What follows belongs to an exercise in optimizing a design on an open flow for small area and a short achievable clock period; a production flow would make more cautious choices. RTL that was checked went through simulation tests only; none was proved equivalent to the original. Some runs may be left out. An edit can pass the tests and still lose a function that they never use. The RTL of runs 14 and 15 was laid out without a check of its function.

Figure 1. Metal 1 (run 1).
Scale bar: 100 um. Supply wires on this layer in gray. Cells faint in the background.
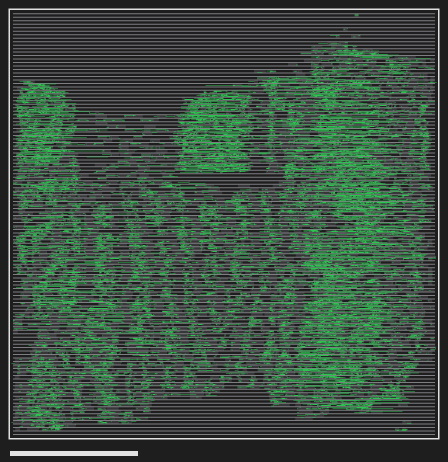
Figure 2. M2 wires (run 1).
Scale bar: 100 um. Cells faint in the background.
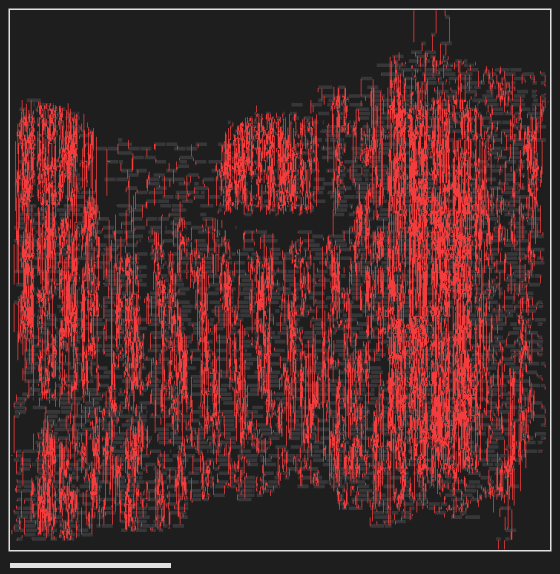
Figure 3. Metal 3 (run 1).
Cells faint in the background.
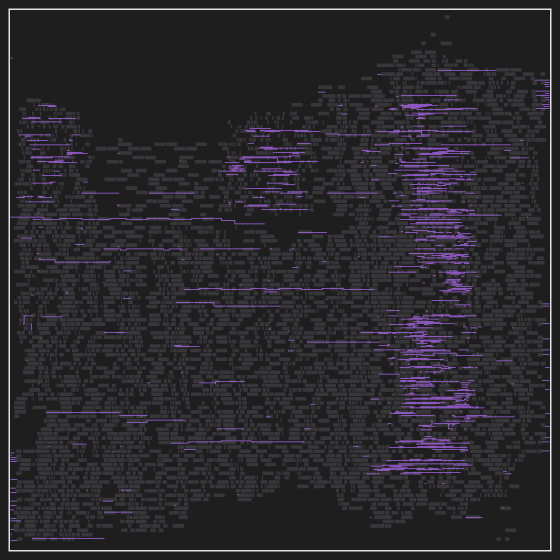
Figure 4. The metal 4 layer (run 1).
Supply wires on this layer in gray.
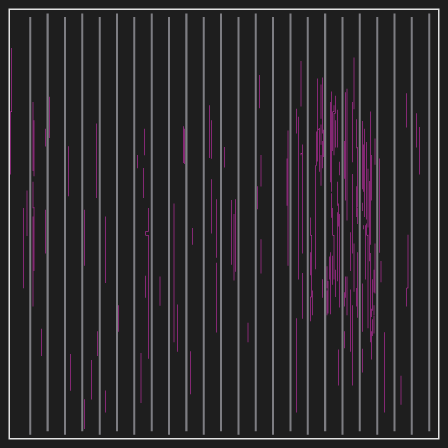
--- flow/design.v: outline only ---
// module sin_cos: 973 lines
module sin_cos (
  input clock, input [15:0] angle, output [15:0] cos, output [15:0] sin);
  // ...
==> flow/run.sh <==
#!/bin/bash
# synth_recipe.tcl (not shown) runs the flow's synth.tcl, then flattens the netlist and writes it again
# the make line also repeats each setting of config.mk as NAME=value (left out here)
make -C /OpenROAD-flow-scripts/flow DESIGN_CONFIG=/design/flow/config.mk WORK_HOME=/design/flow/orfs CLKGATE_MAP_FILE= SYNTH_SCRIPT=/design/flow/synth_recipe.tcl finish
==> flow/config.mk <==
export PLATFORM = sky130hd
export DESIGN_NAME = sin_cos
export DESIGN_NICKNAME = sin_cos
export VERILOG_FILES = /design/flow/design.v
export SDC_FILE = /design/flow/constraint.sdc
export NUM_CORES = 4
export LEC_CHECK = 0
export ABC_CLOCK_PERIOD_IN_PS = 2500
export CAP_MARGIN = 20
export CORE_MARGIN = 2
export CORE_UTILIZATION = 40
export SETUP_SLACK_MARGIN = 3.8
export SLEW_MARGIN = 20
==> flow/constraint.sdc <==
create_clock -name core_clock -period 6.5 [get_ports {clock}]
set_input_delay 1.3000 -clock core_clock [delete_from_list [all_inputs] [get_ports {clock}]]
set_output_delay 1.3000 -clock core_clock [all_outputs]
set_load 0.01 [all_outputs]
==> summary.md, run 1 <==
| Metric | Value |
|---|---|
| Status | `timing/DRC/antenna clean` |
| Final Hold Vio Count | `0` |
| Post-route setup slack | `3.270 ns` |
| RSZ-0062 raised after global routing | `true` |
| Crit Path Max Fanout | `3` |
| Arrival @ worst endpoint | `3.82 ns` |
| Hold depth | `0` |
| Total routing usage reported by global routing | `18.78%` |
| I/O pin total | `49` |
| Highest clock rate | `309.6 MHz` |
| Starting DRT DRC Count | `2216` |
| Vias/cell | `5.326` |
| Min-delay worst type | `reg2reg` |
| Setup_tns | `0 ns` |
| Sequential share of the synthesized area | `36.85%` |
| Count leader, synth | `dfxtp_1` |
| Sink Count | `806` |
| Max incr delay on CP | `0.39 ns` |
| HPWL Detailed | `74.16 mm` |
| Width of the die | `334.9 um` |
| Synth Cell Area | `43790 um2` |
| Main synth FF type | `dfxtp_1` |
| Chip Height | `334.9 um` |
| Clk_skew | `0.02520 ns` |
| Maximum buffer depth of the clock tree | `3` |
| Relative slew slack | `35.20%` |
| Setup Viol. Count Final | `0` |
| Setup Slack @ Placement | `3.103 ns` |
| Syn Area/Cell | `9.299 um2` |
| Area leader, netlist | `dfxtp_1` |
| Crit. End Element | `flip-flop` |
| Hold_buf cts | `0` |
| FF-to-FF path depth | `16` |
| Least-Margin Pin Slew | `0.9706 ns` |
| Row cnt | `121` |
| CP cell instances | `a31oi_2 > nor3_1 > o31ai_2 > nor2_2 > nor2_4 > buf_6 > ha_1 > nand2_1 > o31a_1 > o21a_1 > o21a_1 > o211ai_1 > nand2_1 > a41oi_2 > nor2b_2 > xnor2_1` |
| Total core area | `108700 um2` |
| Initial antenna violation count | `0` |
| Critical path startpoint category | `flip-flop` |
| DIE AREA | `112100 um2` |
| Syn Nets | `5218` |
| Kind of critical path | `reg2reg` |
| GRT overflow | `0` |
| Gpl congestion | `0.8593` |
| Largest net degree at the start of global routing | `73` |
| Worst skew pair latency | `0.67 ns` |
| Max-slew violation count | `0` |
| Number of global-route vias before repair | `32780` |
| Ys Warns | `1` |
| Layout area overhead | `21.29%` |
| DRC Markers | `0` |
| CTS tree | `yes` |
| CTS clk-pin slew, worst paths | `0.06 ns` |
| CP max stage cell | `dfxtp_1` |
| CTS Root Cell | `clkbuf_16` |
| Area contributors post-synth | `dfxtp_1 37%, ha_1 10%, xnor2_1 8.0%` |
About Figure 1:
main direction: horizontal
share of all routed wire: 40%
met1 usage: 22.02%
via count: 33480
Post-Route WL: 110.4 mm

About Figure 2:
wire length on this layer: 54.6 mm
nets with wire on the layer: 4255
share of all routed wire: 50%
met2 global-route usage: 33.53%

About Figure 3:
longest straight run: 48.8 um
nets with wire on the layer: 300
wire length on this layer: 6070 um
main direction: horizontal
share of all routed wire: 5.5%
grt met3 use: 2.701%

About Figure 4:
longest straight run: 127 um
main direction: vertical
wire length on this layer: 5590 um

-- run 1: metal layers --
layer	track usage, %	part of all wire (%)	up-vias
met3	2.701	5.5	336
met4	8.997	5.1	0
li1	-	-	16390
met2	33.53	50	1029
met5	0	0	-
met1	22.02	40	15730
-- run 1: repair_timing --
action	4_1_cts	5_1_grt
pin swaps	145	186
setup endpoints to repair	282	220
cloned	6	3
resized for setup	338	340
buffers inserted	72	97
-- run 1: worst max-delay path, delay by kind of cell, from the launching register on --
family	cells	cell delay, ns
compound gates	7	1.30
simple gates	6	0.91
flops	1	0.39
fa+ha+maj	1	0.33
buf+inv	1	0.12
xor+xnor	1	0.11
-- run 1: through the flow --
stage / instance area (um2) / utilization [%] / instances / hold WS (ns)
floorplan: 44850 / - / 4709 / 0.3096
global placement: 46020 / 42.33 / 5948 / 0.3098
detailed placement: 46020 / 42.33 / 5948 / 0.3121
CTS: 50860 / 46.79 / 6185 / 0.3205
global route: 53120 / 48.86 / 6285 / 0.3236
finish: 53120 / 48.86 / 6285 / 0.3173
-- run 1: cell usage in the layout (no fill, tap or decap), types with 70 or more instances in the layout --
master     synthesis  final
a21oi_1          205    179
and2_1            78     71
xnor2_1          402    369
xor2_1           159    148
a22o_1           138    137
o21ai_0          179    149
clkbuf_16          0     91
fa_1             139     90
dfxtp_1          806    715
nor2_1           264    254
nand2_1          333    328
a221oi_1         151     70
ha_1             353    308
inv_1            425    368
buf_4              0    145
-- run 1: cell families after synthesis --
family	after synthesis	synth area share, %
adder cells (fa/ha/maj)	496	16.53
XOR/XNOR	561	11.22
AO/OA/AOI/OAI	1052	16.93
multiplexers	30	0.8486
AND/OR/NAND/NOR	1075	11.71
flip-flops	806	36.85
buffers and inverters	689	5.912
-- run 1: final cells by class --
type,count,area (um2)
inverter,432,1657
clock buffer,120,2502
clock inverter,39,548.0
timing repair buffer,260,2555
tap,1414,1769
fill,9925,55590
sequential,806,16310
multi-input combinational,3214,27780
Figure 5. The worst timing path (run 1).
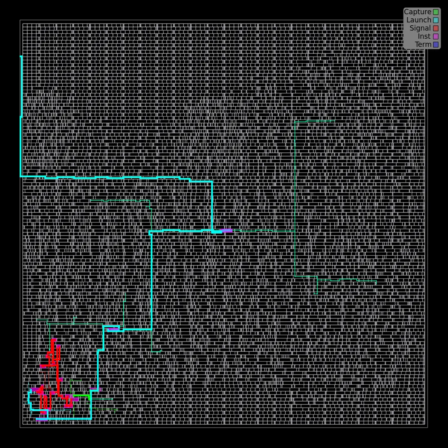

## Run 2: large edit since run 1, in outline
flow/design.v: 974 -> 1224 lines; modules unchanged: 0
  sin_cos: edited, 973 -> 1223 lines
--- a/flow/config.mk
+++ b/flow/config.mk
@@ -6,8 +6,8 @@
 export NUM_CORES = 4
 export LEC_CHECK = 0
-export ABC_CLOCK_PERIOD_IN_PS = 2500
+export ABC_AREA = 1
 export CAP_MARGIN = 20
 export CORE_MARGIN = 2
 export CORE_UTILIZATION = 40
-export SETUP_SLACK_MARGIN = 3.8
+export SETUP_SLACK_MARGIN = 3.9
 export SLEW_MARGIN = 20
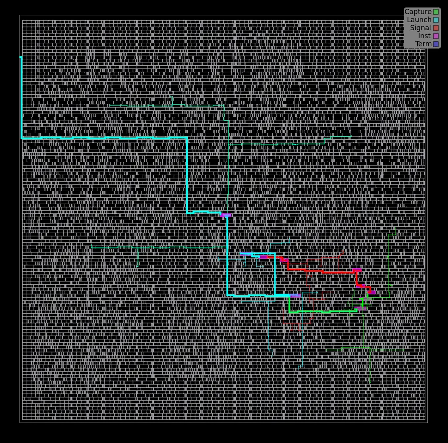
Figure 6: run 2, the worst timing path.
Cell Count, Final, Fillers Out: 7364
post-route setup slack: 3.834 ns
final core utilization: 45.62%
Final min period: 2.666 ns
setup_tns: 0 ns

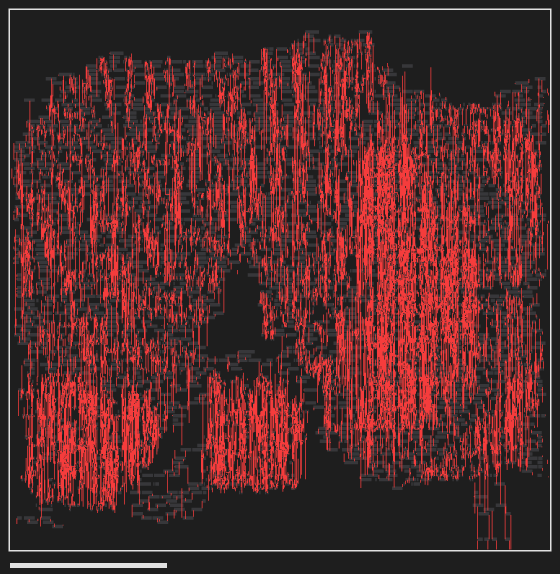
Figure 7: run 2, M2 wires.
Scale bar: 100 um. Cells faint in the background.
nets with wire on the layer: 5033
wire length on this layer: 61.4 mm
main direction: vertical
longest straight run: 100 um
share of all routed wire: 46%
met2 global-route usage: 37.40%
via count: 39420
Post-Route WL: 133.3 mm

==> run 2 against run 1 <==
  * Global-route usage rose by 3.4 points
  * Sequential share of layout area up 0.80 points
  * Setup slack better by 0.56 ns
  * Critical path depth fell by 12
  * Fmax up 21%
  * Area after synthesis is 5.9% higher
  * Register-to-register slack improved by 0.56 ns
  * Wire length grew 21%
  * First-iteration DRC count up 76%
  * Hold slack improved by 0.0062 ns
  * Highest routed layer unchanged
==> summary.md, run 2 <==
| Metric | Value |
|---|---|
| Gpl congestion | `0.9775` |
| Fill cells | `11460` |
| Critical path startpoint category | `flip-flop` |
| Main combinational cell family by area after synthesis | `simple AND/OR/NAND/NOR gates` |
| Number of global-route vias before repair | `38420` |
| Setup Viol. Count Final | `0` |
| RSZ-0062 raised after global routing | `true` |
| Sequential standard cell area | `16480 um2` |
| Vias/cell | `5.353` |
| CTS tree | `yes` |
| Starting DRT DRC Count | `3890` |
| Count leader, synth | `nand2_1` |
| Area leader, netlist | `dfxtp_1` |
| Hold slack | `0.3235 ns` |
| Mux cell area share after synthesis | `0.1403%` |
| I/O pin total | `49` |
| Adder-cell share of the synthesized area | `14.72%` |
| Synth Cell Area | `46360 um2` |
| Crit Path Max Fanout | `18` |
| Status | `timing/DRC/antenna clean` |
| Area contributors post-synth | `dfxtp_1 35%, ha_1 8.6%, nand2_1 8.3%` |
| Least-Margin Pin Slew | `0.9830 ns` |
| Syn Area/Cell | `8.035 um2` |
| Largest net degree at the start of global routing | `62` |
==> run 2: cell types whose count changed after synthesis, sizes merged, moves of 48 or more <==
cell and delta:
o22ai +159, nand2b -48, a22oi -53, a22o -137, inv +328, xor2 +256
a21oi +90, nand3 +178, and2 -79, xnor2 -292, nor2 +127, nand2 +694
o21ai +123, clkbuf -71
==> run 2: layout make-up <==
cell class / instances / share of cell area, %
clock inverters: 50 / 1.325
clock buffers: 116 / 4.877
flip-flops and latches: 818 / 31.51
multi-input cells: 3962 / 50.62
inverters: 765 / 5.807
repair inverters: 10 / 0.1292
repair buffers: 131 / 2.117
well taps: 1512 / 3.617
==> run 2: timing repair <==
action                                  4_1_cts  5_1_grt
gates resized for setup                     112      125
cloned                                        8        2
hold buffers                                  0        0
setup buffers                                26       42
endpoints found under the setup margin      197      134
pin swaps                                     2       11
==> run 2: per-stage QoR <==
| stage | worst slack [ns] | area (um2) |
|---|---|---|
| after detailed placement | 3.094 | 47940 |
| after global placement | 3.095 | 47940 |
| after CTS | 3.900 | 51580 |
| after floorplan | 4.113 | 46360 |
| final | 3.834 | 52310 |
| after global routing | 3.840 | 52310 |
==> run 2: cells by family (layout without fill, tap and decap cells) <==
| family | count (synthesis) | count (layout) |
|---|---|---|
| AOI/OAI and AO/OA | 1130 | 1130 |
| xor gates and xnor gates | 525 | 525 |
| adders and majority gates | 462 | 462 |
| buffers and inverters | 990 | 1072 |
| DFF | 818 | 818 |
| muxes | 6 | 6 |
| and+or+nand+nor | 1839 | 1839 |
==> run 2: critical path: stages, from the launching register on <==
cell and delay (ns):
dfxtp_1 0.89, a221oi_1 0.23, xor2_1 0.44, fa_1 0.51, fa_1 0.45
==> run 2: routing by layer <==
layer / up-vias / share of wire [%] / GRT usage (%)
met5: - / 0 / 0
li1: 19200 / - / -
met4: 0 / 4.8 / 9.620
met3: 452 / 8.0 / 4.839
met2: 1665 / 46 / 37.40
met1: 18100 / 41 / 27.06
Figure 8. Metal 3 (run 2).
Cells faint in the background.
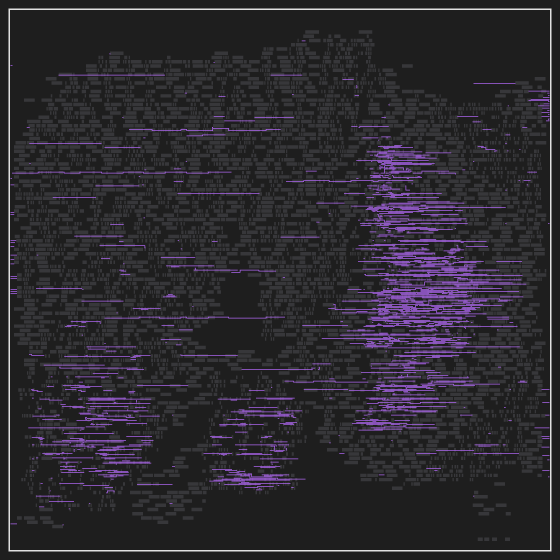

==> inputs of run 3 (changes only) <==
--- a/flow/config.mk
+++ b/flow/config.mk
@@ -11,2 +11,5 @@
 export CORE_UTILIZATION = 40
+export CTS_BUF_LIST = sky130_fd_sc_hd__clkbuf_16
+export CTS_CLUSTER_DIAMETER = 80
+export CTS_CLUSTER_SIZE = 24
 export SETUP_SLACK_MARGIN = 3.9
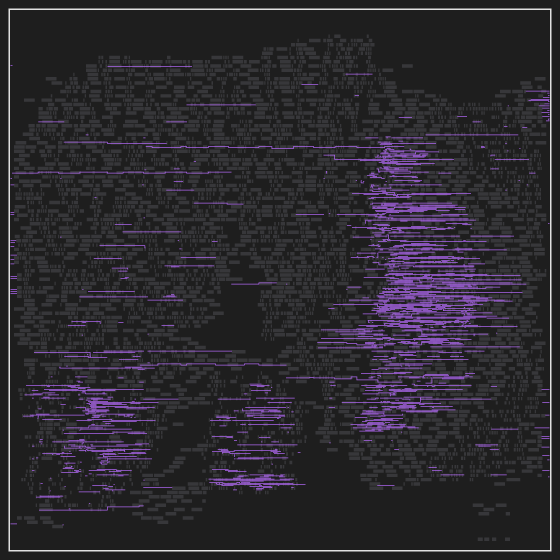
Figure 9: run 3, metal 3.
Cells faint in the background.
main direction: horizontal
nets with wire on the layer: 472
grt met3 use: 4.580%
Post-Route WL: 132.5 mm
via count: 39040

==> run 3 against run 2 <==
  * Count of clock-buffer cells in the layout fell by 67
  * Non-clock buffer count shrank 1
  * Hold slack better by 0.0048 ns
  * First-iteration DRC count grew 6.5%
  * Flip-flop and latch count stayed put
  * Core utilization decreased by 1.5 points
  * Critical path depth up 1
  * Fmax increased by 1.8%
  * Setup slack improved by 0.047 ns
==> summary.md, run 3 <==
| Metric | Value |
|---|---|
| Status | `timing/DRC/antenna clean` |
| Initial antenna violation count | `2` |
| Setup Viol. Count Final | `0` |
| Final Hold Vio Count | `0` |
| Area contributors post-synth | `dfxtp_1 35%, ha_1 8.6%, nand2_1 8.3%` |
| HPWL Detailed | `98.21 mm` |
| Levels on crit path | `5` |
| Least-Margin Pin Slew | `0.9439 ns` |
| Commonest non-fill, non-tap cells in the layout | `1017 x nand2_1, 772 x dfxtp_1, 685 x inv_1` |
| Multi-input logic area | `26460 um2` |
| Most common cell after layout, fill and taps aside | `nand2_1` |
| Setup_tns | `0 ns` |
| Crit. End Element | `flip-flop` |
| Sequential share of the synthesized area | `35.32%` |
| Setup Slack @ Placement | `3.094 ns` |
| Starting DRT DRC Count | `4143` |
| Count leader, synth | `nand2_1` |
| CTS clk-pin slew, worst paths | `0.09 ns` |
| Placed cell count | `7120` |
| Area leader, netlist | `dfxtp_1` |
| Hold_buf cts | `0` |
| Width of the die | `344.5 um` |
| Relative slew slack | `36.73%` |
| Hold depth | `0` |
| Post-route setup slack | `3.881 ns` |
| Layout area overhead | `9.137%` |
| Cell Count, Final, Fillers Out | `7274` |
| Syn Area/Cell | `8.035 um2` |
| Syn Nets | `6247` |
| Highest clock rate | `381.8 MHz` |
| CP max stage cell | `dfxtp_1` |
| Largest net degree at the start of global routing | `62` |
| Min-delay worst type | `reg2reg` |
| Crit Path Max Fanout | `16` |
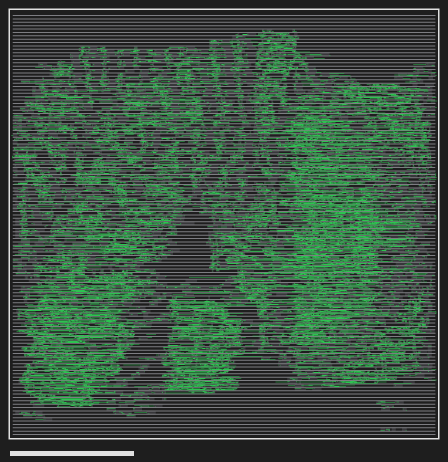
Figure 10: run 3, metal 1.
Scale bar: 100 um. Supply wires on this layer in gray. Cells faint in the background.
longest straight run: 54.7 um
main direction: horizontal
met1 usage: 26.90%

[run 3: cell counts after synthesis]
No cell type changed its count.
[run 3: worst reg2reg max path, cell delays in order (launching register included)]
cell and delay (ns):
dfxtp_1 0.92, a221oi_1 0.23, xor2_1 0.42, fa_1 0.46, inv_1 0.08, fa_1 0.40
[run 3: logic make-up after synthesis]
kind of cell,after synthesis,share of synthesized area [%]
AND/OR/NAND/NOR,1839,16.52
buffers and inverters,990,8.155
adder cells (fa/ha/maj),462,14.72
flip-flops,818,35.32
XOR/XNOR,525,9.934
multiplexers,6,0.1403
AO/OA/AOI/OAI,1130,15.21
[run 3: final cells by class]
cell class,instances,area share (%)
Inverter,765,5.989
Tap cell,1512,3.739
Sequential cell,818,32.56
Timing Repair inverter,10,0.1286
Clock inverter,28,0.6973
Timing Repair Buffer,130,2.164
Clock buffer,49,2.423
Multi-Input combinational cell,3962,52.30
[run 3: through the flow]
stage	util [%]	area, um2
floorplan	-	46360
global placement	41.81	47940
detailed placement	41.81	47940
CTS	43.51	49890
global route	44.13	50600
finish	44.13	50600
[run 3: what timing repair did]
item / 4_1_cts / 5_1_grt
resized for setup: 109 / 114
endpoints found under the setup margin: 196 / 142
gates cloned: 8 / 2
endpoints found under the hold margin: 0 / 0
pin swaps: 2 / 7
setup buffers: 26 / 41
[run 3: per-layer routing]
metal / GRT usage (%) / vias to the layer above / wire length (um) / share of wire [%]
met4: 8.533 / 0 / 5790 / 4.4
met2: 37.35 / 1664 / 61690 / 47
met1: 26.90 / 17910 / 53920 / 41
li1: - / 19050 / - / -
met3: 4.580 / 420 / 11050 / 8.3
met5: 0 / - / 0 / 0
Figure 11. The metal 4 layer (run 3).
Supply wires on this layer in gray.
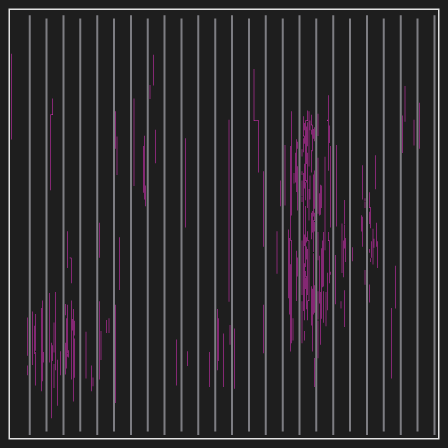

==> inputs of run 4 (changes only) <==
--- a/flow/config.mk
+++ b/flow/config.mk
@@ -10,3 +10,3 @@
 export CORE_MARGIN = 2
-export CORE_UTILIZATION = 40
+export CORE_UTILIZATION = 55
 export CTS_BUF_LIST = sky130_fd_sc_hd__clkbuf_16
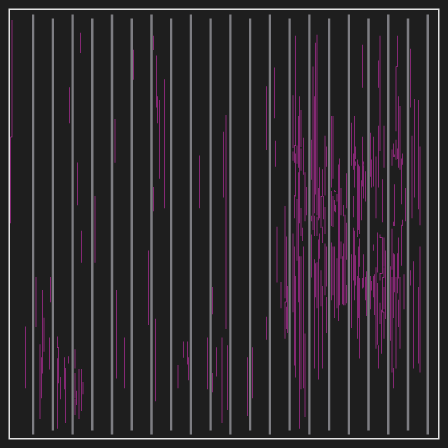
Figure 12: run 4, the metal 4 layer.
Supply wires on this layer in gray.
nets with wire on the layer: 178
wire length on this layer: 8040 um
Post-Route WL: 132.6 mm
via count: 39300

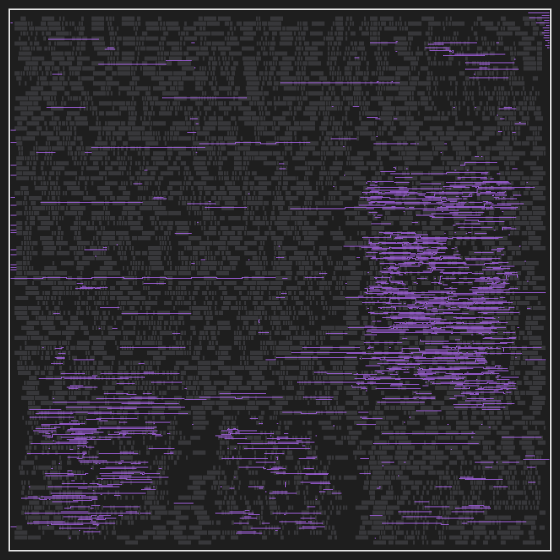
Figure 13: run 4, metal 3.
Cells faint in the background.
longest straight run: 68.5 um
main direction: horizontal
share of all routed wire: 7.9%
nets with wire on the layer: 526
wire length on this layer: 10500 um
grt met3 use: 5.558%

==> run 4 against run 3 <==
  * Synthesized cell count stayed put
  * Flip-flop and latch count unchanged
  * Critical path depth grew 3
  * Area after synthesis is the same
  * Hold slack worse by 0.0011 ns
  * Non-clock buffer count decreased by 2
  * Setup slack improved by 0.017 ns
  * Count of clock-buffer cells in the layout down 2
  * Die area down 27%
  * Largest cell class unchanged
  * Highest routed layer unchanged
==> summary.md, run 4 <==
| Metric | Value |
|---|---|
| Crit Path Max Fanout | `15` |
| Hold_buf cts | `0` |
| FF-to-FF path depth | `8` |
| Final Hold Vio Count | `0` |
| Levels on crit path | `8` |
| Starting DRT DRC Count | `3764` |
| Commonest non-fill, non-tap cells in the layout | `1019 x nand2_1, 773 x dfxtp_1, 687 x inv_1` |
| GRT overflow | `0` |
| Maximum buffer depth of the clock tree | `3` |
| Cell area after layout | `49940 um2` |
| Worst skew pair latency | `0.64 ns` |
| Total routing usage reported by global routing | `30.15%` |
| Fill cells | `7713` |
| Status | `timing/DRC/antenna clean` |
| CP cell instances | `buf_4 > clkinvlp_4 > buf_4 > o22ai_1 > a221oi_1 > xor2_1 > ha_1 > fa_1` |
| Most common cell after layout, fill and taps aside | `nand2_1` |
| Max-slew violation count | `0` |
| Arrival @ worst endpoint | `3.13 ns` |
| Multi-input logic area | `26470 um2` |
| Chip Height | `294.3 um` |
| CTS tree | `yes` |
| Buf/Inv on CP | `3` |
| Highest clock rate | `384.3 MHz` |
| Sequential standard cell area | `16470 um2` |
| DIE AREA | `86640 um2` |
| HPWL Detailed | `97.52 mm` |
| Max incr delay on CP | `0.47 ns` |
| Area contributors post-synth | `dfxtp_1 35%, ha_1 8.6%, nand2_1 8.3%` |
| Ys Warns | `1` |
| Syn Nets | `6247` |
| Clk_skew | `0.03145 ns` |
| Largest delay contributor family on the critical path | `buffers and inverters` |
| CP max stage cell | `fa_1` |
| Setup_tns | `0 ns` |
| Sequential share of the synthesized area | `35.32%` |
| Total core area | `83560 um2` |
| Sink Count | `818` |
| Final min period | `2.602 ns` |
| Main synth FF type | `dfxtp_1` |
| Relative slew slack | `27.11%` |
| CTS Root Cell | `clkbuf_16` |
| CTS clk-pin slew, worst paths | `0.10 ns` |
| Width of the die | `294.3 um` |
| Least-Margin Pin Slew | `1.093 ns` |
| RSZ-0062 raised after global routing | `true` |
| Crit. End Element | `flip-flop` |
| Number of global-route vias before repair | `38250` |
| Layout area overhead | `7.721%` |
| Area leader, netlist | `dfxtp_1` |
| DP Area | `47410 um2` |
| Placed cell count | `6689` |
| Gpl congestion | `0.9651` |
| Vias/cell | `5.749` |
| Min-delay worst type | `reg2reg` |
| Synth Cell Area | `46360 um2` |
| I/O pin total | `49` |
| Hold depth | `0` |
## run 4: cell counts after synthesis
Identical to the previous run, type by type.
## run 4: what timing repair did
action / in CTS / in global routing
pin swaps: 1 / 9
setup buffers: 27 / 36
resized for setup: 105 / 103
cloned: 8 / 1
endpoints found under the setup margin: 185 / 124
## run 4: cell families after synthesis
family,share of synthesized area [%]
flops,35.32
buf+inv,8.155
compound gates,15.21
fa+ha+maj,14.72
xor+xnor,9.934
simple gates,16.52
mux,0.1403
## run 4: worst reg2reg max path, cell delays in order (launching register included)
cell	delay [ns]
dfxtp_1	0.32
buf_4	0.29
clkinvlp_4	0.41
buf_4	0.31
o22ai_1	0.18
a221oi_1	0.09
xor2_1	0.20
ha_1	0.24
fa_1	0.47
## run 4: final cells by class
| type | instances | area share, % |
|---|---|---|
| Antenna cell | 1 | 0.005010 |
| Timing Repair inverter | 9 | 0.1202 |
| Inverter | 765 | 6.080 |
| Tap cell | 1080 | 2.706 |
| Sequential cell | 818 | 32.98 |
| Clock buffer | 47 | 2.355 |
| Clock inverter | 26 | 0.5987 |
| Multi-Input combinational cell | 3962 | 52.99 |
| Timing Repair Buffer | 128 | 2.159 |
## run 4: per-stage QoR
step	util, %	hold slack, ns	setup slack (ns)
after global placement	56.74	0.3096	3.120
after global routing	59.77	0.3307	3.900
after floorplan	-	0.3096	4.113
after detailed placement	56.74	0.3121	3.134
final	59.77	0.3272	3.898
after CTS	58.97	0.3280	3.860
## run 4: per-layer routing
metal	vias up	track usage, %	wire length, um
li1	19010	-	-
met1	18030	36.53	52870
met2	1772	50.77	61280
met3	490	5.558	10450
met4	0	16.19	8040
met5	-	0	0
Figure 14. The worst timing path (run 4).
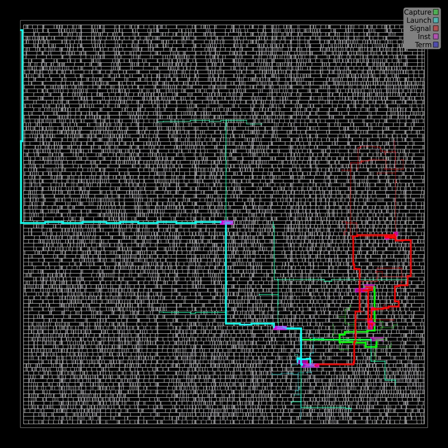

==> inputs of run 5 (changes only) <==
--- a/flow/config.mk
+++ b/flow/config.mk
@@ -10,6 +10,6 @@
 export CORE_MARGIN = 2
-export CORE_UTILIZATION = 55
+export CORE_UTILIZATION = 40
 export CTS_BUF_LIST = sky130_fd_sc_hd__clkbuf_16
-export CTS_CLUSTER_DIAMETER = 80
-export CTS_CLUSTER_SIZE = 24
+export CTS_CLUSTER_DIAMETER = 100
+export CTS_CLUSTER_SIZE = 30
 export SETUP_SLACK_MARGIN = 3.9
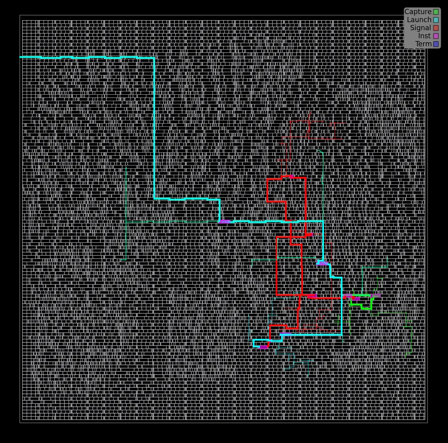
Figure 15: run 5, the worst timing path.
Cell Count, Final, Fillers Out: 7261
Final min period: 2.681 ns
final core utilization: 44.03%

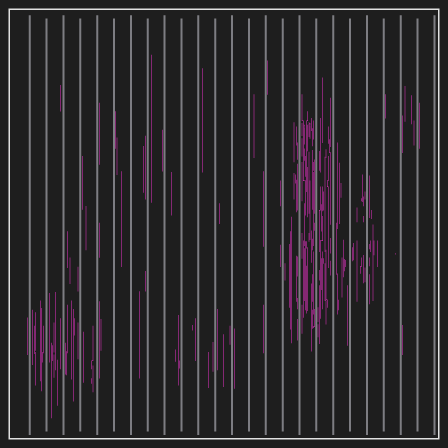
Figure 16: run 5, the metal 4 layer.
Supply wires on this layer in gray.
wire length on this layer: 5850 um
main direction: vertical
nets with wire on the layer: 148
share of all routed wire: 4.4%
Post-Route WL: 132.4 mm
via count: 39050

==> run 5 against run 4 <==
  * Critical path type unchanged
  * Register-to-register slack got worse by 0.08 ns
  * Via count decreased by 0.62%
  * Critical endpoint is now ps_h1[16]$_DFF_P_
  * Area after synthesis unchanged
  * Global-route usage decreased by 8.3 points
  * Still clean on timing, DRC and antenna
  * First-iteration DRC count increased by 6.1%
  * Cell count increased by 6.2%
==> summary.md, run 5 <==
| Metric | Value |
|---|---|
| Number of global-route vias before repair | `37870` |
| Commonest non-fill, non-tap cells in the layout | `1014 x nand2_1, 769 x dfxtp_1, 684 x inv_1` |
| Row cnt | `124` |
| Main synth FF type | `dfxtp_1` |
| Crit. End Element | `flip-flop` |
| FF-to-FF path depth | `5` |
| Largest net degree at the start of global routing | `62` |
| DRC Markers | `0` |
| Kind of critical path | `reg2reg` |
| Critical path startpoint category | `flip-flop` |
| RSZ-0062 raised after global routing | `true` |
| Count leader, synth | `nand2_1` |
| Maximum buffer depth of the clock tree | `3` |
| Arrival @ worst endpoint | `3.20 ns` |
| Gpl congestion | `0.9775` |
| Syn Area/Cell | `8.035 um2` |
| Setup Slack @ Placement | `3.094 ns` |
| HPWL Detailed | `98.21 mm` |
| Syn Nets | `6247` |
| Least-Margin Pin Slew | `0.9102 ns` |
| DP Area | `47940 um2` |
| Layout area overhead | `8.876%` |
| Vias/cell | `5.378` |
| Most common cell after layout, fill and taps aside | `nand2_1` |
| Initial antenna violation count | `2` |
| Starting DRT DRC Count | `3993` |
| Hold depth | `0` |
| Status | `timing/DRC/antenna clean` |
| I/O pin total | `49` |
| GRT overflow | `0` |
| DIE AREA | `118600 um2` |
| Area leader, netlist | `dfxtp_1` |
| Synth Cell Area | `46360 um2` |
| Total core area | `114700 um2` |
| Cell area after layout | `50480 um2` |
| Setup_tns | `0 ns` |
| Highest clock rate | `373.1 MHz` |
| Area contributors post-synth | `dfxtp_1 35%, ha_1 8.6%, nand2_1 8.3%` |
| Max-slew violation count | `0` |
| Sink Count | `818` |
[run 5: cell counts after synthesis]
No cell type changed its count.
[run 5: worst max-delay path, cell delays in order (launching register included)]
cell and delay [ns]:
dfxtp_1 0.33, buf_4 0.35, clkinvlp_4 0.52, a21oi_1 0.57, fa_1 0.34, fa_1 0.43
[run 5: logic make-up (layout without fill, tap and decap cells)]
kind of cell | after synthesis | after routing | synth area share (%)
fa+ha+maj | 462 | 462 | 14.72
mux | 6 | 6 | 0.1403
xor+xnor | 525 | 525 | 9.934
flops | 818 | 818 | 35.32
simple gates | 1839 | 1839 | 16.52
compound gates | 1130 | 1130 | 15.21
buf+inv | 990 | 969 | 8.155
[run 5: through the flow]
step                cells  hold slack, ns
floorplan            5770          0.3096
global placement     7120          0.3100
detailed placement   7120          0.3121
CTS                  7219          0.3183
global route         7261          0.3232
finish               7261          0.3095
[run 5: layer usage]
| layer | wire length (um) | up-vias | track usage (%) | part of all wire [%] |
|---|---|---|---|---|
| met4 | 5854 | 2 | 8.252 | 4.4 |
| met5 | 7 | - | 0 | 0.0053 |
| met3 | 10870 | 429 | 4.249 | 8.2 |
| met2 | 61630 | 1639 | 37.42 | 47 |
| li1 | - | 19020 | - | - |
| met1 | 54020 | 17960 | 27.01 | 41 |
[run 5: final cells by class]
cell class                      count  area, um2
Clock inverter                     23      387.9
Sequential cell                   818      16490
Fill cell                       11590      64180
Timing Repair inverter             10      67.56
Tap cell                         1512       1892
Clock buffer                       39      975.9
Multi-Input combinational cell   3962      26520
Timing Repair Buffer              132       1112
Inverter                          765       3030
[run 5: repair_timing]
| item | in CTS | in global routing |
|---|---|---|
| pin swaps | 2 | 14 |
| resized for setup | 114 | 117 |
| setup endpoints to repair | 197 | 132 |
| hold endpoints to repair | 0 | 0 |
| setup buffers | 29 | 40 |
| cloned | 8 | 2 |
Figure 17. Metal 3 (run 5).
Cells faint in the background.
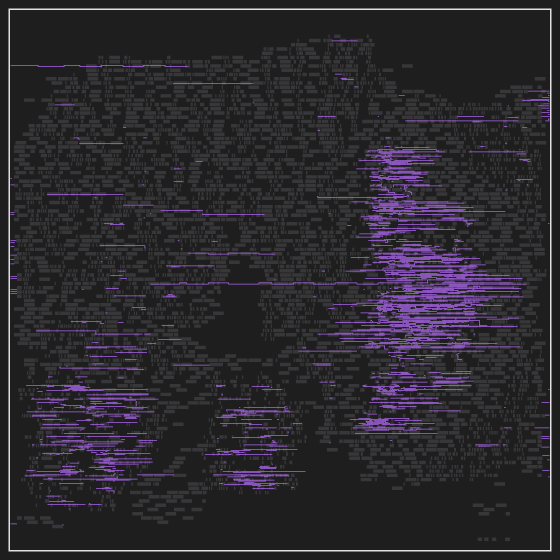

## Run 6: large edit since run 5, in outline
flow/design.v: 1224 -> 2904 lines; modules unchanged: 0
  sin_cos: edited, 1223 -> 2903 lines
--- a/flow/config.mk
+++ b/flow/config.mk
@@ -11,6 +11,6 @@
 export CORE_UTILIZATION = 40
 export CTS_BUF_LIST = sky130_fd_sc_hd__clkbuf_16
-export CTS_CLUSTER_DIAMETER = 100
-export CTS_CLUSTER_SIZE = 30
+export CTS_CLUSTER_DIAMETER = 80
+export CTS_CLUSTER_SIZE = 24
 export SETUP_SLACK_MARGIN = 3.9
 export SLEW_MARGIN = 20
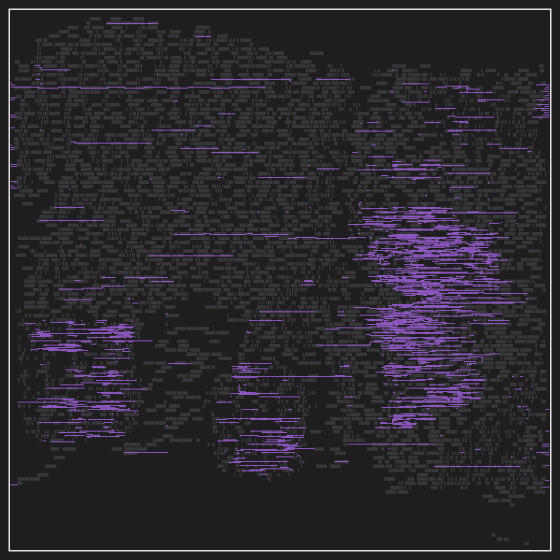
Figure 18: run 6, metal 3.
Cells faint in the background.
wire length on this layer: 9750 um
longest straight run: 76.4 um
main direction: horizontal
Post-Route WL: 126.4 mm
grt met3 use: 3.789%

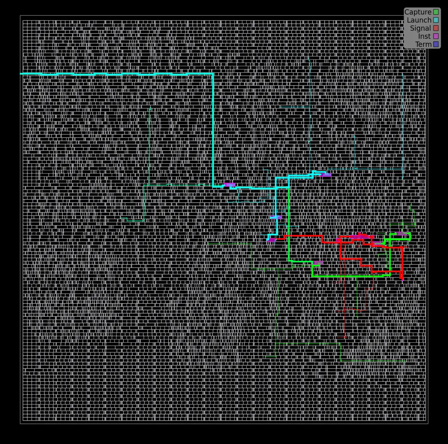
Figure 19: run 6, the worst timing path.
post-route setup slack: 3.867 ns
Cell Count, Final, Fillers Out: 6930
Final min period: 2.633 ns
final core utilization: 44.33%

==> run 6 against run 5 <==
  * Wire length decreased by 4.5%
  * Non-clock buffer count up 36
  * Via count down 4.9%
  * Critical path type unchanged
  * Count of clock-buffer cells in the layout rose by 11
  * Flip-flop and latch count is the same
  * Still clean on timing, DRC and antenna
  * Highest routed layer is now met4
  * First-iteration DRC count fell by 7.3%
  * Sequential share of layout area grew 0.30 points
  * Die area fell by 1.7%
  * Clock skew fell by 0.016 ns
  * Area after synthesis shrank 1.7%
  * Global-route usage fell by 0.66 points
==> summary.md, run 6 <==
| Metric | Value |
|---|---|
| Max incr delay on CP | `0.74 ns` |
| Main synth FF type | `dfxtp_1` |
| CP cell instances | `inv_2 > xor2_1 > fa_1 > inv_1 > fa_1 > inv_1` |
| DIE AREA | `116600 um2` |
| Worst skew pair latency | `0.66 ns` |
| Maximum buffer depth of the clock tree | `3` |
| Setup Viol. Count Final | `0` |
| Count leader, synth | `nand2_1` |
| Area contributors post-synth | `dfxtp_1 36%, ha_1 10%, fa_1 7.9%` |
| CTS tree | `yes` |
| Hold_buf cts | `0` |
| RSZ-0062 raised after global routing | `true` |
| FF-to-FF path depth | `6` |
| Synth cell count leaders | `859 x nand2_1, 818 x dfxtp_1, 770 x inv_1, 376 x ha_1, 364 x xor2_1` |
| Via count | `37150` |
| Antenna cells | `0` |
| Highest clock rate | `379.8 MHz` |
| I/O pin total | `49` |
| Crit. End Element | `flip-flop` |
| Area leader, netlist | `dfxtp_1` |
| Width of the die | `341.5 um` |
| HPWL Detailed | `91.90 mm` |
| Syn Nets | `5977` |
| Critical path startpoint category | `flip-flop` |
| Vias/cell | `5.360` |
| Setup_tns | `0 ns` |
| Hold depth | `0` |
| Max-slew violation count | `0` |
| Relative slew slack | `33.71%` |
| Total routing usage reported by global routing | `21.17%` |
| Row cnt | `123` |
| Gpl congestion | `0.9692` |
| Starting DRT DRC Count | `3703` |
| Status | `timing/DRC/antenna clean` |
| Largest net degree at the start of global routing | `53` |
| Least-Margin Pin Slew | `0.9931 ns` |
| GRT overflow | `0` |
| DRC Markers | `0` |
| Number of global-route vias before repair | `36450` |
| Commonest non-fill, non-tap cells in the layout | `856 x nand2_1, 777 x dfxtp_1, 736 x inv_1` |
| Levels on crit path | `6` |
| Most common cell after layout, fill and taps aside | `nand2_1` |
| Critical path data required time | `7.06 ns` |
| Layout area overhead | `9.763%` |
| Sequential share of the synthesized area | `35.94%` |
| Crit Path Max Fanout | `16` |
| CP max stage cell | `dfxtp_1` |
| CTS clk-pin slew, worst paths | `0.09 ns` |
| CTS Root Cell | `clkbuf_16` |
| Total core area | `112800 um2` |
| Initial antenna violation count | `0` |
| Buf/Inv on CP | `3` |
| Sink Count | `818` |
| Placed cell count | `6742` |
-- run 6: cell types whose count changed after synthesis, sizes merged, moves of 19 or more --
cell,before,now
inv,755,798
nand3,248,211
nand2,1027,876
clkbuf,144,125
fa,140,180
xor2,415,367
ha,320,376
xnor2,110,66
buf,81,102
o21ai,304,253
a21oi,296,274
nor2,391,296
-- run 6: cell families after synthesis --
| family | after synthesis | synth area share, % |
|---|---|---|
| flops | 818 | 35.94 |
| xor+xnor | 433 | 8.398 |
| buf+inv | 1031 | 8.788 |
| mux | 5 | 0.1181 |
| simple gates | 1536 | 14.28 |
| compound gates | 1023 | 14.19 |
| fa+ha+maj | 558 | 18.28 |
-- run 6: per-stage QoR --
step	cell area, um2	hold WS [ns]	utilization, %	setup WS [ns]
after floorplan	45560	0.3096	-	4.094
after global placement	47060	0.3100	41.72	3.065
after detailed placement	47060	0.3121	41.72	3.008
after CTS	49130	0.3081	43.55	3.901
after global routing	50010	0.3035	44.33	3.891
final	50010	0.3090	44.33	3.867
-- run 6: timing repair --
action	in CTS	in global routing
setup endpoints to repair	231	148
gates cloned	9	1
buffers inserted	33	70
resized for setup	116	90
pin swaps	3	8
-- run 6: layout make-up --
type | instances | area share [%]
clock buffer | 50 | 2.502
multi-input combinational | 3555 | 50.68
timing repair inverter | 10 | 0.1351
tap | 1500 | 3.753
sequential | 818 | 32.97
clock inverter | 25 | 0.7206
timing repair buffer | 168 | 2.895
inverter | 804 | 6.345
-- run 6: per-layer routing --
metal,part of all wire [%],GRT usage (%),up-vias
li1,-,-,17810
met1,40,25.57,17270
met2,47,36.56,1632
met3,7.7,3.789,430
met4,5.4,9.701,0
met5,0,0,-
Figure 20. Metal 1 (run 6).
Scale bar: 100 um. Supply wires on this layer in gray. Cells faint in the background.
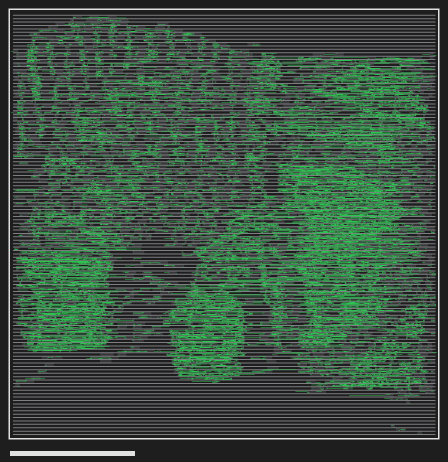

==> inputs of run 7 (changes only) <==
--- a/flow/config.mk
+++ b/flow/config.mk
@@ -10,3 +10,3 @@
 export CORE_MARGIN = 2
-export CORE_UTILIZATION = 40
+export CORE_UTILIZATION = 55
 export CTS_BUF_LIST = sky130_fd_sc_hd__clkbuf_16
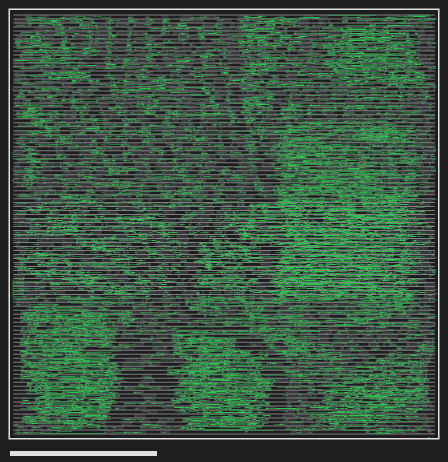
Figure 21: run 7, metal 1.
Scale bar: 100 um. Supply wires on this layer in gray. Cells faint in the background.
share of all routed wire: 39%
wire length on this layer: 49.5 mm
main direction: horizontal
longest straight run: 58.9 um
nets with wire on the layer: 5659
Post-Route WL: 126.6 mm
met1 usage: 35.20%
via count: 37220

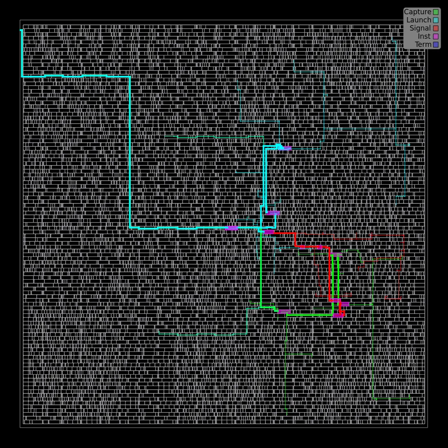
Figure 22: run 7, the worst timing path.
post-route setup slack: 3.824 ns
final core utilization: 60.00%
Cell Count, Final, Fillers Out: 6473

==> run 7 against run 6 <==
  * Core utilization rose by 16 points
  * Via count rose by 0.19%
  * Flip-flop and latch count did not move
  * Highest routed layer unchanged
  * Area after synthesis did not move
  * Critical endpoint is now pc_h1[19]$_DFF_P_
  * Critical path type unchanged
  * Final area fell by 1.5%
==> summary.md, run 7 <==
| Metric | Value |
|---|---|
| Status | `timing/DRC/antenna clean` |
| Number of global-route vias before repair | `36030` |
| Width of the die | `291.8 um` |
| DIE AREA | `85150 um2` |
| Placed cell count | `6312` |
| Setup Viol. Count Final | `0` |
| Arrival @ worst endpoint | `3.19 ns` |
| Critical path data required time | `7.02 ns` |
| Highest clock rate | `373.7 MHz` |
| Row cnt | `105` |
| RSZ-0062 raised after global routing | `true` |
| Initial antenna violation count | `1` |
| Gpl congestion | `0.9610` |
| Count leader, synth | `nand2_1` |
| CTS Root Cell | `clkbuf_16` |
| Chip Height | `291.8 um` |
| Vias/cell | `5.750` |
| Area contributors post-synth | `dfxtp_1 36%, ha_1 10%, fa_1 7.9%` |
| Least-Margin Pin Slew | `1.005 ns` |
| Worst skew pair latency | `0.65 ns` |
| Kind of critical path | `reg2reg` |
| Hold depth | `0` |
| Area leader, netlist | `dfxtp_1` |
| FF-to-FF path depth | `4` |
[run 7: cell count changes in the layout (fill, tap and decap cells not counted), sizes merged, moves of 3 or more]
cell	change
buf	-27
clkdlybuf4s15	-4
clkinv	-3
dlygate4sd2	+4
inv	+4
[run 7: metrics by stage]
stage	util [%]	hold slack, ns	area (um2)	setup WS [ns]
final	60.00	0.3299	49270	3.824
after floorplan	-	0.3096	45560	4.094
after global placement	56.66	0.3095	46520	3.081
after CTS	58.92	0.3314	48380	3.892
after global routing	60.00	0.3331	49270	3.767
after detailed placement	56.66	0.3121	46520	3.045
[run 7: final cells by class]
cell class,count,area (um2)
Clock buffer,48,1201
Tap cell,1070,1339
Clock inverter,24,306.5
Timing Repair Buffer,143,1209
Antenna cell,1,2.502
Fill cell,7461,32840
Sequential cell,818,16470
Multi-Input combinational cell,3555,25500
Timing Repair inverter,10,65.06
Inverter,804,3171
[run 7: per-layer routing]
layer / global-route usage (%) / part of all wire (%) / routed length, um
met1: 35.20 / 39 / 49540
met2: 50.84 / 48 / 60870
met3: 4.460 / 7.2 / 9159
met4: 14.58 / 5.6 / 7061
met5: 0 / 0 / 0
[run 7: kinds of logic (layout without fill, tap and decap cells)]
group	count (synthesis)	in the layout	synth area share [%]
other	0	1	0
muxes	5	5	0.1181
buffers and inverters	1031	1029	8.788
AOI/OAI and AO/OA	1023	1023	14.19
xor gates and xnor gates	433	433	8.398
DFF	818	818	35.94
adders and majority gates	558	558	18.28
and+or+nand+nor	1536	1536	14.28
[run 7: worst max-delay path: stages (launching register included)]
cell and delay, ns:
dfxtp_1 0.99, a221oi_1 0.27, xor2_1 0.35, fa_1 0.47, fa_1 0.45
[run 7: what timing repair did]
action                                 4_1_cts  5_1_grt
gates resized for setup                    110      117
pin swaps                                    0       15
setup endpoints to repair                  238      155
cloned                                       9        1
endpoints found under the hold margin        0        0
setup buffers                               23       55
Figure 23. The metal 4 layer (run 7).
Supply wires on this layer in gray.
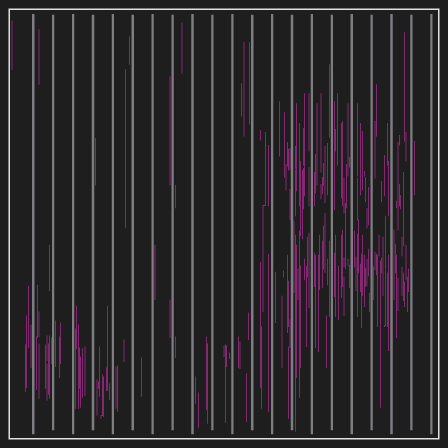

==> inputs of run 8 (changes only) <==
--- a/flow/config.mk
+++ b/flow/config.mk
@@ -10,3 +10,3 @@
 export CORE_MARGIN = 2
-export CORE_UTILIZATION = 55
+export CORE_UTILIZATION = 40
 export CTS_BUF_LIST = sky130_fd_sc_hd__clkbuf_16
@@ -14,3 +14,3 @@
 export CTS_CLUSTER_SIZE = 24
-export SETUP_SLACK_MARGIN = 3.9
+export SETUP_SLACK_MARGIN = 4.0
 export SLEW_MARGIN = 20
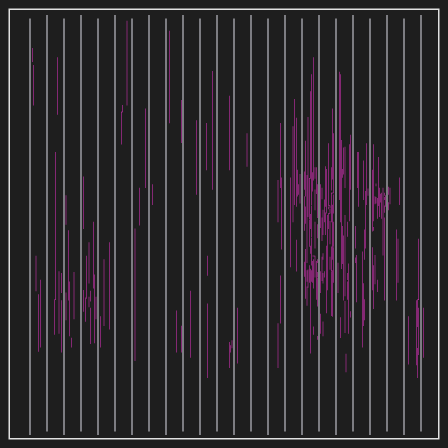
Figure 24: run 8, the metal 4 layer.
Supply wires on this layer in gray.
main direction: vertical
share of all routed wire: 5.2%
wire length on this layer: 6650 um
via count: 37400
Post-Route WL: 127.4 mm

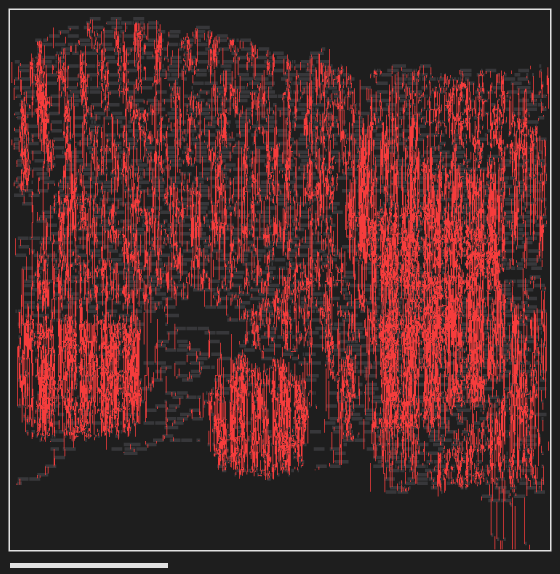
Figure 25: run 8, M2 wires.
Scale bar: 100 um. Cells faint in the background.
longest straight run: 88.7 um
share of all routed wire: 47%
wire length on this layer: 60.1 mm
met2 global-route usage: 36.78%

==> run 8 against run 7 <==
  * Still clean
  * Via count is 0.49% higher
  * Sequential share of layout area is 0.90 points lower
  * Count of clock-buffer cells in the layout is 2 higher
  * First-iteration DRC count is 1.1% higher
  * Hold slack worse by 0.021 ns
  * Final area is 3.2% higher
  * Setup slack better by 0.14 ns
  * Critical path depth stayed put
  * Global-route usage is 8.0 points lower
  * Core utilization is 15 points lower
  * Critical endpoint unchanged
  * Highest routed layer unchanged
==> summary.md, run 8 <==
| Metric | Value |
|---|---|
| Status | `timing/DRC/antenna clean` |
| Syn Nets | `5977` |
| Crit. End Element | `flip-flop` |
| Min-delay worst type | `reg2reg` |
| Max-slew violation count | `0` |
| XOR/XNOR Fraction of Synth Area | `8.398%` |
| Layout area overhead | `11.61%` |
| Largest net degree at the start of global routing | `53` |
| Maximum buffer depth of the clock tree | `3` |
| Adder-cell share of the synthesized area | `18.28%` |
| Width of the die | `341.5 um` |
| Final Hold Vio Count | `0` |
| Final core utilization | `45.08%` |
| Number of global-route vias before repair | `36620` |
| Placed cell count | `6742` |
| Area contributors post-synth | `dfxtp_1 36%, ha_1 10%, fa_1 7.9%` |
| Hold depth | `0` |
| GRT overflow | `0` |
| Mux cell area share after synthesis | `0.1181%` |
| Setup Slack @ Placement | `3.008 ns` |
| Synth cell count leaders | `859 x nand2_1, 818 x dfxtp_1, 770 x inv_1, 376 x ha_1, 364 x xor2_1` |
| Starting DRT DRC Count | `3506` |
| CTS Root Cell | `clkbuf_16` |
| RSZ-0062 raised after global routing | `true` |
| Cell Count, Final, Fillers Out | `6987` |
| Most common cell after layout, fill and taps aside | `nand2_1` |
| Met1 usage | `25.44%` |
| FF-to-FF path depth | `4` |
| Final min period | `2.537 ns` |
| DIE AREA | `116600 um2` |
| CTS clk-pin slew, worst paths | `0.09 ns` |
| Initial antenna violation count | `0` |
| Sink Count | `818` |
| Global-route layer with the greatest usage | `met2` |
| Total core area | `112800 um2` |
run 8: cell counts after synthesis:
No cell type changed its count.
run 8: final cells by class:
class                      count  area (um2)
antenna                        1       2.502
clock buffer                  50        1251
clock inverter                25       360.3
fill                       11080       61960
inverter                     804        3193
multi-input combinational   3555       25750
sequential                   818       16550
tap                         1500        1877
timing repair buffer         222        1789
timing repair inverter        12       80.08
run 8: per-layer routing:
layer  share of wire [%]  up-vias
li1                    -    17910
met1                  40    17410
met2                  47     1641
met3                 7.9      440
met4                 5.2        0
met5                   0        -
run 8: worst max-delay path, cell delays in order, from the launching register on:
cell      delay [ns]
dfxtp_1         0.84
a221oi_1        0.23
xor2_1          0.41
fa_1            0.51
fa_1            0.43
run 8: through the flow:
step	area [um2]	hold WS, ns
2_1_floorplan	45560	0.3096
3_3_place_gp	47060	0.3100
3_5_place_dp	47060	0.3121
4_1_cts	49420	0.3081
5_1_grt	50850	0.3035
6_report	50850	0.3093
run 8: what timing repair did:
item,4_1_cts,5_1_grt
setup buffers,57,100
endpoints found under the setup margin,293,183
cloned,10,2
resized for setup,257,182
hold buffers,0,0
pin swaps,8,32
run 8: kinds of logic after synthesis:
logic type               after synthesis
flip-flops                           818
buffers and inverters               1031
XOR/XNOR                             433
AND/OR/NAND/NOR                     1536
AO/OA/AOI/OAI                       1023
adder cells (fa/ha/maj)              558
multiplexers                           5
Figure 26. Metal 1 (run 8).
Scale bar: 100 um. Supply wires on this layer in gray. Cells faint in the background.
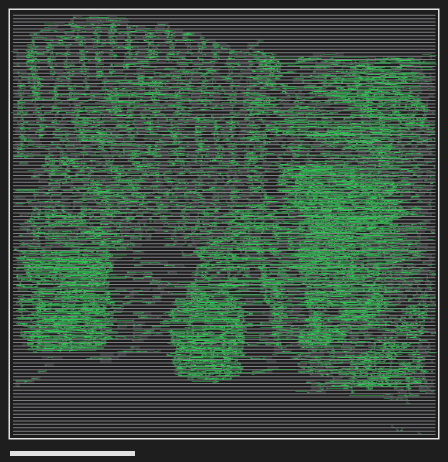

==> inputs of run 9 (changes only) <==
--- a/flow/design.v
+++ b/flow/design.v
@@ -168,4 +168,4 @@
   7'd13: x7n = 17'd38912;
-  7'd14: x7n = 17'd51200;
-  7'd15: x7n = 17'd0;
+  7'd14: x7n = 17'd63488;
+  7'd15: x7n = 17'd63488;
   7'd16: x7n = 17'd65536;
@@ -184,4 +184,4 @@
   7'd29: x7n = 17'd33408;
-  7'd30: x7n = 17'd47680;
-  7'd31: x7n = 17'd0;
+  7'd30: x7n = 17'd61952;
+  7'd31: x7n = 17'd61952;
   7'd32: x7n = 17'd65536;
@@ -200,4 +200,4 @@
   7'd45: x7n = 17'd36160;
-  7'd46: x7n = 17'd49440;
-  7'd47: x7n = 17'd0;
+  7'd46: x7n = 17'd62720;
+  7'd47: x7n = 17'd62720;
   7'd48: x7n = 17'd65408;
@@ -208,4 +208,4 @@
   7'd53: x7n = 17'd41376;
-  7'd54: x7n = 17'd52624;
-  7'd55: x7n = 17'd0;
+  7'd54: x7n = 17'd63872;
+  7'd55: x7n = 17'd63872;
   7'd56: x7n = 17'd64640;
@@ -216,4 +216,4 @@
   7'd61: x7n = 17'd30580;
-  7'd62: x7n = 17'd45820;
-  7'd63: x7n = 17'd0;
+  7'd62: x7n = 17'd61060;
+  7'd63: x7n = 17'd61060;
   7'd64: x7n = 17'd65536;
@@ -232,4 +232,4 @@
   7'd77: x7n = 17'd37536;
-  7'd78: x7n = 17'd50320;
-  7'd79: x7n = 17'd0;
+  7'd78: x7n = 17'd63104;
+  7'd79: x7n = 17'd63104;
   7'd80: x7n = 17'd65472;
@@ -240,4 +240,4 @@
   7'd85: x7n = 17'd42704;
-  7'd86: x7n = 17'd53448;
-  7'd87: x7n = 17'd0;
+  7'd86: x7n = 17'd64192;
+  7'd87: x7n = 17'd64192;
   7'd88: x7n = 17'd64832;
@@ -248,4 +248,4 @@
   7'd93: x7n = 17'd31994;
-  7'd94: x7n = 17'd46750;
-  7'd95: x7n = 17'd0;
+  7'd94: x7n = 17'd61506;
+  7'd95: x7n = 17'd61506;
   7'd96: x7n = 17'd65504;
@@ -264,4 +264,4 @@
   7'd109: x7n = 17'd34765;
-  7'd110: x7n = 17'd48535;
-  7'd111: x7n = 17'd0;
+  7'd110: x7n = 17'd62305;
+  7'd111: x7n = 17'd62305;
   7'd112: x7n = 17'd65312;
@@ -272,4 +272,4 @@
   7'd117: x7n = 17'd40027;
-  7'd118: x7n = 17'd51774;
-  7'd119: x7n = 17'd0;
+  7'd118: x7n = 17'd63521;
+  7'd119: x7n = 17'd63521;
   7'd120: x7n = 17'd64417;
@@ -278,6 +278,6 @@
   7'd123: x7n = 17'd9214;
-  7'd124: x7n = 17'd60584;
-  7'd125: x7n = 17'd29150;
-  7'd126: x7n = 17'd44867;
-  7'd127: x7n = 17'd0;
+  7'd124: x7n = 17'd64417;
+  7'd125: x7n = 17'd64417;
+  7'd126: x7n = 17'd64417;
+  7'd127: x7n = 17'd64417;
   default: x7n = 17'd0;
@@ -299,4 +299,4 @@
   7'd13: y7n = 17'd88064;
-  7'd14: y7n = 17'd56320;
-  7'd15: y7n = 17'd107520;
+  7'd14: y7n = 17'd24576;
+  7'd15: y7n = 17'd24576;
   7'd16: y7n = 17'd4096;
@@ -315,4 +315,4 @@
   7'd29: y7n = 17'd90496;
-  7'd30: y7n = 17'd59520;
-  7'd31: y7n = 17'd107520;
+  7'd30: y7n = 17'd28544;
+  7'd31: y7n = 17'd28544;
   7'd32: y7n = 17'd2048;
@@ -331,4 +331,4 @@
   7'd45: y7n = 17'd89280;
-  7'd46: y7n = 17'd57920;
-  7'd47: y7n = 17'd107520;
+  7'd46: y7n = 17'd26560;
+  7'd47: y7n = 17'd26560;
   7'd48: y7n = 17'd6144;
@@ -339,4 +339,4 @@
   7'd53: y7n = 17'd86368;
-  7'd54: y7n = 17'd54432;
-  7'd55: y7n = 17'd107056;
+  7'd54: y7n = 17'd22496;
+  7'd55: y7n = 17'd22496;
   7'd56: y7n = 17'd14320;
@@ -347,4 +347,4 @@
   7'd61: y7n = 17'd91540;
-  7'd62: y7n = 17'd61010;
-  7'd63: y7n = 17'd107520;
+  7'd62: y7n = 17'd30480;
+  7'd63: y7n = 17'd30480;
   7'd64: y7n = 17'd1024;
@@ -363,4 +363,4 @@
   7'd77: y7n = 17'd88672;
-  7'd78: y7n = 17'd57120;
-  7'd79: y7n = 17'd107520;
+  7'd78: y7n = 17'd25568;
+  7'd79: y7n = 17'd25568;
   7'd80: y7n = 17'd5120;
@@ -371,4 +371,4 @@
   7'd85: y7n = 17'd85680;
-  7'd86: y7n = 17'd53584;
-  7'd87: y7n = 17'd107032;
+  7'd86: y7n = 17'd21488;
+  7'd87: y7n = 17'd21488;
   7'd88: y7n = 17'd13304;
@@ -379,4 +379,4 @@
   7'd93: y7n = 17'd91018;
-  7'd94: y7n = 17'd60265;
-  7'd95: y7n = 17'd107520;
+  7'd94: y7n = 17'd29512;
+  7'd95: y7n = 17'd29512;
   7'd96: y7n = 17'd3072;
@@ -395,4 +395,4 @@
   7'd109: y7n = 17'd89845;
-  7'd110: y7n = 17'd58692;
-  7'd111: y7n = 17'd107520;
+  7'd110: y7n = 17'd27540;
+  7'd111: y7n = 17'd27540;
   7'd112: y7n = 17'd7166;
@@ -403,4 +403,4 @@
   7'd117: y7n = 17'd87014;
-  7'd118: y7n = 17'd55254;
-  7'd119: y7n = 17'd107056;
+  7'd118: y7n = 17'd23494;
+  7'd119: y7n = 17'd23494;
   7'd120: y7n = 17'd15330;
@@ -409,6 +409,6 @@
   7'd123: y7n = 17'd104289;
-  7'd124: y7n = 17'd31434;
-  7'd125: y7n = 17'd92017;
-  7'd126: y7n = 17'd61725;
-  7'd127: y7n = 17'd107520;
+  7'd124: y7n = 17'd15330;
+  7'd125: y7n = 17'd15330;
+  7'd126: y7n = 17'd15330;
+  7'd127: y7n = 17'd15330;
   default: y7n = 17'd0;
@@ -2180,4 +2180,4 @@
   7'd13: gn = 16'd44607;
-  7'd14: gn = 16'd56422;
-  7'd15: gn = 16'd39896;
+  7'd14: gn = 16'd63085;
+  7'd15: gn = 16'd63085;
   7'd16: gn = 16'd65410;
@@ -2196,4 +2196,4 @@
   7'd29: gn = 16'd44521;
-  7'd30: gn = 16'd56314;
-  7'd31: gn = 16'd39819;
+  7'd30: gn = 16'd62964;
+  7'd31: gn = 16'd62964;
   7'd32: gn = 16'd65502;
@@ -2212,4 +2212,4 @@
   7'd45: gn = 16'd44584;
-  7'd46: gn = 16'd56393;
-  7'd47: gn = 16'd39875;
+  7'd46: gn = 16'd63053;
+  7'd47: gn = 16'd63053;
   7'd48: gn = 16'd65377;
@@ -2220,4 +2220,4 @@
   7'd53: gn = 16'd44845;
-  7'd54: gn = 16'd56723;
-  7'd55: gn = 16'd40108;
+  7'd54: gn = 16'd63421;
+  7'd55: gn = 16'd63421;
   7'd56: gn = 16'd64872;
@@ -2228,4 +2228,4 @@
   7'd61: gn = 16'd44498;
-  7'd62: gn = 16'd56285;
-  7'd63: gn = 16'd39798;
+  7'd62: gn = 16'd62932;
+  7'd63: gn = 16'd62932;
   7'd64: gn = 16'd65528;
@@ -2244,4 +2244,4 @@
   7'd77: gn = 16'd44602;
-  7'd78: gn = 16'd56415;
-  7'd79: gn = 16'd39891;
+  7'd78: gn = 16'd63078;
+  7'd79: gn = 16'd63078;
   7'd80: gn = 16'd65403;
@@ -2252,4 +2252,4 @@
   7'd85: gn = 16'd44863;
-  7'd86: gn = 16'd56745;
-  7'd87: gn = 16'd40124;
+  7'd86: gn = 16'd63446;
+  7'd87: gn = 16'd63446;
   7'd88: gn = 16'd64898;
@@ -2260,4 +2260,4 @@
   7'd93: gn = 16'd44516;
-  7'd94: gn = 16'd56307;
-  7'd95: gn = 16'd39814;
+  7'd94: gn = 16'd62957;
+  7'd95: gn = 16'd62957;
   7'd96: gn = 16'd65495;
@@ -2276,4 +2276,4 @@
   7'd109: gn = 16'd44579;
-  7'd110: gn = 16'd56386;
-  7'd111: gn = 16'd39870;
+  7'd110: gn = 16'd63046;
+  7'd111: gn = 16'd63046;
   7'd112: gn = 16'd65370;
@@ -2284,4 +2284,4 @@
   7'd117: gn = 16'd44840;
-  7'd118: gn = 16'd56716;
-  7'd119: gn = 16'd40103;
+  7'd118: gn = 16'd63414;
+  7'd119: gn = 16'd63414;
   7'd120: gn = 16'd64865;
@@ -2290,6 +2290,6 @@
   7'd123: gn = 16'd41021;
-  7'd124: gn = 16'd62925;
-  7'd125: gn = 16'd44493;
-  7'd126: gn = 16'd56278;
-  7'd127: gn = 16'd39793;
+  7'd124: gn = 16'd64865;
+  7'd125: gn = 16'd64865;
+  7'd126: gn = 16'd64865;
+  7'd127: gn = 16'd64865;
   default: gn = 16'd0;
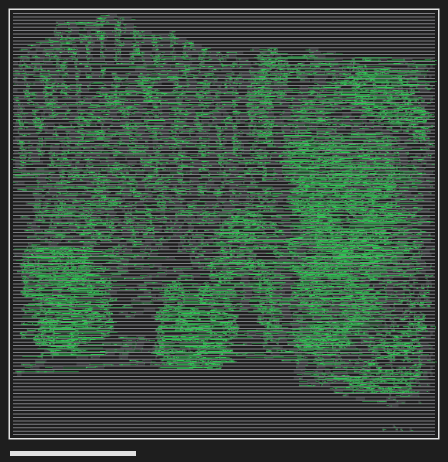
Figure 27: run 9, metal 1.
Scale bar: 100 um. Supply wires on this layer in gray. Cells faint in the background.
longest straight run: 58.6 um
share of all routed wire: 40%
wire length on this layer: 49.1 mm
main direction: horizontal
nets with wire on the layer: 5631
Post-Route WL: 124.3 mm
via count: 36460
met1 usage: 25.36%

==> run 9 against run 8 <==
  * Still clean
  * First-iteration DRC count is 2.8% higher
  * Global-route usage is 0.47 points lower
  * Count of clock-buffer cells in the layout stayed put
  * Via count is 2.5% lower
  * Core utilization is 0.22 points lower
  * Wire length is 2.5% lower
  * Fmax is 1.6% higher
  * Flip-flop and latch count is 2 higher
  * Area after synthesis is 0.85% lower
  * Cell count is 1.5% lower
  * Setup slack better by 0.040 ns
  * Critical endpoint is now pc_h1[22]$_DFF_P_
==> summary.md, run 9 <==
| Metric | Value |
|---|---|
| Buf/Inv on CP | `1` |
| Area contributors post-synth | `dfxtp_1 36%, ha_1 10%, fa_1 7.9%` |
| Sequential share of the synthesized area | `36.34%` |
| Synth cell count leaders | `820 x dfxtp_1, 798 x nand2_1, 778 x inv_1, 377 x ha_1, 366 x xor2_1` |
| Adder-cell share of the synthesized area | `18.42%` |
| Cell area after layout | `50330 um2` |
| Syn Nets | `5884` |
| Sink Count | `820` |
| Crit. End Element | `flip-flop` |
| Most common cell after layout, fill and taps aside | `nand2_1` |
| Hold_buf cts | `0` |
| Setup Viol. Count Final | `0` |
| Setup_tns | `0 ns` |
| Fill cells | `10940` |
| Maximum buffer depth of the clock tree | `3` |
| Kind of critical path | `reg2reg` |
| CP max stage cell | `dfxtp_1` |
| Status | `timing/DRC/antenna clean` |
| HPWL Detailed | `89.66 mm` |
| Synth Cell Area | `45170 um2` |
| Syn Area/Cell | `8.506 um2` |
| Main combinational cell family by area after synthesis | `adder cells` |
| Layout area overhead | `11.41%` |
| I/O pin total | `49` |
| Crit Path Max Fanout | `16` |
| Levels on crit path | `5` |
| Ys Warns | `1` |
| Main synth FF type | `dfxtp_1` |
| Least-Margin Pin Slew | `0.9395 ns` |
| Row cnt | `123` |
| Post-synthesis compound-gate area fraction | `13.68%` |
| Area leader, netlist | `dfxtp_1` |
| Largest net degree at the start of global routing | `47` |
| Min-delay worst type | `reg2reg` |
| CTS tree | `yes` |
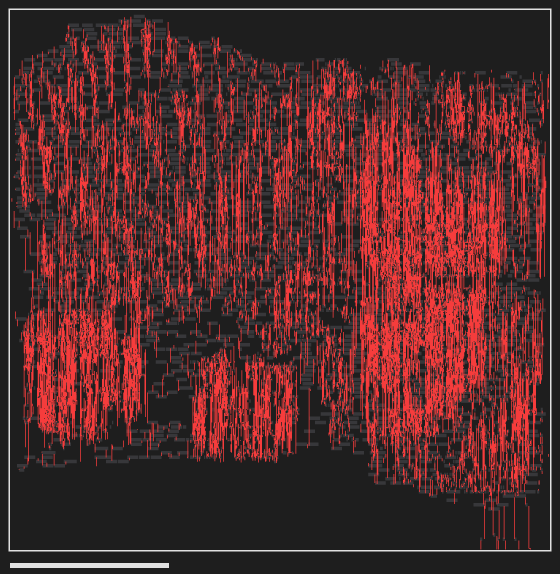
Figure 28: run 9, M2 wires.
Scale bar: 100 um. Cells faint in the background.
main direction: vertical
nets with wire on the layer: 4784
share of all routed wire: 48%
longest straight run: 121 um
wire length on this layer: 59.6 mm
met2 global-route usage: 35.79%

==> run 9: layer usage <==
metal | global-route usage [%] | vias up | part of all wire [%]
li1 | - | 17560 | -
met1 | 25.36 | 16940 | 40
met2 | 35.79 | 1581 | 48
met3 | 3.653 | 373 | 7.7
met4 | 9.264 | 0 | 4.8
met5 | 0 | - | 0
==> run 9: kinds of logic after synthesis <==
logic type / count (synthesis)
buf+inv: 1021
fa+ha+maj: 558
compound gates: 978
xor+xnor: 446
simple gates: 1483
mux: 5
flops: 820
==> run 9: cell type report <==
class | count | area share [%]
multi-input combinational | 3470 | 50.39
timing repair inverter | 12 | 0.1641
inverter | 803 | 6.367
clock buffer | 50 | 2.486
timing repair buffer | 201 | 3.058
sequential | 820 | 32.93
tap | 1500 | 3.729
clock inverter | 29 | 0.8801
==> run 9: repair_timing <==
action / 4_1_cts / 5_1_grt
cloned: 8 / 4
gates resized for setup: 264 / 171
setup buffers: 51 / 86
pin swaps: 5 / 30
setup endpoints to repair: 301 / 172
==> run 9: stage by stage <==
stage          worst slack [ns]  cells  hold WS [ns]  utilization (%)
3_5_place_dp              2.957   6657        0.3121            41.64
3_3_place_gp              2.959   6657        0.3097            41.64
4_1_cts                   4.001   6795        0.3198            43.72
2_1_floorplan             4.001   5311        0.3096                -
5_1_grt                   3.941   6885        0.3328            44.86
6_report                  4.002   6885        0.3180            44.86
Figure 29. The metal 4 layer (run 9).
Supply wires on this layer in gray.
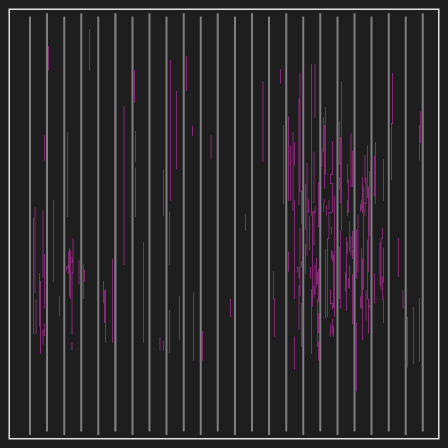

==> inputs of run 10 (changes only) <==
--- a/flow/config.mk
+++ b/flow/config.mk
@@ -10,3 +10,3 @@
 export CORE_MARGIN = 2
-export CORE_UTILIZATION = 40
+export CORE_UTILIZATION = 50
 export CTS_BUF_LIST = sky130_fd_sc_hd__clkbuf_16
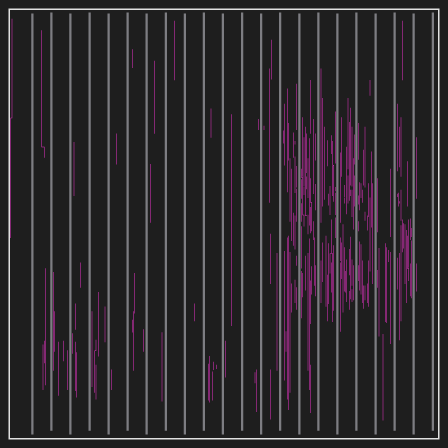
Figure 30: run 10, the metal 4 layer.
Supply wires on this layer in gray.
share of all routed wire: 5.6%
main direction: vertical
wire length on this layer: 7070 um
Post-Route WL: 125.9 mm
via count: 36710

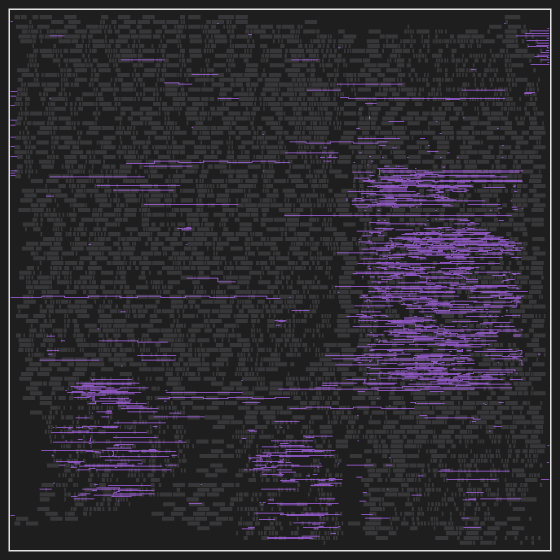
Figure 31: run 10, metal 3.
Cells faint in the background.
nets with wire on the layer: 419
main direction: horizontal
grt met3 use: 5.612%

==> run 10 against run 9 <==
  * Still clean on timing, DRC and antenna
  * Count of clock-buffer cells in the layout decreased by 1
  * Wire length increased by 1.3%
  * Via count increased by 0.70%
  * Global-route usage increased by 5.6 points
  * Hold slack got worse by 0.0034 ns
  * Die area decreased by 20%
==> summary.md, run 10 <==
| Metric | Value |
|---|---|
| Status | `timing/DRC/antenna clean` |
| Commonest non-fill, non-tap cells in the layout | `782 x nand2_1, 752 x dfxtp_1, 739 x inv_1` |
| Max-slew violation count | `0` |
| CP dominant cell by count | `fa_1` |
| Area contributors post-synth | `dfxtp_1 36%, ha_1 10%, fa_1 7.9%` |
| FF-to-FF path depth | `5` |
| Setup Viol. Count Final | `0` |
| Chip Height | `304.6 um` |
| Met3 routed WL | `10.25 mm` |
| Final Hold Vio Count | `0` |
| Setup Slack @ Placement | `2.925 ns` |
| Main synth FF type | `dfxtp_1` |
| Critical path data required time | `7.04 ns` |
| Number of global-route vias before repair | `35590` |
| Sequential standard cell area | `16550 um2` |
| Maximum buffer depth of the clock tree | `3` |
| I/O pin total | `49` |
| Metal-1 WL | `49.42 mm` |
| Placed cell count | `6339` |
| GRT overflow | `0` |
| Min-delay worst type | `reg2reg` |
| Post-route setup slack | `4.010 ns` |
| Area leader, netlist | `dfxtp_1` |
| CP max stage cell | `dfxtp_1` |
| Fill cells | `8292` |
| CTS tree | `yes` |
| Buf/Inv on CP | `1` |
| RSZ-0062 raised after global routing | `true` |
| Hold depth | `0` |
| HPWL Detailed | `89.11 mm` |
| Antenna cells | `0` |
| Total core area | `89740 um2` |
| CTS clk-pin slew, worst paths | `0.09 ns` |
| Synth Cell Area | `45170 um2` |
| Count leader, synth | `dfxtp_1` |
| Setup_tns | `0 ns` |
| Met2 routed WL | `59.12 mm` |
| Clk_skew | `0.04219 ns` |
| Largest delay contributor family on the critical path | `adder cells` |
| Initial antenna violation count | `1` |
| Uppermost layer routed | `met4` |
| Levels on crit path | `5` |
| Cell Count, Final, Fillers Out | `6549` |
run 10: repair_timing:
action,CTS,global route
pin swaps,3,35
cloned,7,3
setup endpoints to repair,294,199
resized for setup,263,202
buffers inserted,57,71
run 10: metal layers:
layer	track usage (%)	up-vias
met1	31.73	17120
met5	0	-
met4	12.38	0
met3	5.612	468
met2	45.16	1573
li1	-	17550
run 10: area by class of cell:
type	count	share of cell area, %
clock buffers	49	2.453
clock inverters	23	0.6907
inverters	803	6.417
multi-input cells	3470	51.11
flip-flops and latches	820	33.10
well taps	1176	2.943
repair buffers	198	3.151
repair inverters	10	0.1301
run 10: cell families (layout without fill, tap and decap cells):
group,Yosys count,count (layout),share of synthesized area [%]
AOI/OAI and AO/OA,978,978,13.68
xor gates and xnor gates,446,446,8.722
adders and majority gates,558,558,18.42
buffers and inverters,1021,1083,8.755
DFF,820,820,36.34
muxes,5,5,0.1191
and+or+nand+nor,1483,1483,13.97
run 10: metrics by stage:
stage / hold slack, ns / area (um2)
finish: 0.3146 / 50000
global route: 0.3158 / 50000
CTS: 0.3126 / 48640
detailed placement: 0.3121 / 46350
global placement: 0.3098 / 46350
floorplan: 0.3096 / 45180
Figure 32. The worst timing path (run 10).
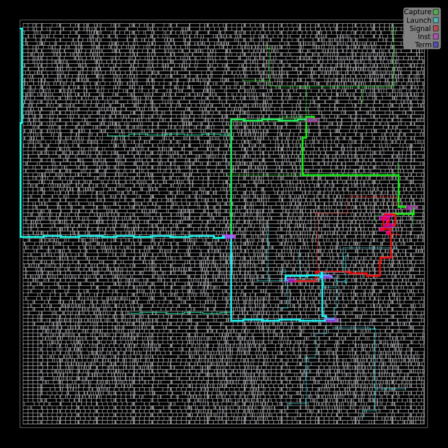

==> inputs of run 11 (changes only) <==
--- a/flow/config.mk
+++ b/flow/config.mk
@@ -10,3 +10,3 @@
 export CORE_MARGIN = 2
-export CORE_UTILIZATION = 50
+export CORE_UTILIZATION = 60
 export CTS_BUF_LIST = sky130_fd_sc_hd__clkbuf_16
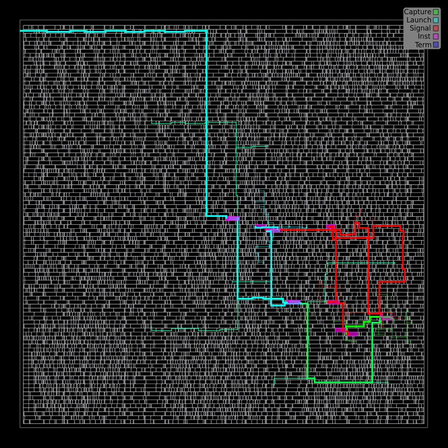
Figure 33: run 11, the worst timing path.
post-route setup slack: 3.978 ns
final core utilization: 66.86%
Cell Count, Final, Fillers Out: 6343
Final min period: 2.522 ns

==> run 11 against run 10 <==
  * Global-route usage is 4.6 points higher
  * Final area fell by 0.44%
  * First-iteration DRC count rose by 7.8%
  * Flip-flop and latch count did not move
  * Critical endpoint is now pc_h1[19]$_DFF_P_
  * Area after synthesis stayed put
  * Critical path type unchanged
  * Non-clock buffer count up 3
  * Die area is 16% lower
==> summary.md, run 11 <==
| Metric | Value |
|---|---|
| Placed cell count | `6130` |
| Vias/cell | `5.850` |
| Sink Count | `820` |
| CTS clk-pin slew, worst paths | `0.09 ns` |
| Number of global-route vias before repair | `35990` |
| Syn Nets | `5884` |
| Area leader, netlist | `dfxtp_1` |
| Chip Height | `278.4 um` |
| Setup Viol. Count Final | `0` |
| Status | `timing/DRC/antenna clean` |
| Most common cell after layout, fill and taps aside | `nand2_1` |
| Layout area overhead | `10.19%` |
| Sequential standard cell area | `16540 um2` |
| Multi-input logic area | `25580 um2` |
| Initial antenna violation count | `0` |
| Fill cells | `6230` |
| Commonest non-fill, non-tap cells in the layout | `779 x nand2_1, 759 x dfxtp_1, 738 x inv_1` |
| Critical path startpoint category | `flip-flop` |
| Total routing usage reported by global routing | `31.03%` |
| I/O pin total | `49` |
| Total core area | `74450 um2` |
| Cell area after layout | `49780 um2` |
| Relative slew slack | `33.66%` |
| Synth cell count leaders | `820 x dfxtp_1, 798 x nand2_1, 778 x inv_1, 377 x ha_1, 366 x xor2_1` |
| CP cell instances | `inv_2 > xor2_2 > fa_1 > fa_1` |
| Synth Cell Area | `45170 um2` |
| CTS Root Cell | `clkbuf_16` |
| Kind of critical path | `reg2reg` |
| Crit. End Element | `flip-flop` |
| Highest clock rate | `396.6 MHz` |
| Buf/Inv on CP | `1` |
| Area contributors post-synth | `dfxtp_1 36%, ha_1 10%, fa_1 7.9%` |
| Sequential share of the synthesized area | `36.34%` |
| Crit Path Max Fanout | `15` |
| Count leader, synth | `dfxtp_1` |
| DIE AREA | `77500 um2` |
| Setup_tns | `0 ns` |
| Starting DRT DRC Count | `3729` |
| Largest delay contributor family on the critical path | `adder cells` |
| Hold depth | `0` |
| DRC Markers | `0` |
| Clk_skew | `0.04054 ns` |
| Syn Area/Cell | `8.506 um2` |
| Min-delay worst type | `reg2reg` |
| Maximum buffer depth of the clock tree | `3` |
| GRT overflow | `0` |
| Least-Margin Pin Slew | `0.9937 ns` |
| Largest net degree at the start of global routing | `47` |
| FF-to-FF path depth | `4` |
| Main synth FF type | `dfxtp_1` |
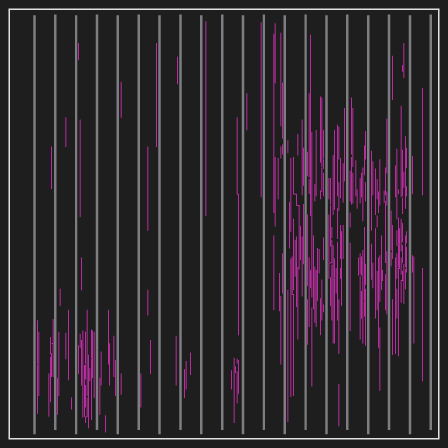
Figure 34: run 11, the metal 4 layer.
Supply wires on this layer in gray.
share of all routed wire: 5.9%
nets with wire on the layer: 180
wire length on this layer: 7230 um
main direction: vertical
longest straight run: 127 um
Post-Route WL: 122.5 mm
via count: 37110

==> run 11: cells by family after synthesis <==
family,Yosys count,share of synthesized area [%]
buf+inv,1021,8.755
fa+ha+maj,558,18.42
xor+xnor,446,8.722
flops,820,36.34
mux,5,0.1191
compound gates,978,13.68
simple gates,1483,13.97
==> run 11: final cells by class <==
class	count	share of cell area (%)
clock inverter	24	0.5832
clock buffer	47	2.363
timing repair inverter	9	0.1156
sequential	820	33.23
inverter	803	6.465
timing repair buffer	201	3.416
multi-input combinational	3470	51.39
tap	969	2.436
==> run 11: per-stage QoR <==
step / hold slack, ns / worst slack, ns
after CTS: 0.3182 / 4.001
after floorplan: 0.3096 / 4.001
after detailed placement: 0.3121 / 2.925
final: 0.3029 / 3.978
after global placement: 0.3095 / 3.017
after global routing: 0.3257 / 3.959
==> run 11: timing repair <==
action,4_1_cts,5_1_grt
resized for setup,207,233
pin swaps,4,34
gates cloned,7,2
buffers inserted,52,81
hold buffers,0,0
setup endpoints to repair,307,222
==> run 11: metal layers <==
metal / GRT usage [%] / up-vias / share of wire, %
li1: - / 17570 / -
met1: 36.92 / 17210 / 38
met2: 53.57 / 1815 / 47
met5: 0 / - / 0
met4: 15.27 / 0 / 5.9
met3: 6.061 / 514 / 8.2
Figure 35. Metal 3 (run 11).
Cells faint in the background.
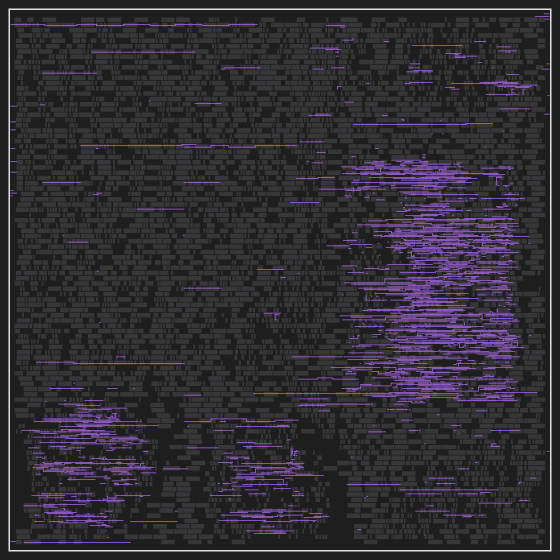

==> inputs of run 12 (changes only) <==
--- a/flow/config.mk
+++ b/flow/config.mk
@@ -10,3 +10,3 @@
 export CORE_MARGIN = 2
-export CORE_UTILIZATION = 60
+export CORE_UTILIZATION = 70
 export CTS_BUF_LIST = sky130_fd_sc_hd__clkbuf_16
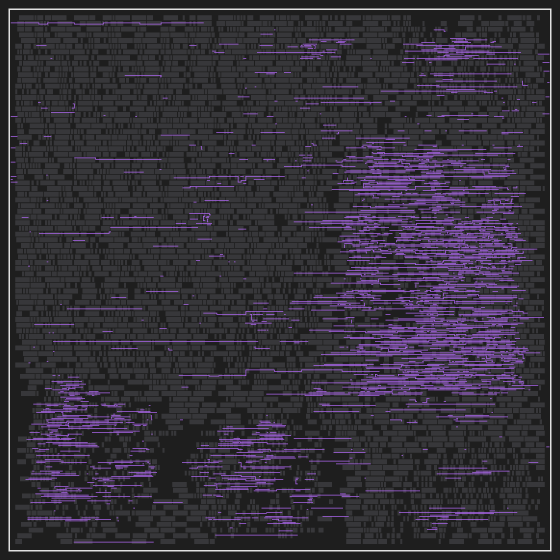
Figure 36: run 12, metal 3.
Cells faint in the background.
longest straight run: 97.8 um
nets with wire on the layer: 640
grt met3 use: 7.951%
via count: 38260
Post-Route WL: 127.1 mm

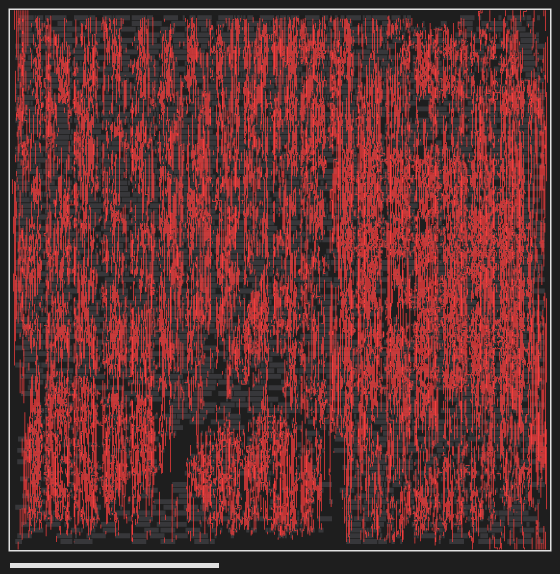
Figure 37: run 12, M2 wires.
Scale bar: 100 um. Cells faint in the background.
nets with wire on the layer: 5061
wire length on this layer: 59.6 mm
share of all routed wire: 47%
main direction: vertical
met2 global-route usage: 61.66%

==> run 12 against run 11 <==
  * Wire length grew 3.8%
  * Clock skew shrank 0.0031 ns
  * Register-to-register slack lost 0.02 ns
  * Synthesized cell count is the same
  * Hold slack gained 0.020 ns
  * Flip-flop and latch count is the same
  * Critical path depth grew 1
  * Critical endpoint is now pc_h1[12]$_DFF_P_
==> summary.md, run 12 <==
| Metric | Value |
|---|---|
| Starting DRT DRC Count | `5033` |
| DRC Markers | `0` |
| Count of different cell masters after synthesis | `65` |
| Total core area | `64120 um2` |
| Worst skew pair latency | `0.66 ns` |
| CP dominant cell by count | `fa_1` |
| RSZ-0062 raised after global routing | `true` |
| Setup Viol. Count Final | `0` |
| Synth cell count leaders | `820 x dfxtp_1, 798 x nand2_1, 778 x inv_1, 377 x ha_1, 366 x xor2_1` |
| FF-to-FF path depth | `5` |
| Initial antenna violation count | `2` |
| Post-route setup slack | `3.957 ns` |
| Total routing usage reported by global routing | `36.20%` |
| CTS clk-pin slew, worst paths | `0.09 ns` |
| Area leader, netlist | `dfxtp_1` |
| Syn Nets | `5884` |
| Crit. End Element | `flip-flop` |
| Area contributors post-synth | `dfxtp_1 36%, ha_1 10%, fa_1 7.9%` |
| Setup Slack @ Placement | `3.039 ns` |
| Ys Warns | `1` |
| Hold depth | `0` |
| DIE AREA | `66580 um2` |
| Relative slew slack | `27.78%` |
| Kind of critical path | `reg2reg` |
| Number of global-route vias before repair | `37080` |
| Highest clock rate | `393.2 MHz` |
| Most common cell after layout, fill and taps aside | `nand2_1` |
| Crit Path Max Fanout | `16` |
| Critical path data required time | `7.03 ns` |
| Count leader, synth | `dfxtp_1` |
| Critical path startpoint category | `flip-flop` |
| Chip Height | `258.0 um` |
| Gpl congestion | `1.012` |
| Sequential share of the synthesized area | `36.34%` |
| Layout area overhead | `9.309%` |
| Maximum buffer depth of the clock tree | `3` |
| Width of the die | `258.0 um` |
| Final min period | `2.543 ns` |
| Max-slew violation count | `0` |
| Largest net degree at the start of global routing | `47` |
| Arrival @ worst endpoint | `3.08 ns` |
| Setup_tns | `0 ns` |
| Least-Margin Pin Slew | `1.072 ns` |
| I/O pin total | `49` |
| Final Hold Vio Count | `0` |
| Vias/cell | `6.154` |
| Synth Cell Area | `45170 um2` |
| CTS tree | `yes` |
| Status | `timing/DRC/antenna clean` |
| CTS Root Cell | `clkbuf_16` |
| Min-delay worst type | `reg2reg` |
[run 12: per-stage QoR]
step | instance area (um2) | hold WS (ns) | cells | util, %
final | 49380 | 0.3227 | 6217 | 77.02
after global routing | 49380 | 0.3209 | 6216 | 77.01
after CTS | 47950 | 0.3261 | 6126 | 74.78
after detailed placement | 45910 | 0.3121 | 6012 | 71.60
after global placement | 45910 | 0.3096 | 6012 | 71.60
after floorplan | 45180 | 0.3096 | 5311 | -
[run 12: kinds of logic after synthesis]
family / Yosys count / share of synthesized area (%)
flops: 820 / 36.34
compound gates: 978 / 13.68
mux: 5 / 0.1191
fa+ha+maj: 558 / 18.42
buf+inv: 1021 / 8.755
xor+xnor: 446 / 8.722
simple gates: 1483 / 13.97
[run 12: per-layer routing]
layer  routed length, um  vias to the layer above  global-route usage, %  share of wire [%]
met5                  46                        -                      0              0.036
li1                    -                    17550                      -                  -
met3               12590                      777                  7.951                9.9
met4                9701                        6                  22.74                7.6
met2               59590                     2278                  61.66                 47
met1               45200                    17660                  41.38                 36
[run 12: area by class of cell]
cell class / instances / area [um2] / area share (%)
Multi-Input combinational cell: 3470 / 25470 / 51.59
Sequential cell: 820 / 16550 / 33.53
Inverter: 803 / 3199 / 6.479
Timing Repair Buffer: 195 / 1650 / 3.342
Clock buffer: 45 / 1126 / 2.281
Tap cell: 855 / 1070 / 2.166
Clock inverter: 17 / 231.5 / 0.4688
Timing Repair inverter: 11 / 70.07 / 0.1419
Antenna cell: 1 / 2.502 / 0.005068
[run 12: worst max-delay path, delay by kind of cell, from the launching register on]
family                   cells  cell delay (ns)
AO/OA/AOI/OAI                1             0.25
XOR/XNOR                     1             0.23
adder cells (fa/ha/maj)      2             1.00
buffers and inverters        1             0.06
flip-flops                   1             0.88
[run 12: timing repair]
action	4_1_cts	5_1_grt
pin swaps	2	27
resized for setup	210	220
buffers inserted	45	85
hold buffers	0	0
gates cloned	7	4
setup endpoints to repair	294	244
Figure 38. The metal 4 layer (run 12).
Supply wires on this layer in gray.
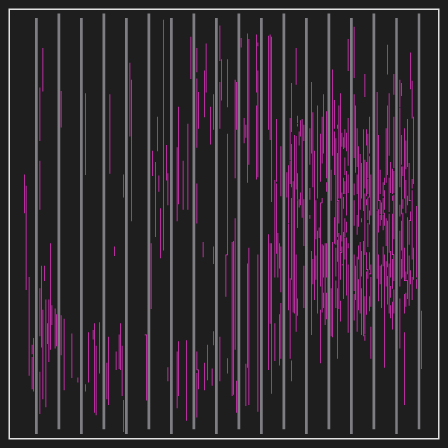

==> inputs of run 13 (changes only) <==
--- a/flow/config.mk
+++ b/flow/config.mk
@@ -10,3 +10,3 @@
 export CORE_MARGIN = 2
-export CORE_UTILIZATION = 70
+export CORE_UTILIZATION = 40
 export CTS_BUF_LIST = sky130_fd_sc_hd__clkbuf_16
@@ -14,3 +14,3 @@
 export CTS_CLUSTER_SIZE = 24
-export SETUP_SLACK_MARGIN = 4.0
+export SETUP_SLACK_MARGIN = 3.9
 export SLEW_MARGIN = 20
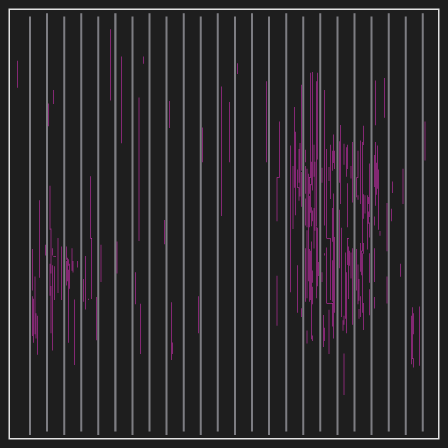
Figure 39: run 13, the metal 4 layer.
Supply wires on this layer in gray.
main direction: vertical
nets with wire on the layer: 132
share of all routed wire: 5.1%
longest straight run: 116 um
via count: 36170
Post-Route WL: 120.6 mm

==> run 13 against run 12 <==
  * Still clean on timing, DRC and antenna
  * Via count down 5.5%
  * Flip-flop and latch count unchanged
  * Register-to-register slack worse by 0.08 ns
  * Wire length down 5.2%
  * Clock skew down 0.017 ns
  * Core utilization down 33 points
  * Count of clock-buffer cells in the layout up 2
  * Critical endpoint is now ps_h1[14]$_DFF_P_
  * Highest routed layer is now met4
==> summary.md, run 13 <==
| Metric | Value |
|---|---|
| CTS tree | `yes` |
| Final min period | `2.623 ns` |
| CP cell instances | `clkinvlp_2 > buf_4 > buf_4 > o22ai_1 > a221oi_1 > xor2_1 > ha_1 > fa_1` |
| RSZ-0062 raised after global routing | `false` |
| Grt met3 use | `3.139%` |
| Clk_skew | `0.02016 ns` |
| Placed cell count | `6656` |
| Cell Count, Final, Fillers Out | `6818` |
| Relative slew slack | `34.26%` |
| Final Hold Vio Count | `0` |
| I/O pin total | `49` |
| Max incr delay on CP | `0.47 ns` |
| Area leader, netlist | `dfxtp_1` |
| Count of different cell masters after synthesis | `65` |
| Status | `timing/DRC/antenna clean` |
| Setup_tns | `0 ns` |
| Buf/Inv on CP | `3` |
| Gpl congestion | `0.9510` |
| Area contributors post-synth | `dfxtp_1 36%, ha_1 10%, fa_1 7.9%` |
| Main synth FF type | `dfxtp_1` |
| Crit Path Max Fanout | `6` |
| DIE AREA | `115600 um2` |
| Setup Slack @ Placement | `2.929 ns` |
| Hold depth | `0` |
| Levels on crit path | `8` |
| CP max stage cell | `dfxtp_2` |
| CTS Root Cell | `clkbuf_16` |
| Total routing usage reported by global routing | `20.23%` |
| Ys Warns | `1` |
| Most common cell after layout, fill and taps aside | `nand2_1` |
| Initial antenna violation count | `0` |
| Met1 usage | `25.00%` |
| Min-delay worst type | `reg2reg` |
| CTS clk-pin slew, worst paths | `0.09 ns` |
| Layout area overhead | `9.210%` |
| Post-route setup slack | `3.877 ns` |
| CP dominant cell by count | `buf_4` |
| Starting DRT DRC Count | `3158` |
| Worst skew pair latency | `0.66 ns` |
| Vias/cell | `5.306` |
| Setup Viol. Count Final | `0` |
| HPWL Detailed | `88.36 mm` |
| Max-slew violation count | `0` |
| Kind of critical path | `reg2reg` |
| Hold_buf cts | `0` |
| Sink Count | `820` |
| Width of the die | `340.1 um` |
| Largest delay contributor family on the critical path | `buffers and inverters` |
| Critical path data required time | `7.04 ns` |
| Global-route layer with the greatest usage | `met2` |
| Highest clock rate | `381.2 MHz` |
| Synth Cell Area | `45170 um2` |
| Row cnt | `123` |
| Critical path startpoint category | `flip-flop` |
| Count leader, synth | `dfxtp_1` |
| Crit. End Element | `flip-flop` |
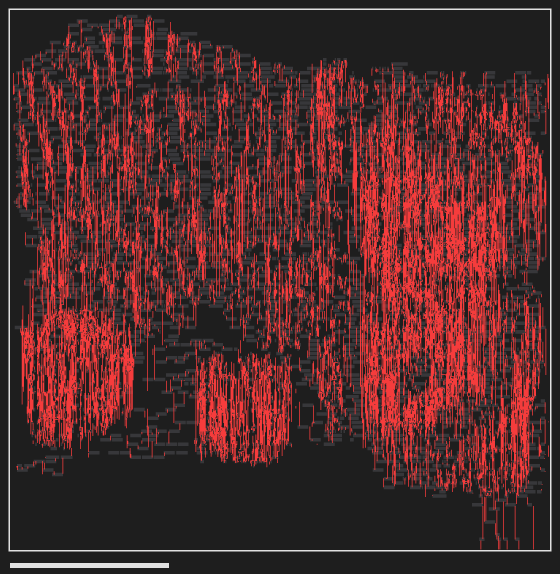
Figure 40: run 13, M2 wires.
Scale bar: 100 um. Cells faint in the background.
longest straight run: 82.3 um
main direction: vertical
share of all routed wire: 47%
nets with wire on the layer: 4712
met2 global-route usage: 34.92%

[run 13: cell count changes in the layout (fill, tap and decap cells not counted), sizes merged]
cell / change
dlygate4sd2: +28
bufinv: +2
buf: -64
inv: +2
clkdlybuf4s15: -9
clkbuf: -3
[run 13: logic make-up after synthesis]
| group | synth area share, % |
|---|---|
| simple gates | 13.97 |
| buf+inv | 8.755 |
| compound gates | 13.68 |
| flops | 36.34 |
| xor+xnor | 8.722 |
| fa+ha+maj | 18.42 |
| mux | 0.1191 |
[run 13: worst reg2reg max path, stage by stage (launching register included)]
cell,delay [ns]
dfxtp_2,0.47
clkinvlp_2,0.46
buf_4,0.30
buf_4,0.14
o22ai_1,0.14
a221oi_1,0.08
xor2_1,0.21
ha_1,0.25
fa_1,0.45
[run 13: routing by layer]
| metal | up-vias | wire [um] |
|---|---|---|
| li1 | 17420 | - |
| met1 | 16840 | 48680 |
| met2 | 1513 | 56960 |
| met3 | 404 | 8741 |
| met4 | 0 | 6175 |
| met5 | - | 0 |
[run 13: what timing repair did]
item / CTS / global route
gates cloned: 6 / 3
endpoints found under the setup margin: 255 / 185
endpoints found under the hold margin: 0 / 0
buffers inserted: 26 / 56
resized for setup: 111 / 97
pin swaps: 0 / 6
[run 13: cell type report]
class	count	area (um2)
Timing Repair inverter	9	57.56
Timing Repair Buffer	145	1186
Tap cell	1500	1877
Clock inverter	23	342.8
Fill cell	11130	62860
Inverter	803	3193
Multi-Input combinational cell	3470	24980
Antenna cell	1	2.502
Sequential cell	820	16520
Clock buffer	47	1176
[run 13: metrics by stage]
stage,hold WS [ns],instance area (um2)
2_1_floorplan,0.3096,45170
3_5_place_dp,0.3121,46700
3_3_place_gp,0.3098,46700
5_1_grt,0.3306,49330
6_report,0.3234,49330
4_1_cts,0.3254,48610
Figure 41. Metal 1 (run 13).
Scale bar: 100 um. Supply wires on this layer in gray. Cells faint in the background.
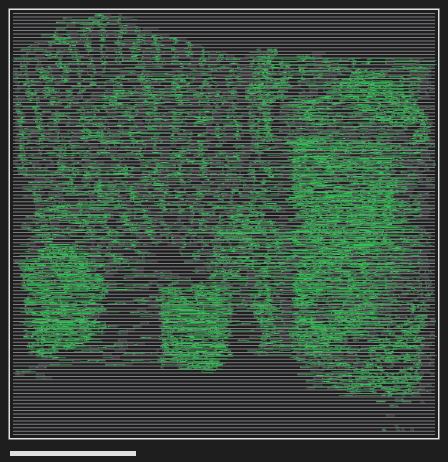

## Run 14: large edit since run 13, in outline
flow/design.v: 2904 -> 3725 lines; modules unchanged: 0
  sin_cos: edited, 2903 -> 3724 lines
==> flow/config.mk (replaced) <==
export PLATFORM = sky130hd
export DESIGN_NAME = sin_cos
export DESIGN_NICKNAME = sin_cos
export VERILOG_FILES = /design/flow/design.v
export SDC_FILE = /design/flow/constraint.sdc
export NUM_CORES = 4
export LEC_CHECK = 0
export ABC_CLOCK_PERIOD_IN_PS = 2700
export CAP_MARGIN = 20
export CORE_MARGIN = 2
export CORE_UTILIZATION = 40
export SETUP_SLACK_MARGIN = 3.6
export SLEW_MARGIN = 20
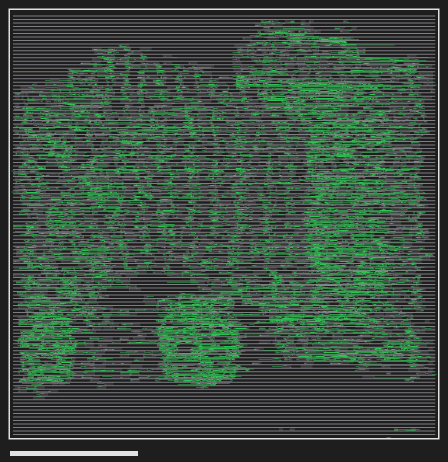
Figure 42: run 14, metal 1.
Scale bar: 100 um. Supply wires on this layer in gray. Cells faint in the background.
longest straight run: 67.2 um
share of all routed wire: 42%
main direction: horizontal
nets with wire on the layer: 4802
Post-Route WL: 94.80 mm
met1 usage: 20.60%
via count: 29690

==> run 14 against run 13 <==
  * Highest routed layer unchanged
  * Fmax down 20%
  * Die area down 3.7%
  * Area after synthesis down 3.7%
  * Hold slack worse by 0.028 ns
  * Still clean
  * Core utilization up 2.9 points
  * Via count down 18%
  * Non-clock buffer count up 34
  * Register-to-register slack worse by 0.64 ns
  * Final area up 2.1%
  * Setup slack worse by 0.64 ns
==> summary.md, run 14 <==
| Metric | Value |
|---|---|
| CTS tree | `yes` |
| RSZ-0062 raised after global routing | `true` |
| Sequential share of the synthesized area | `36.49%` |
| Ys Warns | `1` |
| Row cnt | `120` |
| Max incr delay on CP | `0.52 ns` |
| Highest clock rate | `306.1 MHz` |
| Critical path startpoint category | `flip-flop` |
| Number of global-route vias before repair | `30340` |
| Total core area | `107500 um2` |
| GRT overflow | `0` |
| Width of the die | `333.8 um` |
| CP max stage cell | `fa_1` |
| Most common cell after layout, fill and taps aside | `dfxtp_1` |
| Gpl congestion | `0.8667` |
| Sink Count | `793` |
| Syn Area/Cell | `9.855 um2` |
| Cell area after layout | `50380 um2` |
| Maximum buffer depth of the clock tree | `3` |
| Layout area overhead | `15.82%` |
| Fill cells | `10070` |
| Setup Viol. Count Final | `0` |
| Critical path data required time | `7.05 ns` |
| Area contributors post-synth | `dfxtp_1 36%, fa_1 13%, ha_1 10%` |
| Count leader, synth | `dfxtp_1` |
| HPWL Detailed | `65.74 mm` |
| Final min period | `3.266 ns` |
| Main synth FF type | `dfxtp_1` |
| DP Area | `45250 um2` |
| Total routing usage reported by global routing | `16.96%` |
| Area leader, netlist | `dfxtp_1` |
| Synth Cell Area | `43500 um2` |
| Arrival @ worst endpoint | `3.82 ns` |
| CP dominant cell by count | `fa_1` |
| Min-delay worst type | `reg2reg` |
| Sequential standard cell area | `16030 um2` |
| Clk_skew | `0.03630 ns` |
| CP cell instances | `fa_1 > inv_1 > fa_1 > inv_2 > ha_4 > a31o_4 > a211oi_4 > nor3b_2 > nor3_2 > buf_4 > a21oi_4 > a311oi_2 > xnor2_1` |
| CTS Root Cell | `clkbuf_16` |
| Crit. End Element | `flip-flop` |
| Count of different cell masters after synthesis | `79` |
| Levels on crit path | `13` |
| Hold_buf cts | `0` |
| CTS clk-pin slew, worst paths | `0.06 ns` |
| Buf/Inv on CP | `3` |
| Max-slew violation count | `0` |
| Syn Nets | `5058` |
| DRC Markers | `0` |
| I/O pin total | `49` |
| Starting DRT DRC Count | `1690` |
| Status | `timing/DRC/antenna clean` |
| FF-to-FF path depth | `13` |
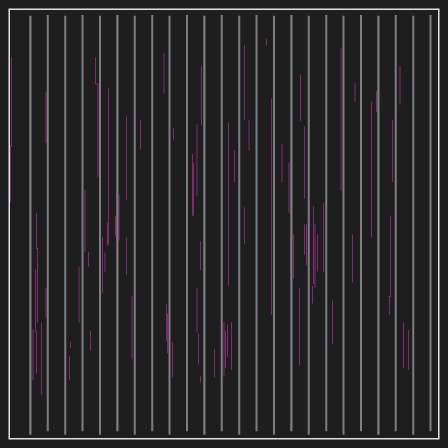
Figure 43: run 14, the metal 4 layer.
Supply wires on this layer in gray.
nets with wire on the layer: 51
longest straight run: 169 um
main direction: vertical

[run 14: kinds of logic after synthesis]
kind of cell	Yosys count	synth area share (%)
adder cells (fa/ha/maj)	631	22.91
XOR/XNOR	578	11.64
flip-flops	793	36.49
AO/OA/AOI/OAI	820	12.58
AND/OR/NAND/NOR	849	9.500
buffers and inverters	717	6.195
multiplexers	26	0.6845
[run 14: through the flow]
stage               hold WS (ns)  util (%)  cells  setup WS (ns)
floorplan                 0.3096         -   4414          3.223
global placement          0.3096     42.10   5666          2.438
detailed placement        0.3120     42.10   5666          2.492
CTS                       0.2995     45.86   5877          3.208
global route              0.3166     46.87   5928          3.101
finish                    0.2956     46.87   5928          3.234
[run 14: area by class of cell]
type,instances,share of cell area (%)
Clock buffer,120,5.024
Clock inverter,43,1.207
Inverter,486,3.660
Multi-Input combinational cell,2904,51.48
Sequential cell,793,31.81
Tap cell,1403,3.484
Timing Repair Buffer,179,3.328
[run 14: repair_timing]
item / 4_1_cts / 5_1_grt
pin swaps: 60 / 93
resized for setup: 187 / 154
setup buffers: 45 / 50
endpoints found under the setup margin: 197 / 154
cloned: 3 / 1
[run 14: per-layer routing]
| layer | part of all wire [%] | track usage (%) | up-vias | routed length, um |
|---|---|---|---|---|
| met4 | 3.3 | 6.086 | 0 | 3136 |
| li1 | - | - | 14720 | - |
| met5 | 0 | 0 | - | 0 |
| met3 | 4.6 | 2.650 | 179 | 4356 |
| met1 | 42 | 20.60 | 14130 | 39930 |
| met2 | 50 | 30.26 | 662 | 47370 |
Figure 44. Metal 3 (run 14).
Cells faint in the background.
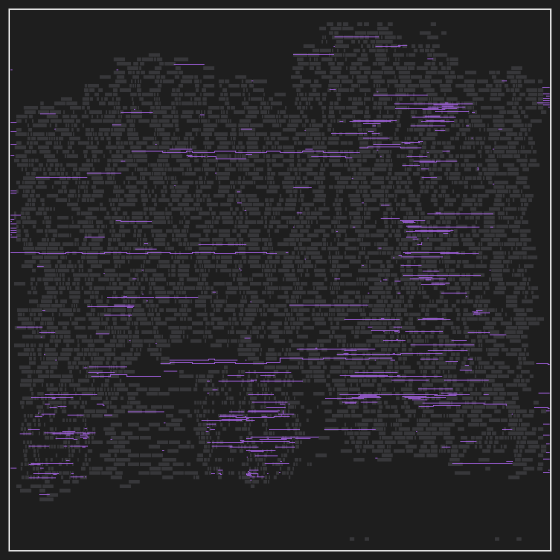

## Run 15: large edit since run 14, in outline
flow/design.v: 3725 -> 3657 lines; modules unchanged: 0
  sin_cos: edited, 3724 -> 3656 lines
--- a/flow/config.mk
+++ b/flow/config.mk
@@ -10,4 +10,7 @@
 export CORE_MARGIN = 2
 export CORE_UTILIZATION = 40
-export SETUP_SLACK_MARGIN = 3.6
+export CTS_BUF_LIST = sky130_fd_sc_hd__clkbuf_4 sky130_fd_sc_hd__clkbuf_8
+export CTS_CLUSTER_DIAMETER = 60
+export CTS_CLUSTER_SIZE = 30
+export SETUP_SLACK_MARGIN = 3.75
 export SLEW_MARGIN = 20
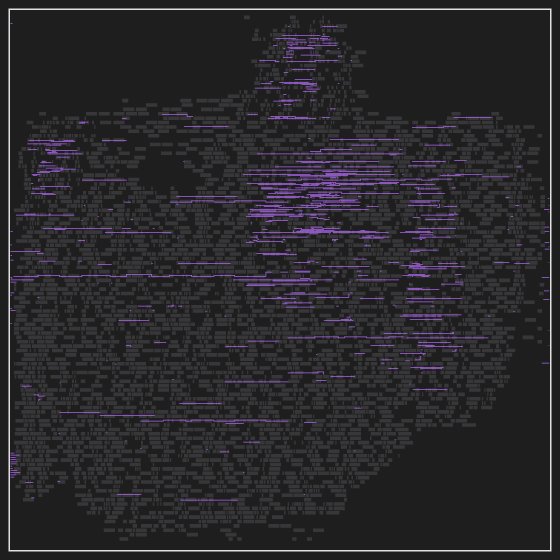
Figure 45: run 15, metal 3.
Cells faint in the background.
longest straight run: 89.9 um
wire length on this layer: 5350 um
main direction: horizontal
share of all routed wire: 5.3%
grt met3 use: 2.949%
Post-Route WL: 101.7 mm
via count: 30100

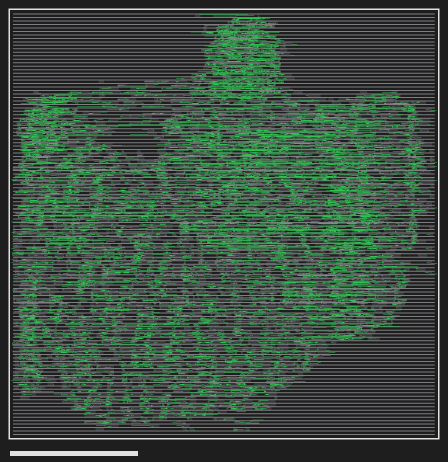
Figure 46: run 15, metal 1.
Scale bar: 100 um. Supply wires on this layer in gray. Cells faint in the background.
wire length on this layer: 42.2 mm
share of all routed wire: 41%
longest straight run: 56.8 um
nets with wire on the layer: 4751
main direction: horizontal
met1 usage: 21.85%

==> run 15 against run 14 <==
  * Critical path depth unchanged
  * Wire length is 7.3% higher
  * Die area is 0.75% higher
  * Global-route usage up 0.99 points
  * Hold slack gained 0.015 ns
  * Flip-flop and latch count is 32 higher
  * Cell count shrank 0.12%
  * Highest routed layer unchanged
==> summary.md, run 15 <==
| Metric | Value |
|---|---|
| Largest delay contributor family on the critical path | `compound AO/OA/AOI/OAI gates` |
| Ys Warns | `1` |
| Width of the die | `335.0 um` |
| Layout area overhead | `14.47%` |
| GRT overflow | `0` |
| Chip Height | `335.0 um` |
| Max-slew violation count | `0` |
| Largest net degree at the start of global routing | `71` |
| DRC Markers | `0` |
| Starting DRT DRC Count | `1726` |
| Arrival @ worst endpoint | `3.59 ns` |
| Vias/cell | `5.084` |
| Synth Cell Area | `43830 um2` |
| Setup_tns | `0 ns` |
| Synth cell count leaders | `825 x dfxtp_1, 459 x inv_1, 371 x xnor2_1, 316 x nand2_1, 306 x ha_1` |
| Min-delay worst type | `reg2reg` |
| Final min period | `2.958 ns` |
| Commonest non-fill, non-tap cells in the layout | `723 x dfxtp_1, 444 x inv_1, 367 x xnor2_1` |
| Initial antenna violation count | `2` |
| Total core area | `108700 um2` |
| Number of global-route vias before repair | `30580` |
| Relative slew slack | `30.59%` |
| FF-to-FF path depth | `13` |
| Total routing usage reported by global routing | `17.95%` |
| RSZ-0062 raised after global routing | `true` |
| CTS Root Cell | `clkbuf_8` |
| Crit Path Max Fanout | `5` |
| CTS clk-pin slew, worst paths | `0.12 ns` |
| Critical path startpoint category | `flip-flop` |
| Highest clock rate | `338.1 MHz` |
| Worst skew pair latency | `0.77 ns` |
| Hold_buf cts | `0` |
| Critical path data required time | `7.13 ns` |
| Sink Count | `825` |
| Cell area after layout | `50180 um2` |
| Final Hold Vio Count | `0` |
| Area contributors post-synth | `dfxtp_1 38%, fa_1 13%, ha_1 8.7%` |
| Least-Margin Pin Slew | `1.041 ns` |
| Gpl congestion | `0.8730` |
| Setup Viol. Count Final | `0` |
| Status | `timing/DRC/antenna clean` |
| Count leader, synth | `dfxtp_1` |
| Main synth FF type | `dfxtp_1` |
| Kind of critical path | `reg2reg` |
| Sequential share of the synthesized area | `37.68%` |
| Max incr delay on CP | `0.54 ns` |
| CP max stage cell | `fa_1` |
| Row cnt | `121` |
[run 15: changes by cell type after synthesis, sizes merged, moves of 10 or more]
cell,change
nand2,+27
xor2,-21
and3,-10
inv,-24
nand3,+13
dfxtp,+32
nand3b,+13
xnor2,+17
ha,-44
a21oi,-15
nor2,-14
[run 15: cells by family after synthesis]
| family | Yosys count | synth area share, % |
|---|---|---|
| AOI/OAI and AO/OA | 815 | 12.53 |
| xor gates and xnor gates | 574 | 11.47 |
| buffers and inverters | 699 | 6.009 |
| muxes | 31 | 0.8763 |
| adders and majority gates | 591 | 21.66 |
| and+or+nand+nor | 876 | 9.777 |
| DFF | 825 | 37.68 |
[run 15: cell type report]
cell class,instances,area (um2),share of cell area [%]
antenna,2,5.005,0.009975
clock inverter,58,725.7,1.446
timing repair inverter,1,7.507,0.01496
inverter,462,1760,3.509
clock buffer,81,1090,2.172
multi-input combinational,2887,26090,52.00
tap,1414,1769,3.526
sequential,825,16750,33.39
timing repair buffer,191,1972,3.930
[run 15: timing repair]
item                       CTS  global route
gates resized for setup    314           223
pin swaps                   68            93
buffers inserted            62            51
cloned                       2             1
setup endpoints to repair  296           188
[run 15: per-layer routing]
| metal | GRT usage (%) | part of all wire (%) | vias to the layer above |
|---|---|---|---|
| li1 | - | - | 14680 |
| met1 | 21.85 | 41 | 14390 |
| met2 | 31.98 | 50 | 815 |
| met3 | 2.949 | 5.3 | 224 |
| met4 | 6.116 | 3.4 | 0 |
| met5 | 0 | 0 | - |
[run 15: metrics by stage]
stage | utilization, % | cells | setup slack [ns]
3_3_place_gp | 41.93 | 5664 | 2.643
3_5_place_dp | 41.93 | 5664 | 2.669
2_1_floorplan | - | 4411 | 3.405
5_1_grt | 46.16 | 5921 | 3.373
4_1_cts | 44.96 | 5867 | 3.537
6_report | 46.16 | 5921 | 3.542

==> layout pictures side by side <==
Metal 3.
Cells faint in the background.
image #1
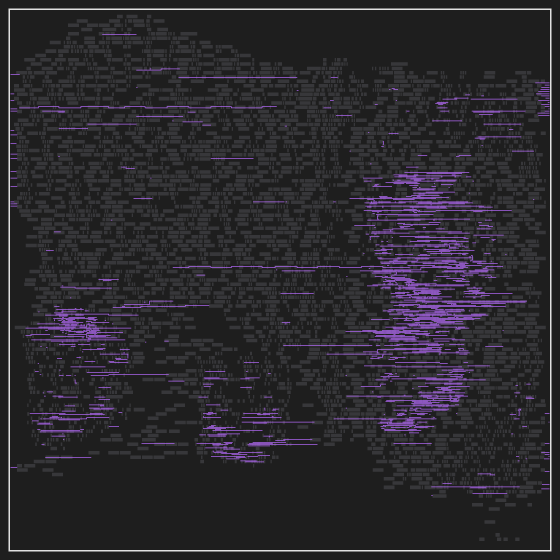
image #2
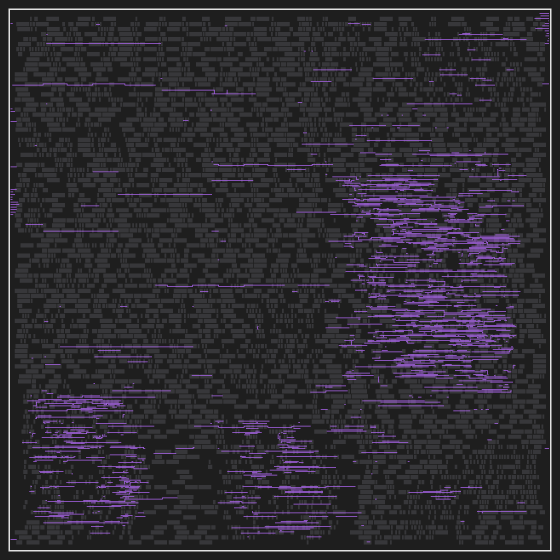
image #1 -> run 13
image #2 -> run 7


==> gallery <==
M2 wires.
Scale bar: 100 um. Cells faint in the background.
(a)
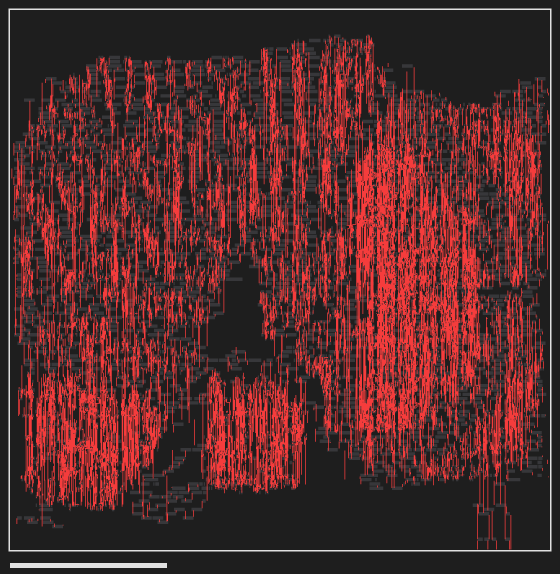
(b)
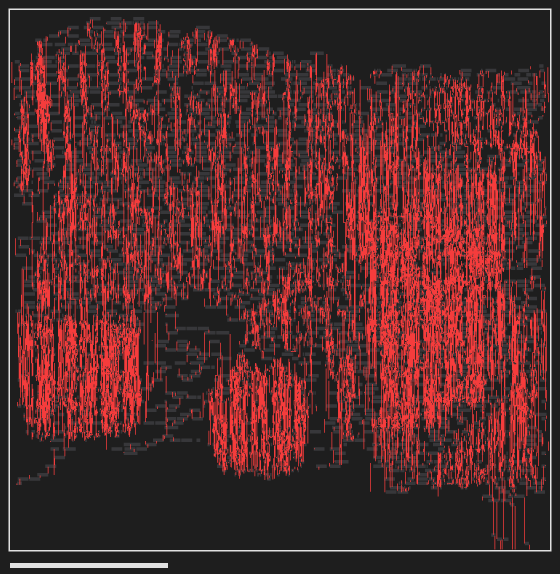
(c)
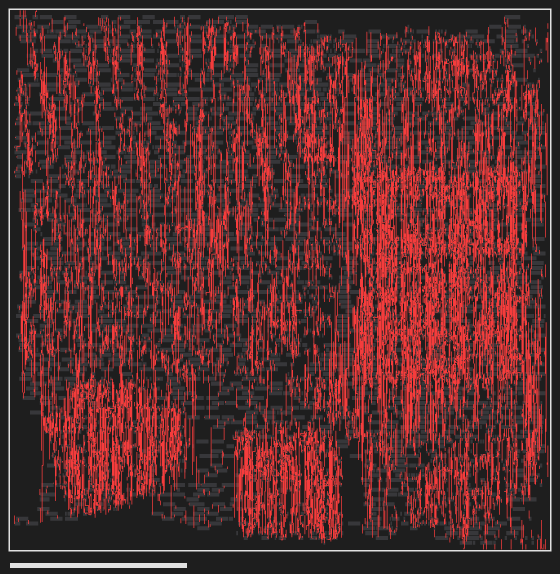
(d)
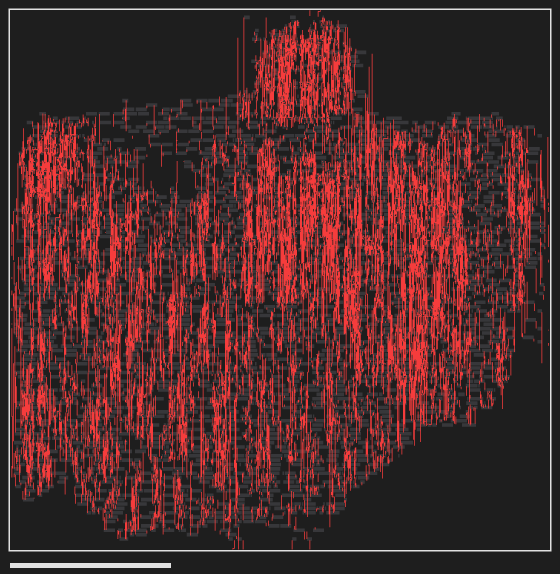
- (a) = run 3
- (b) = run 6
- (c) = run 10
- (d) = run 15
The one with the smallest die is (c).

[what the ideal ports hide]
The flow's constraints put no driver on any port. The routed layouts listed below were extracted and timed again, unchanged, in two steps.
Step 1, drivers: a clkbuf_16 drives clock and a buf_2 each remaining input, both assumed.
Step 2 moves the port delays by t, midway between the first and last clock arrival at a register: inputs arrive t later, outputs are due t later. That takes back most of the time a late clock gives input paths.
Slacks: ideal / step 1 / step 2; pairs: ideal / step 1.
run | t, ns | setup slack, ns | clock arrival spread, ns | cell pins on the clock port's net
run 1 | 0.720 | 3.270 / 3.270 / 3.270 | 0.029 / 0.029 | 1
run 2 | 0.740 | 3.834 / 3.834 / 3.487 | 0.040 / 0.040 | 1
run 3 | 0.728 | 3.881 / 3.881 / 3.484 | 0.031 / 0.031 | 1
run 4 | 0.688 | 3.898 / 3.888 / 3.466 | 0.032 / 0.033 | 1
run 5 | 0.700 | 3.819 / 3.819 / 3.470 | 0.056 / 0.056 | 1
run 6 | 0.708 | 3.867 / 3.867 / 3.430 | 0.028 / 0.029 | 1
run 7 | 0.706 | 3.824 / 3.824 / 3.504 | 0.033 / 0.033 | 1
run 8 | 0.709 | 3.963 / 3.963 / 3.453 | 0.032 / 0.032 | 1
run 9 | 0.732 | 4.002 / 4.001 / 3.457 | 0.042 / 0.043 | 1
run 10 | 0.725 | 4.010 / 3.992 / 3.509 | 0.048 / 0.048 | 1
run 11 | 0.689 | 3.978 / 3.963 / 3.500 | 0.045 / 0.045 | 1
run 12 | 0.705 | 3.957 / 3.945 / 3.512 | 0.047 / 0.047 | 1
run 13 | 0.721 | 3.877 / 3.877 / 3.436 | 0.025 / 0.024 | 1
run 14 | 0.712 | 3.234 / 3.234 / 3.018 | 0.041 / 0.041 | 1
run 15 | 0.795 | 3.542 / 3.542 / 3.043 | 0.078 / 0.079 | 1
After both steps setup and hold are still met in every run listed. For run 9, which loses most, drivers alone change the setup slack by -0.001 ns; drivers and shift together by -0.545 ns.
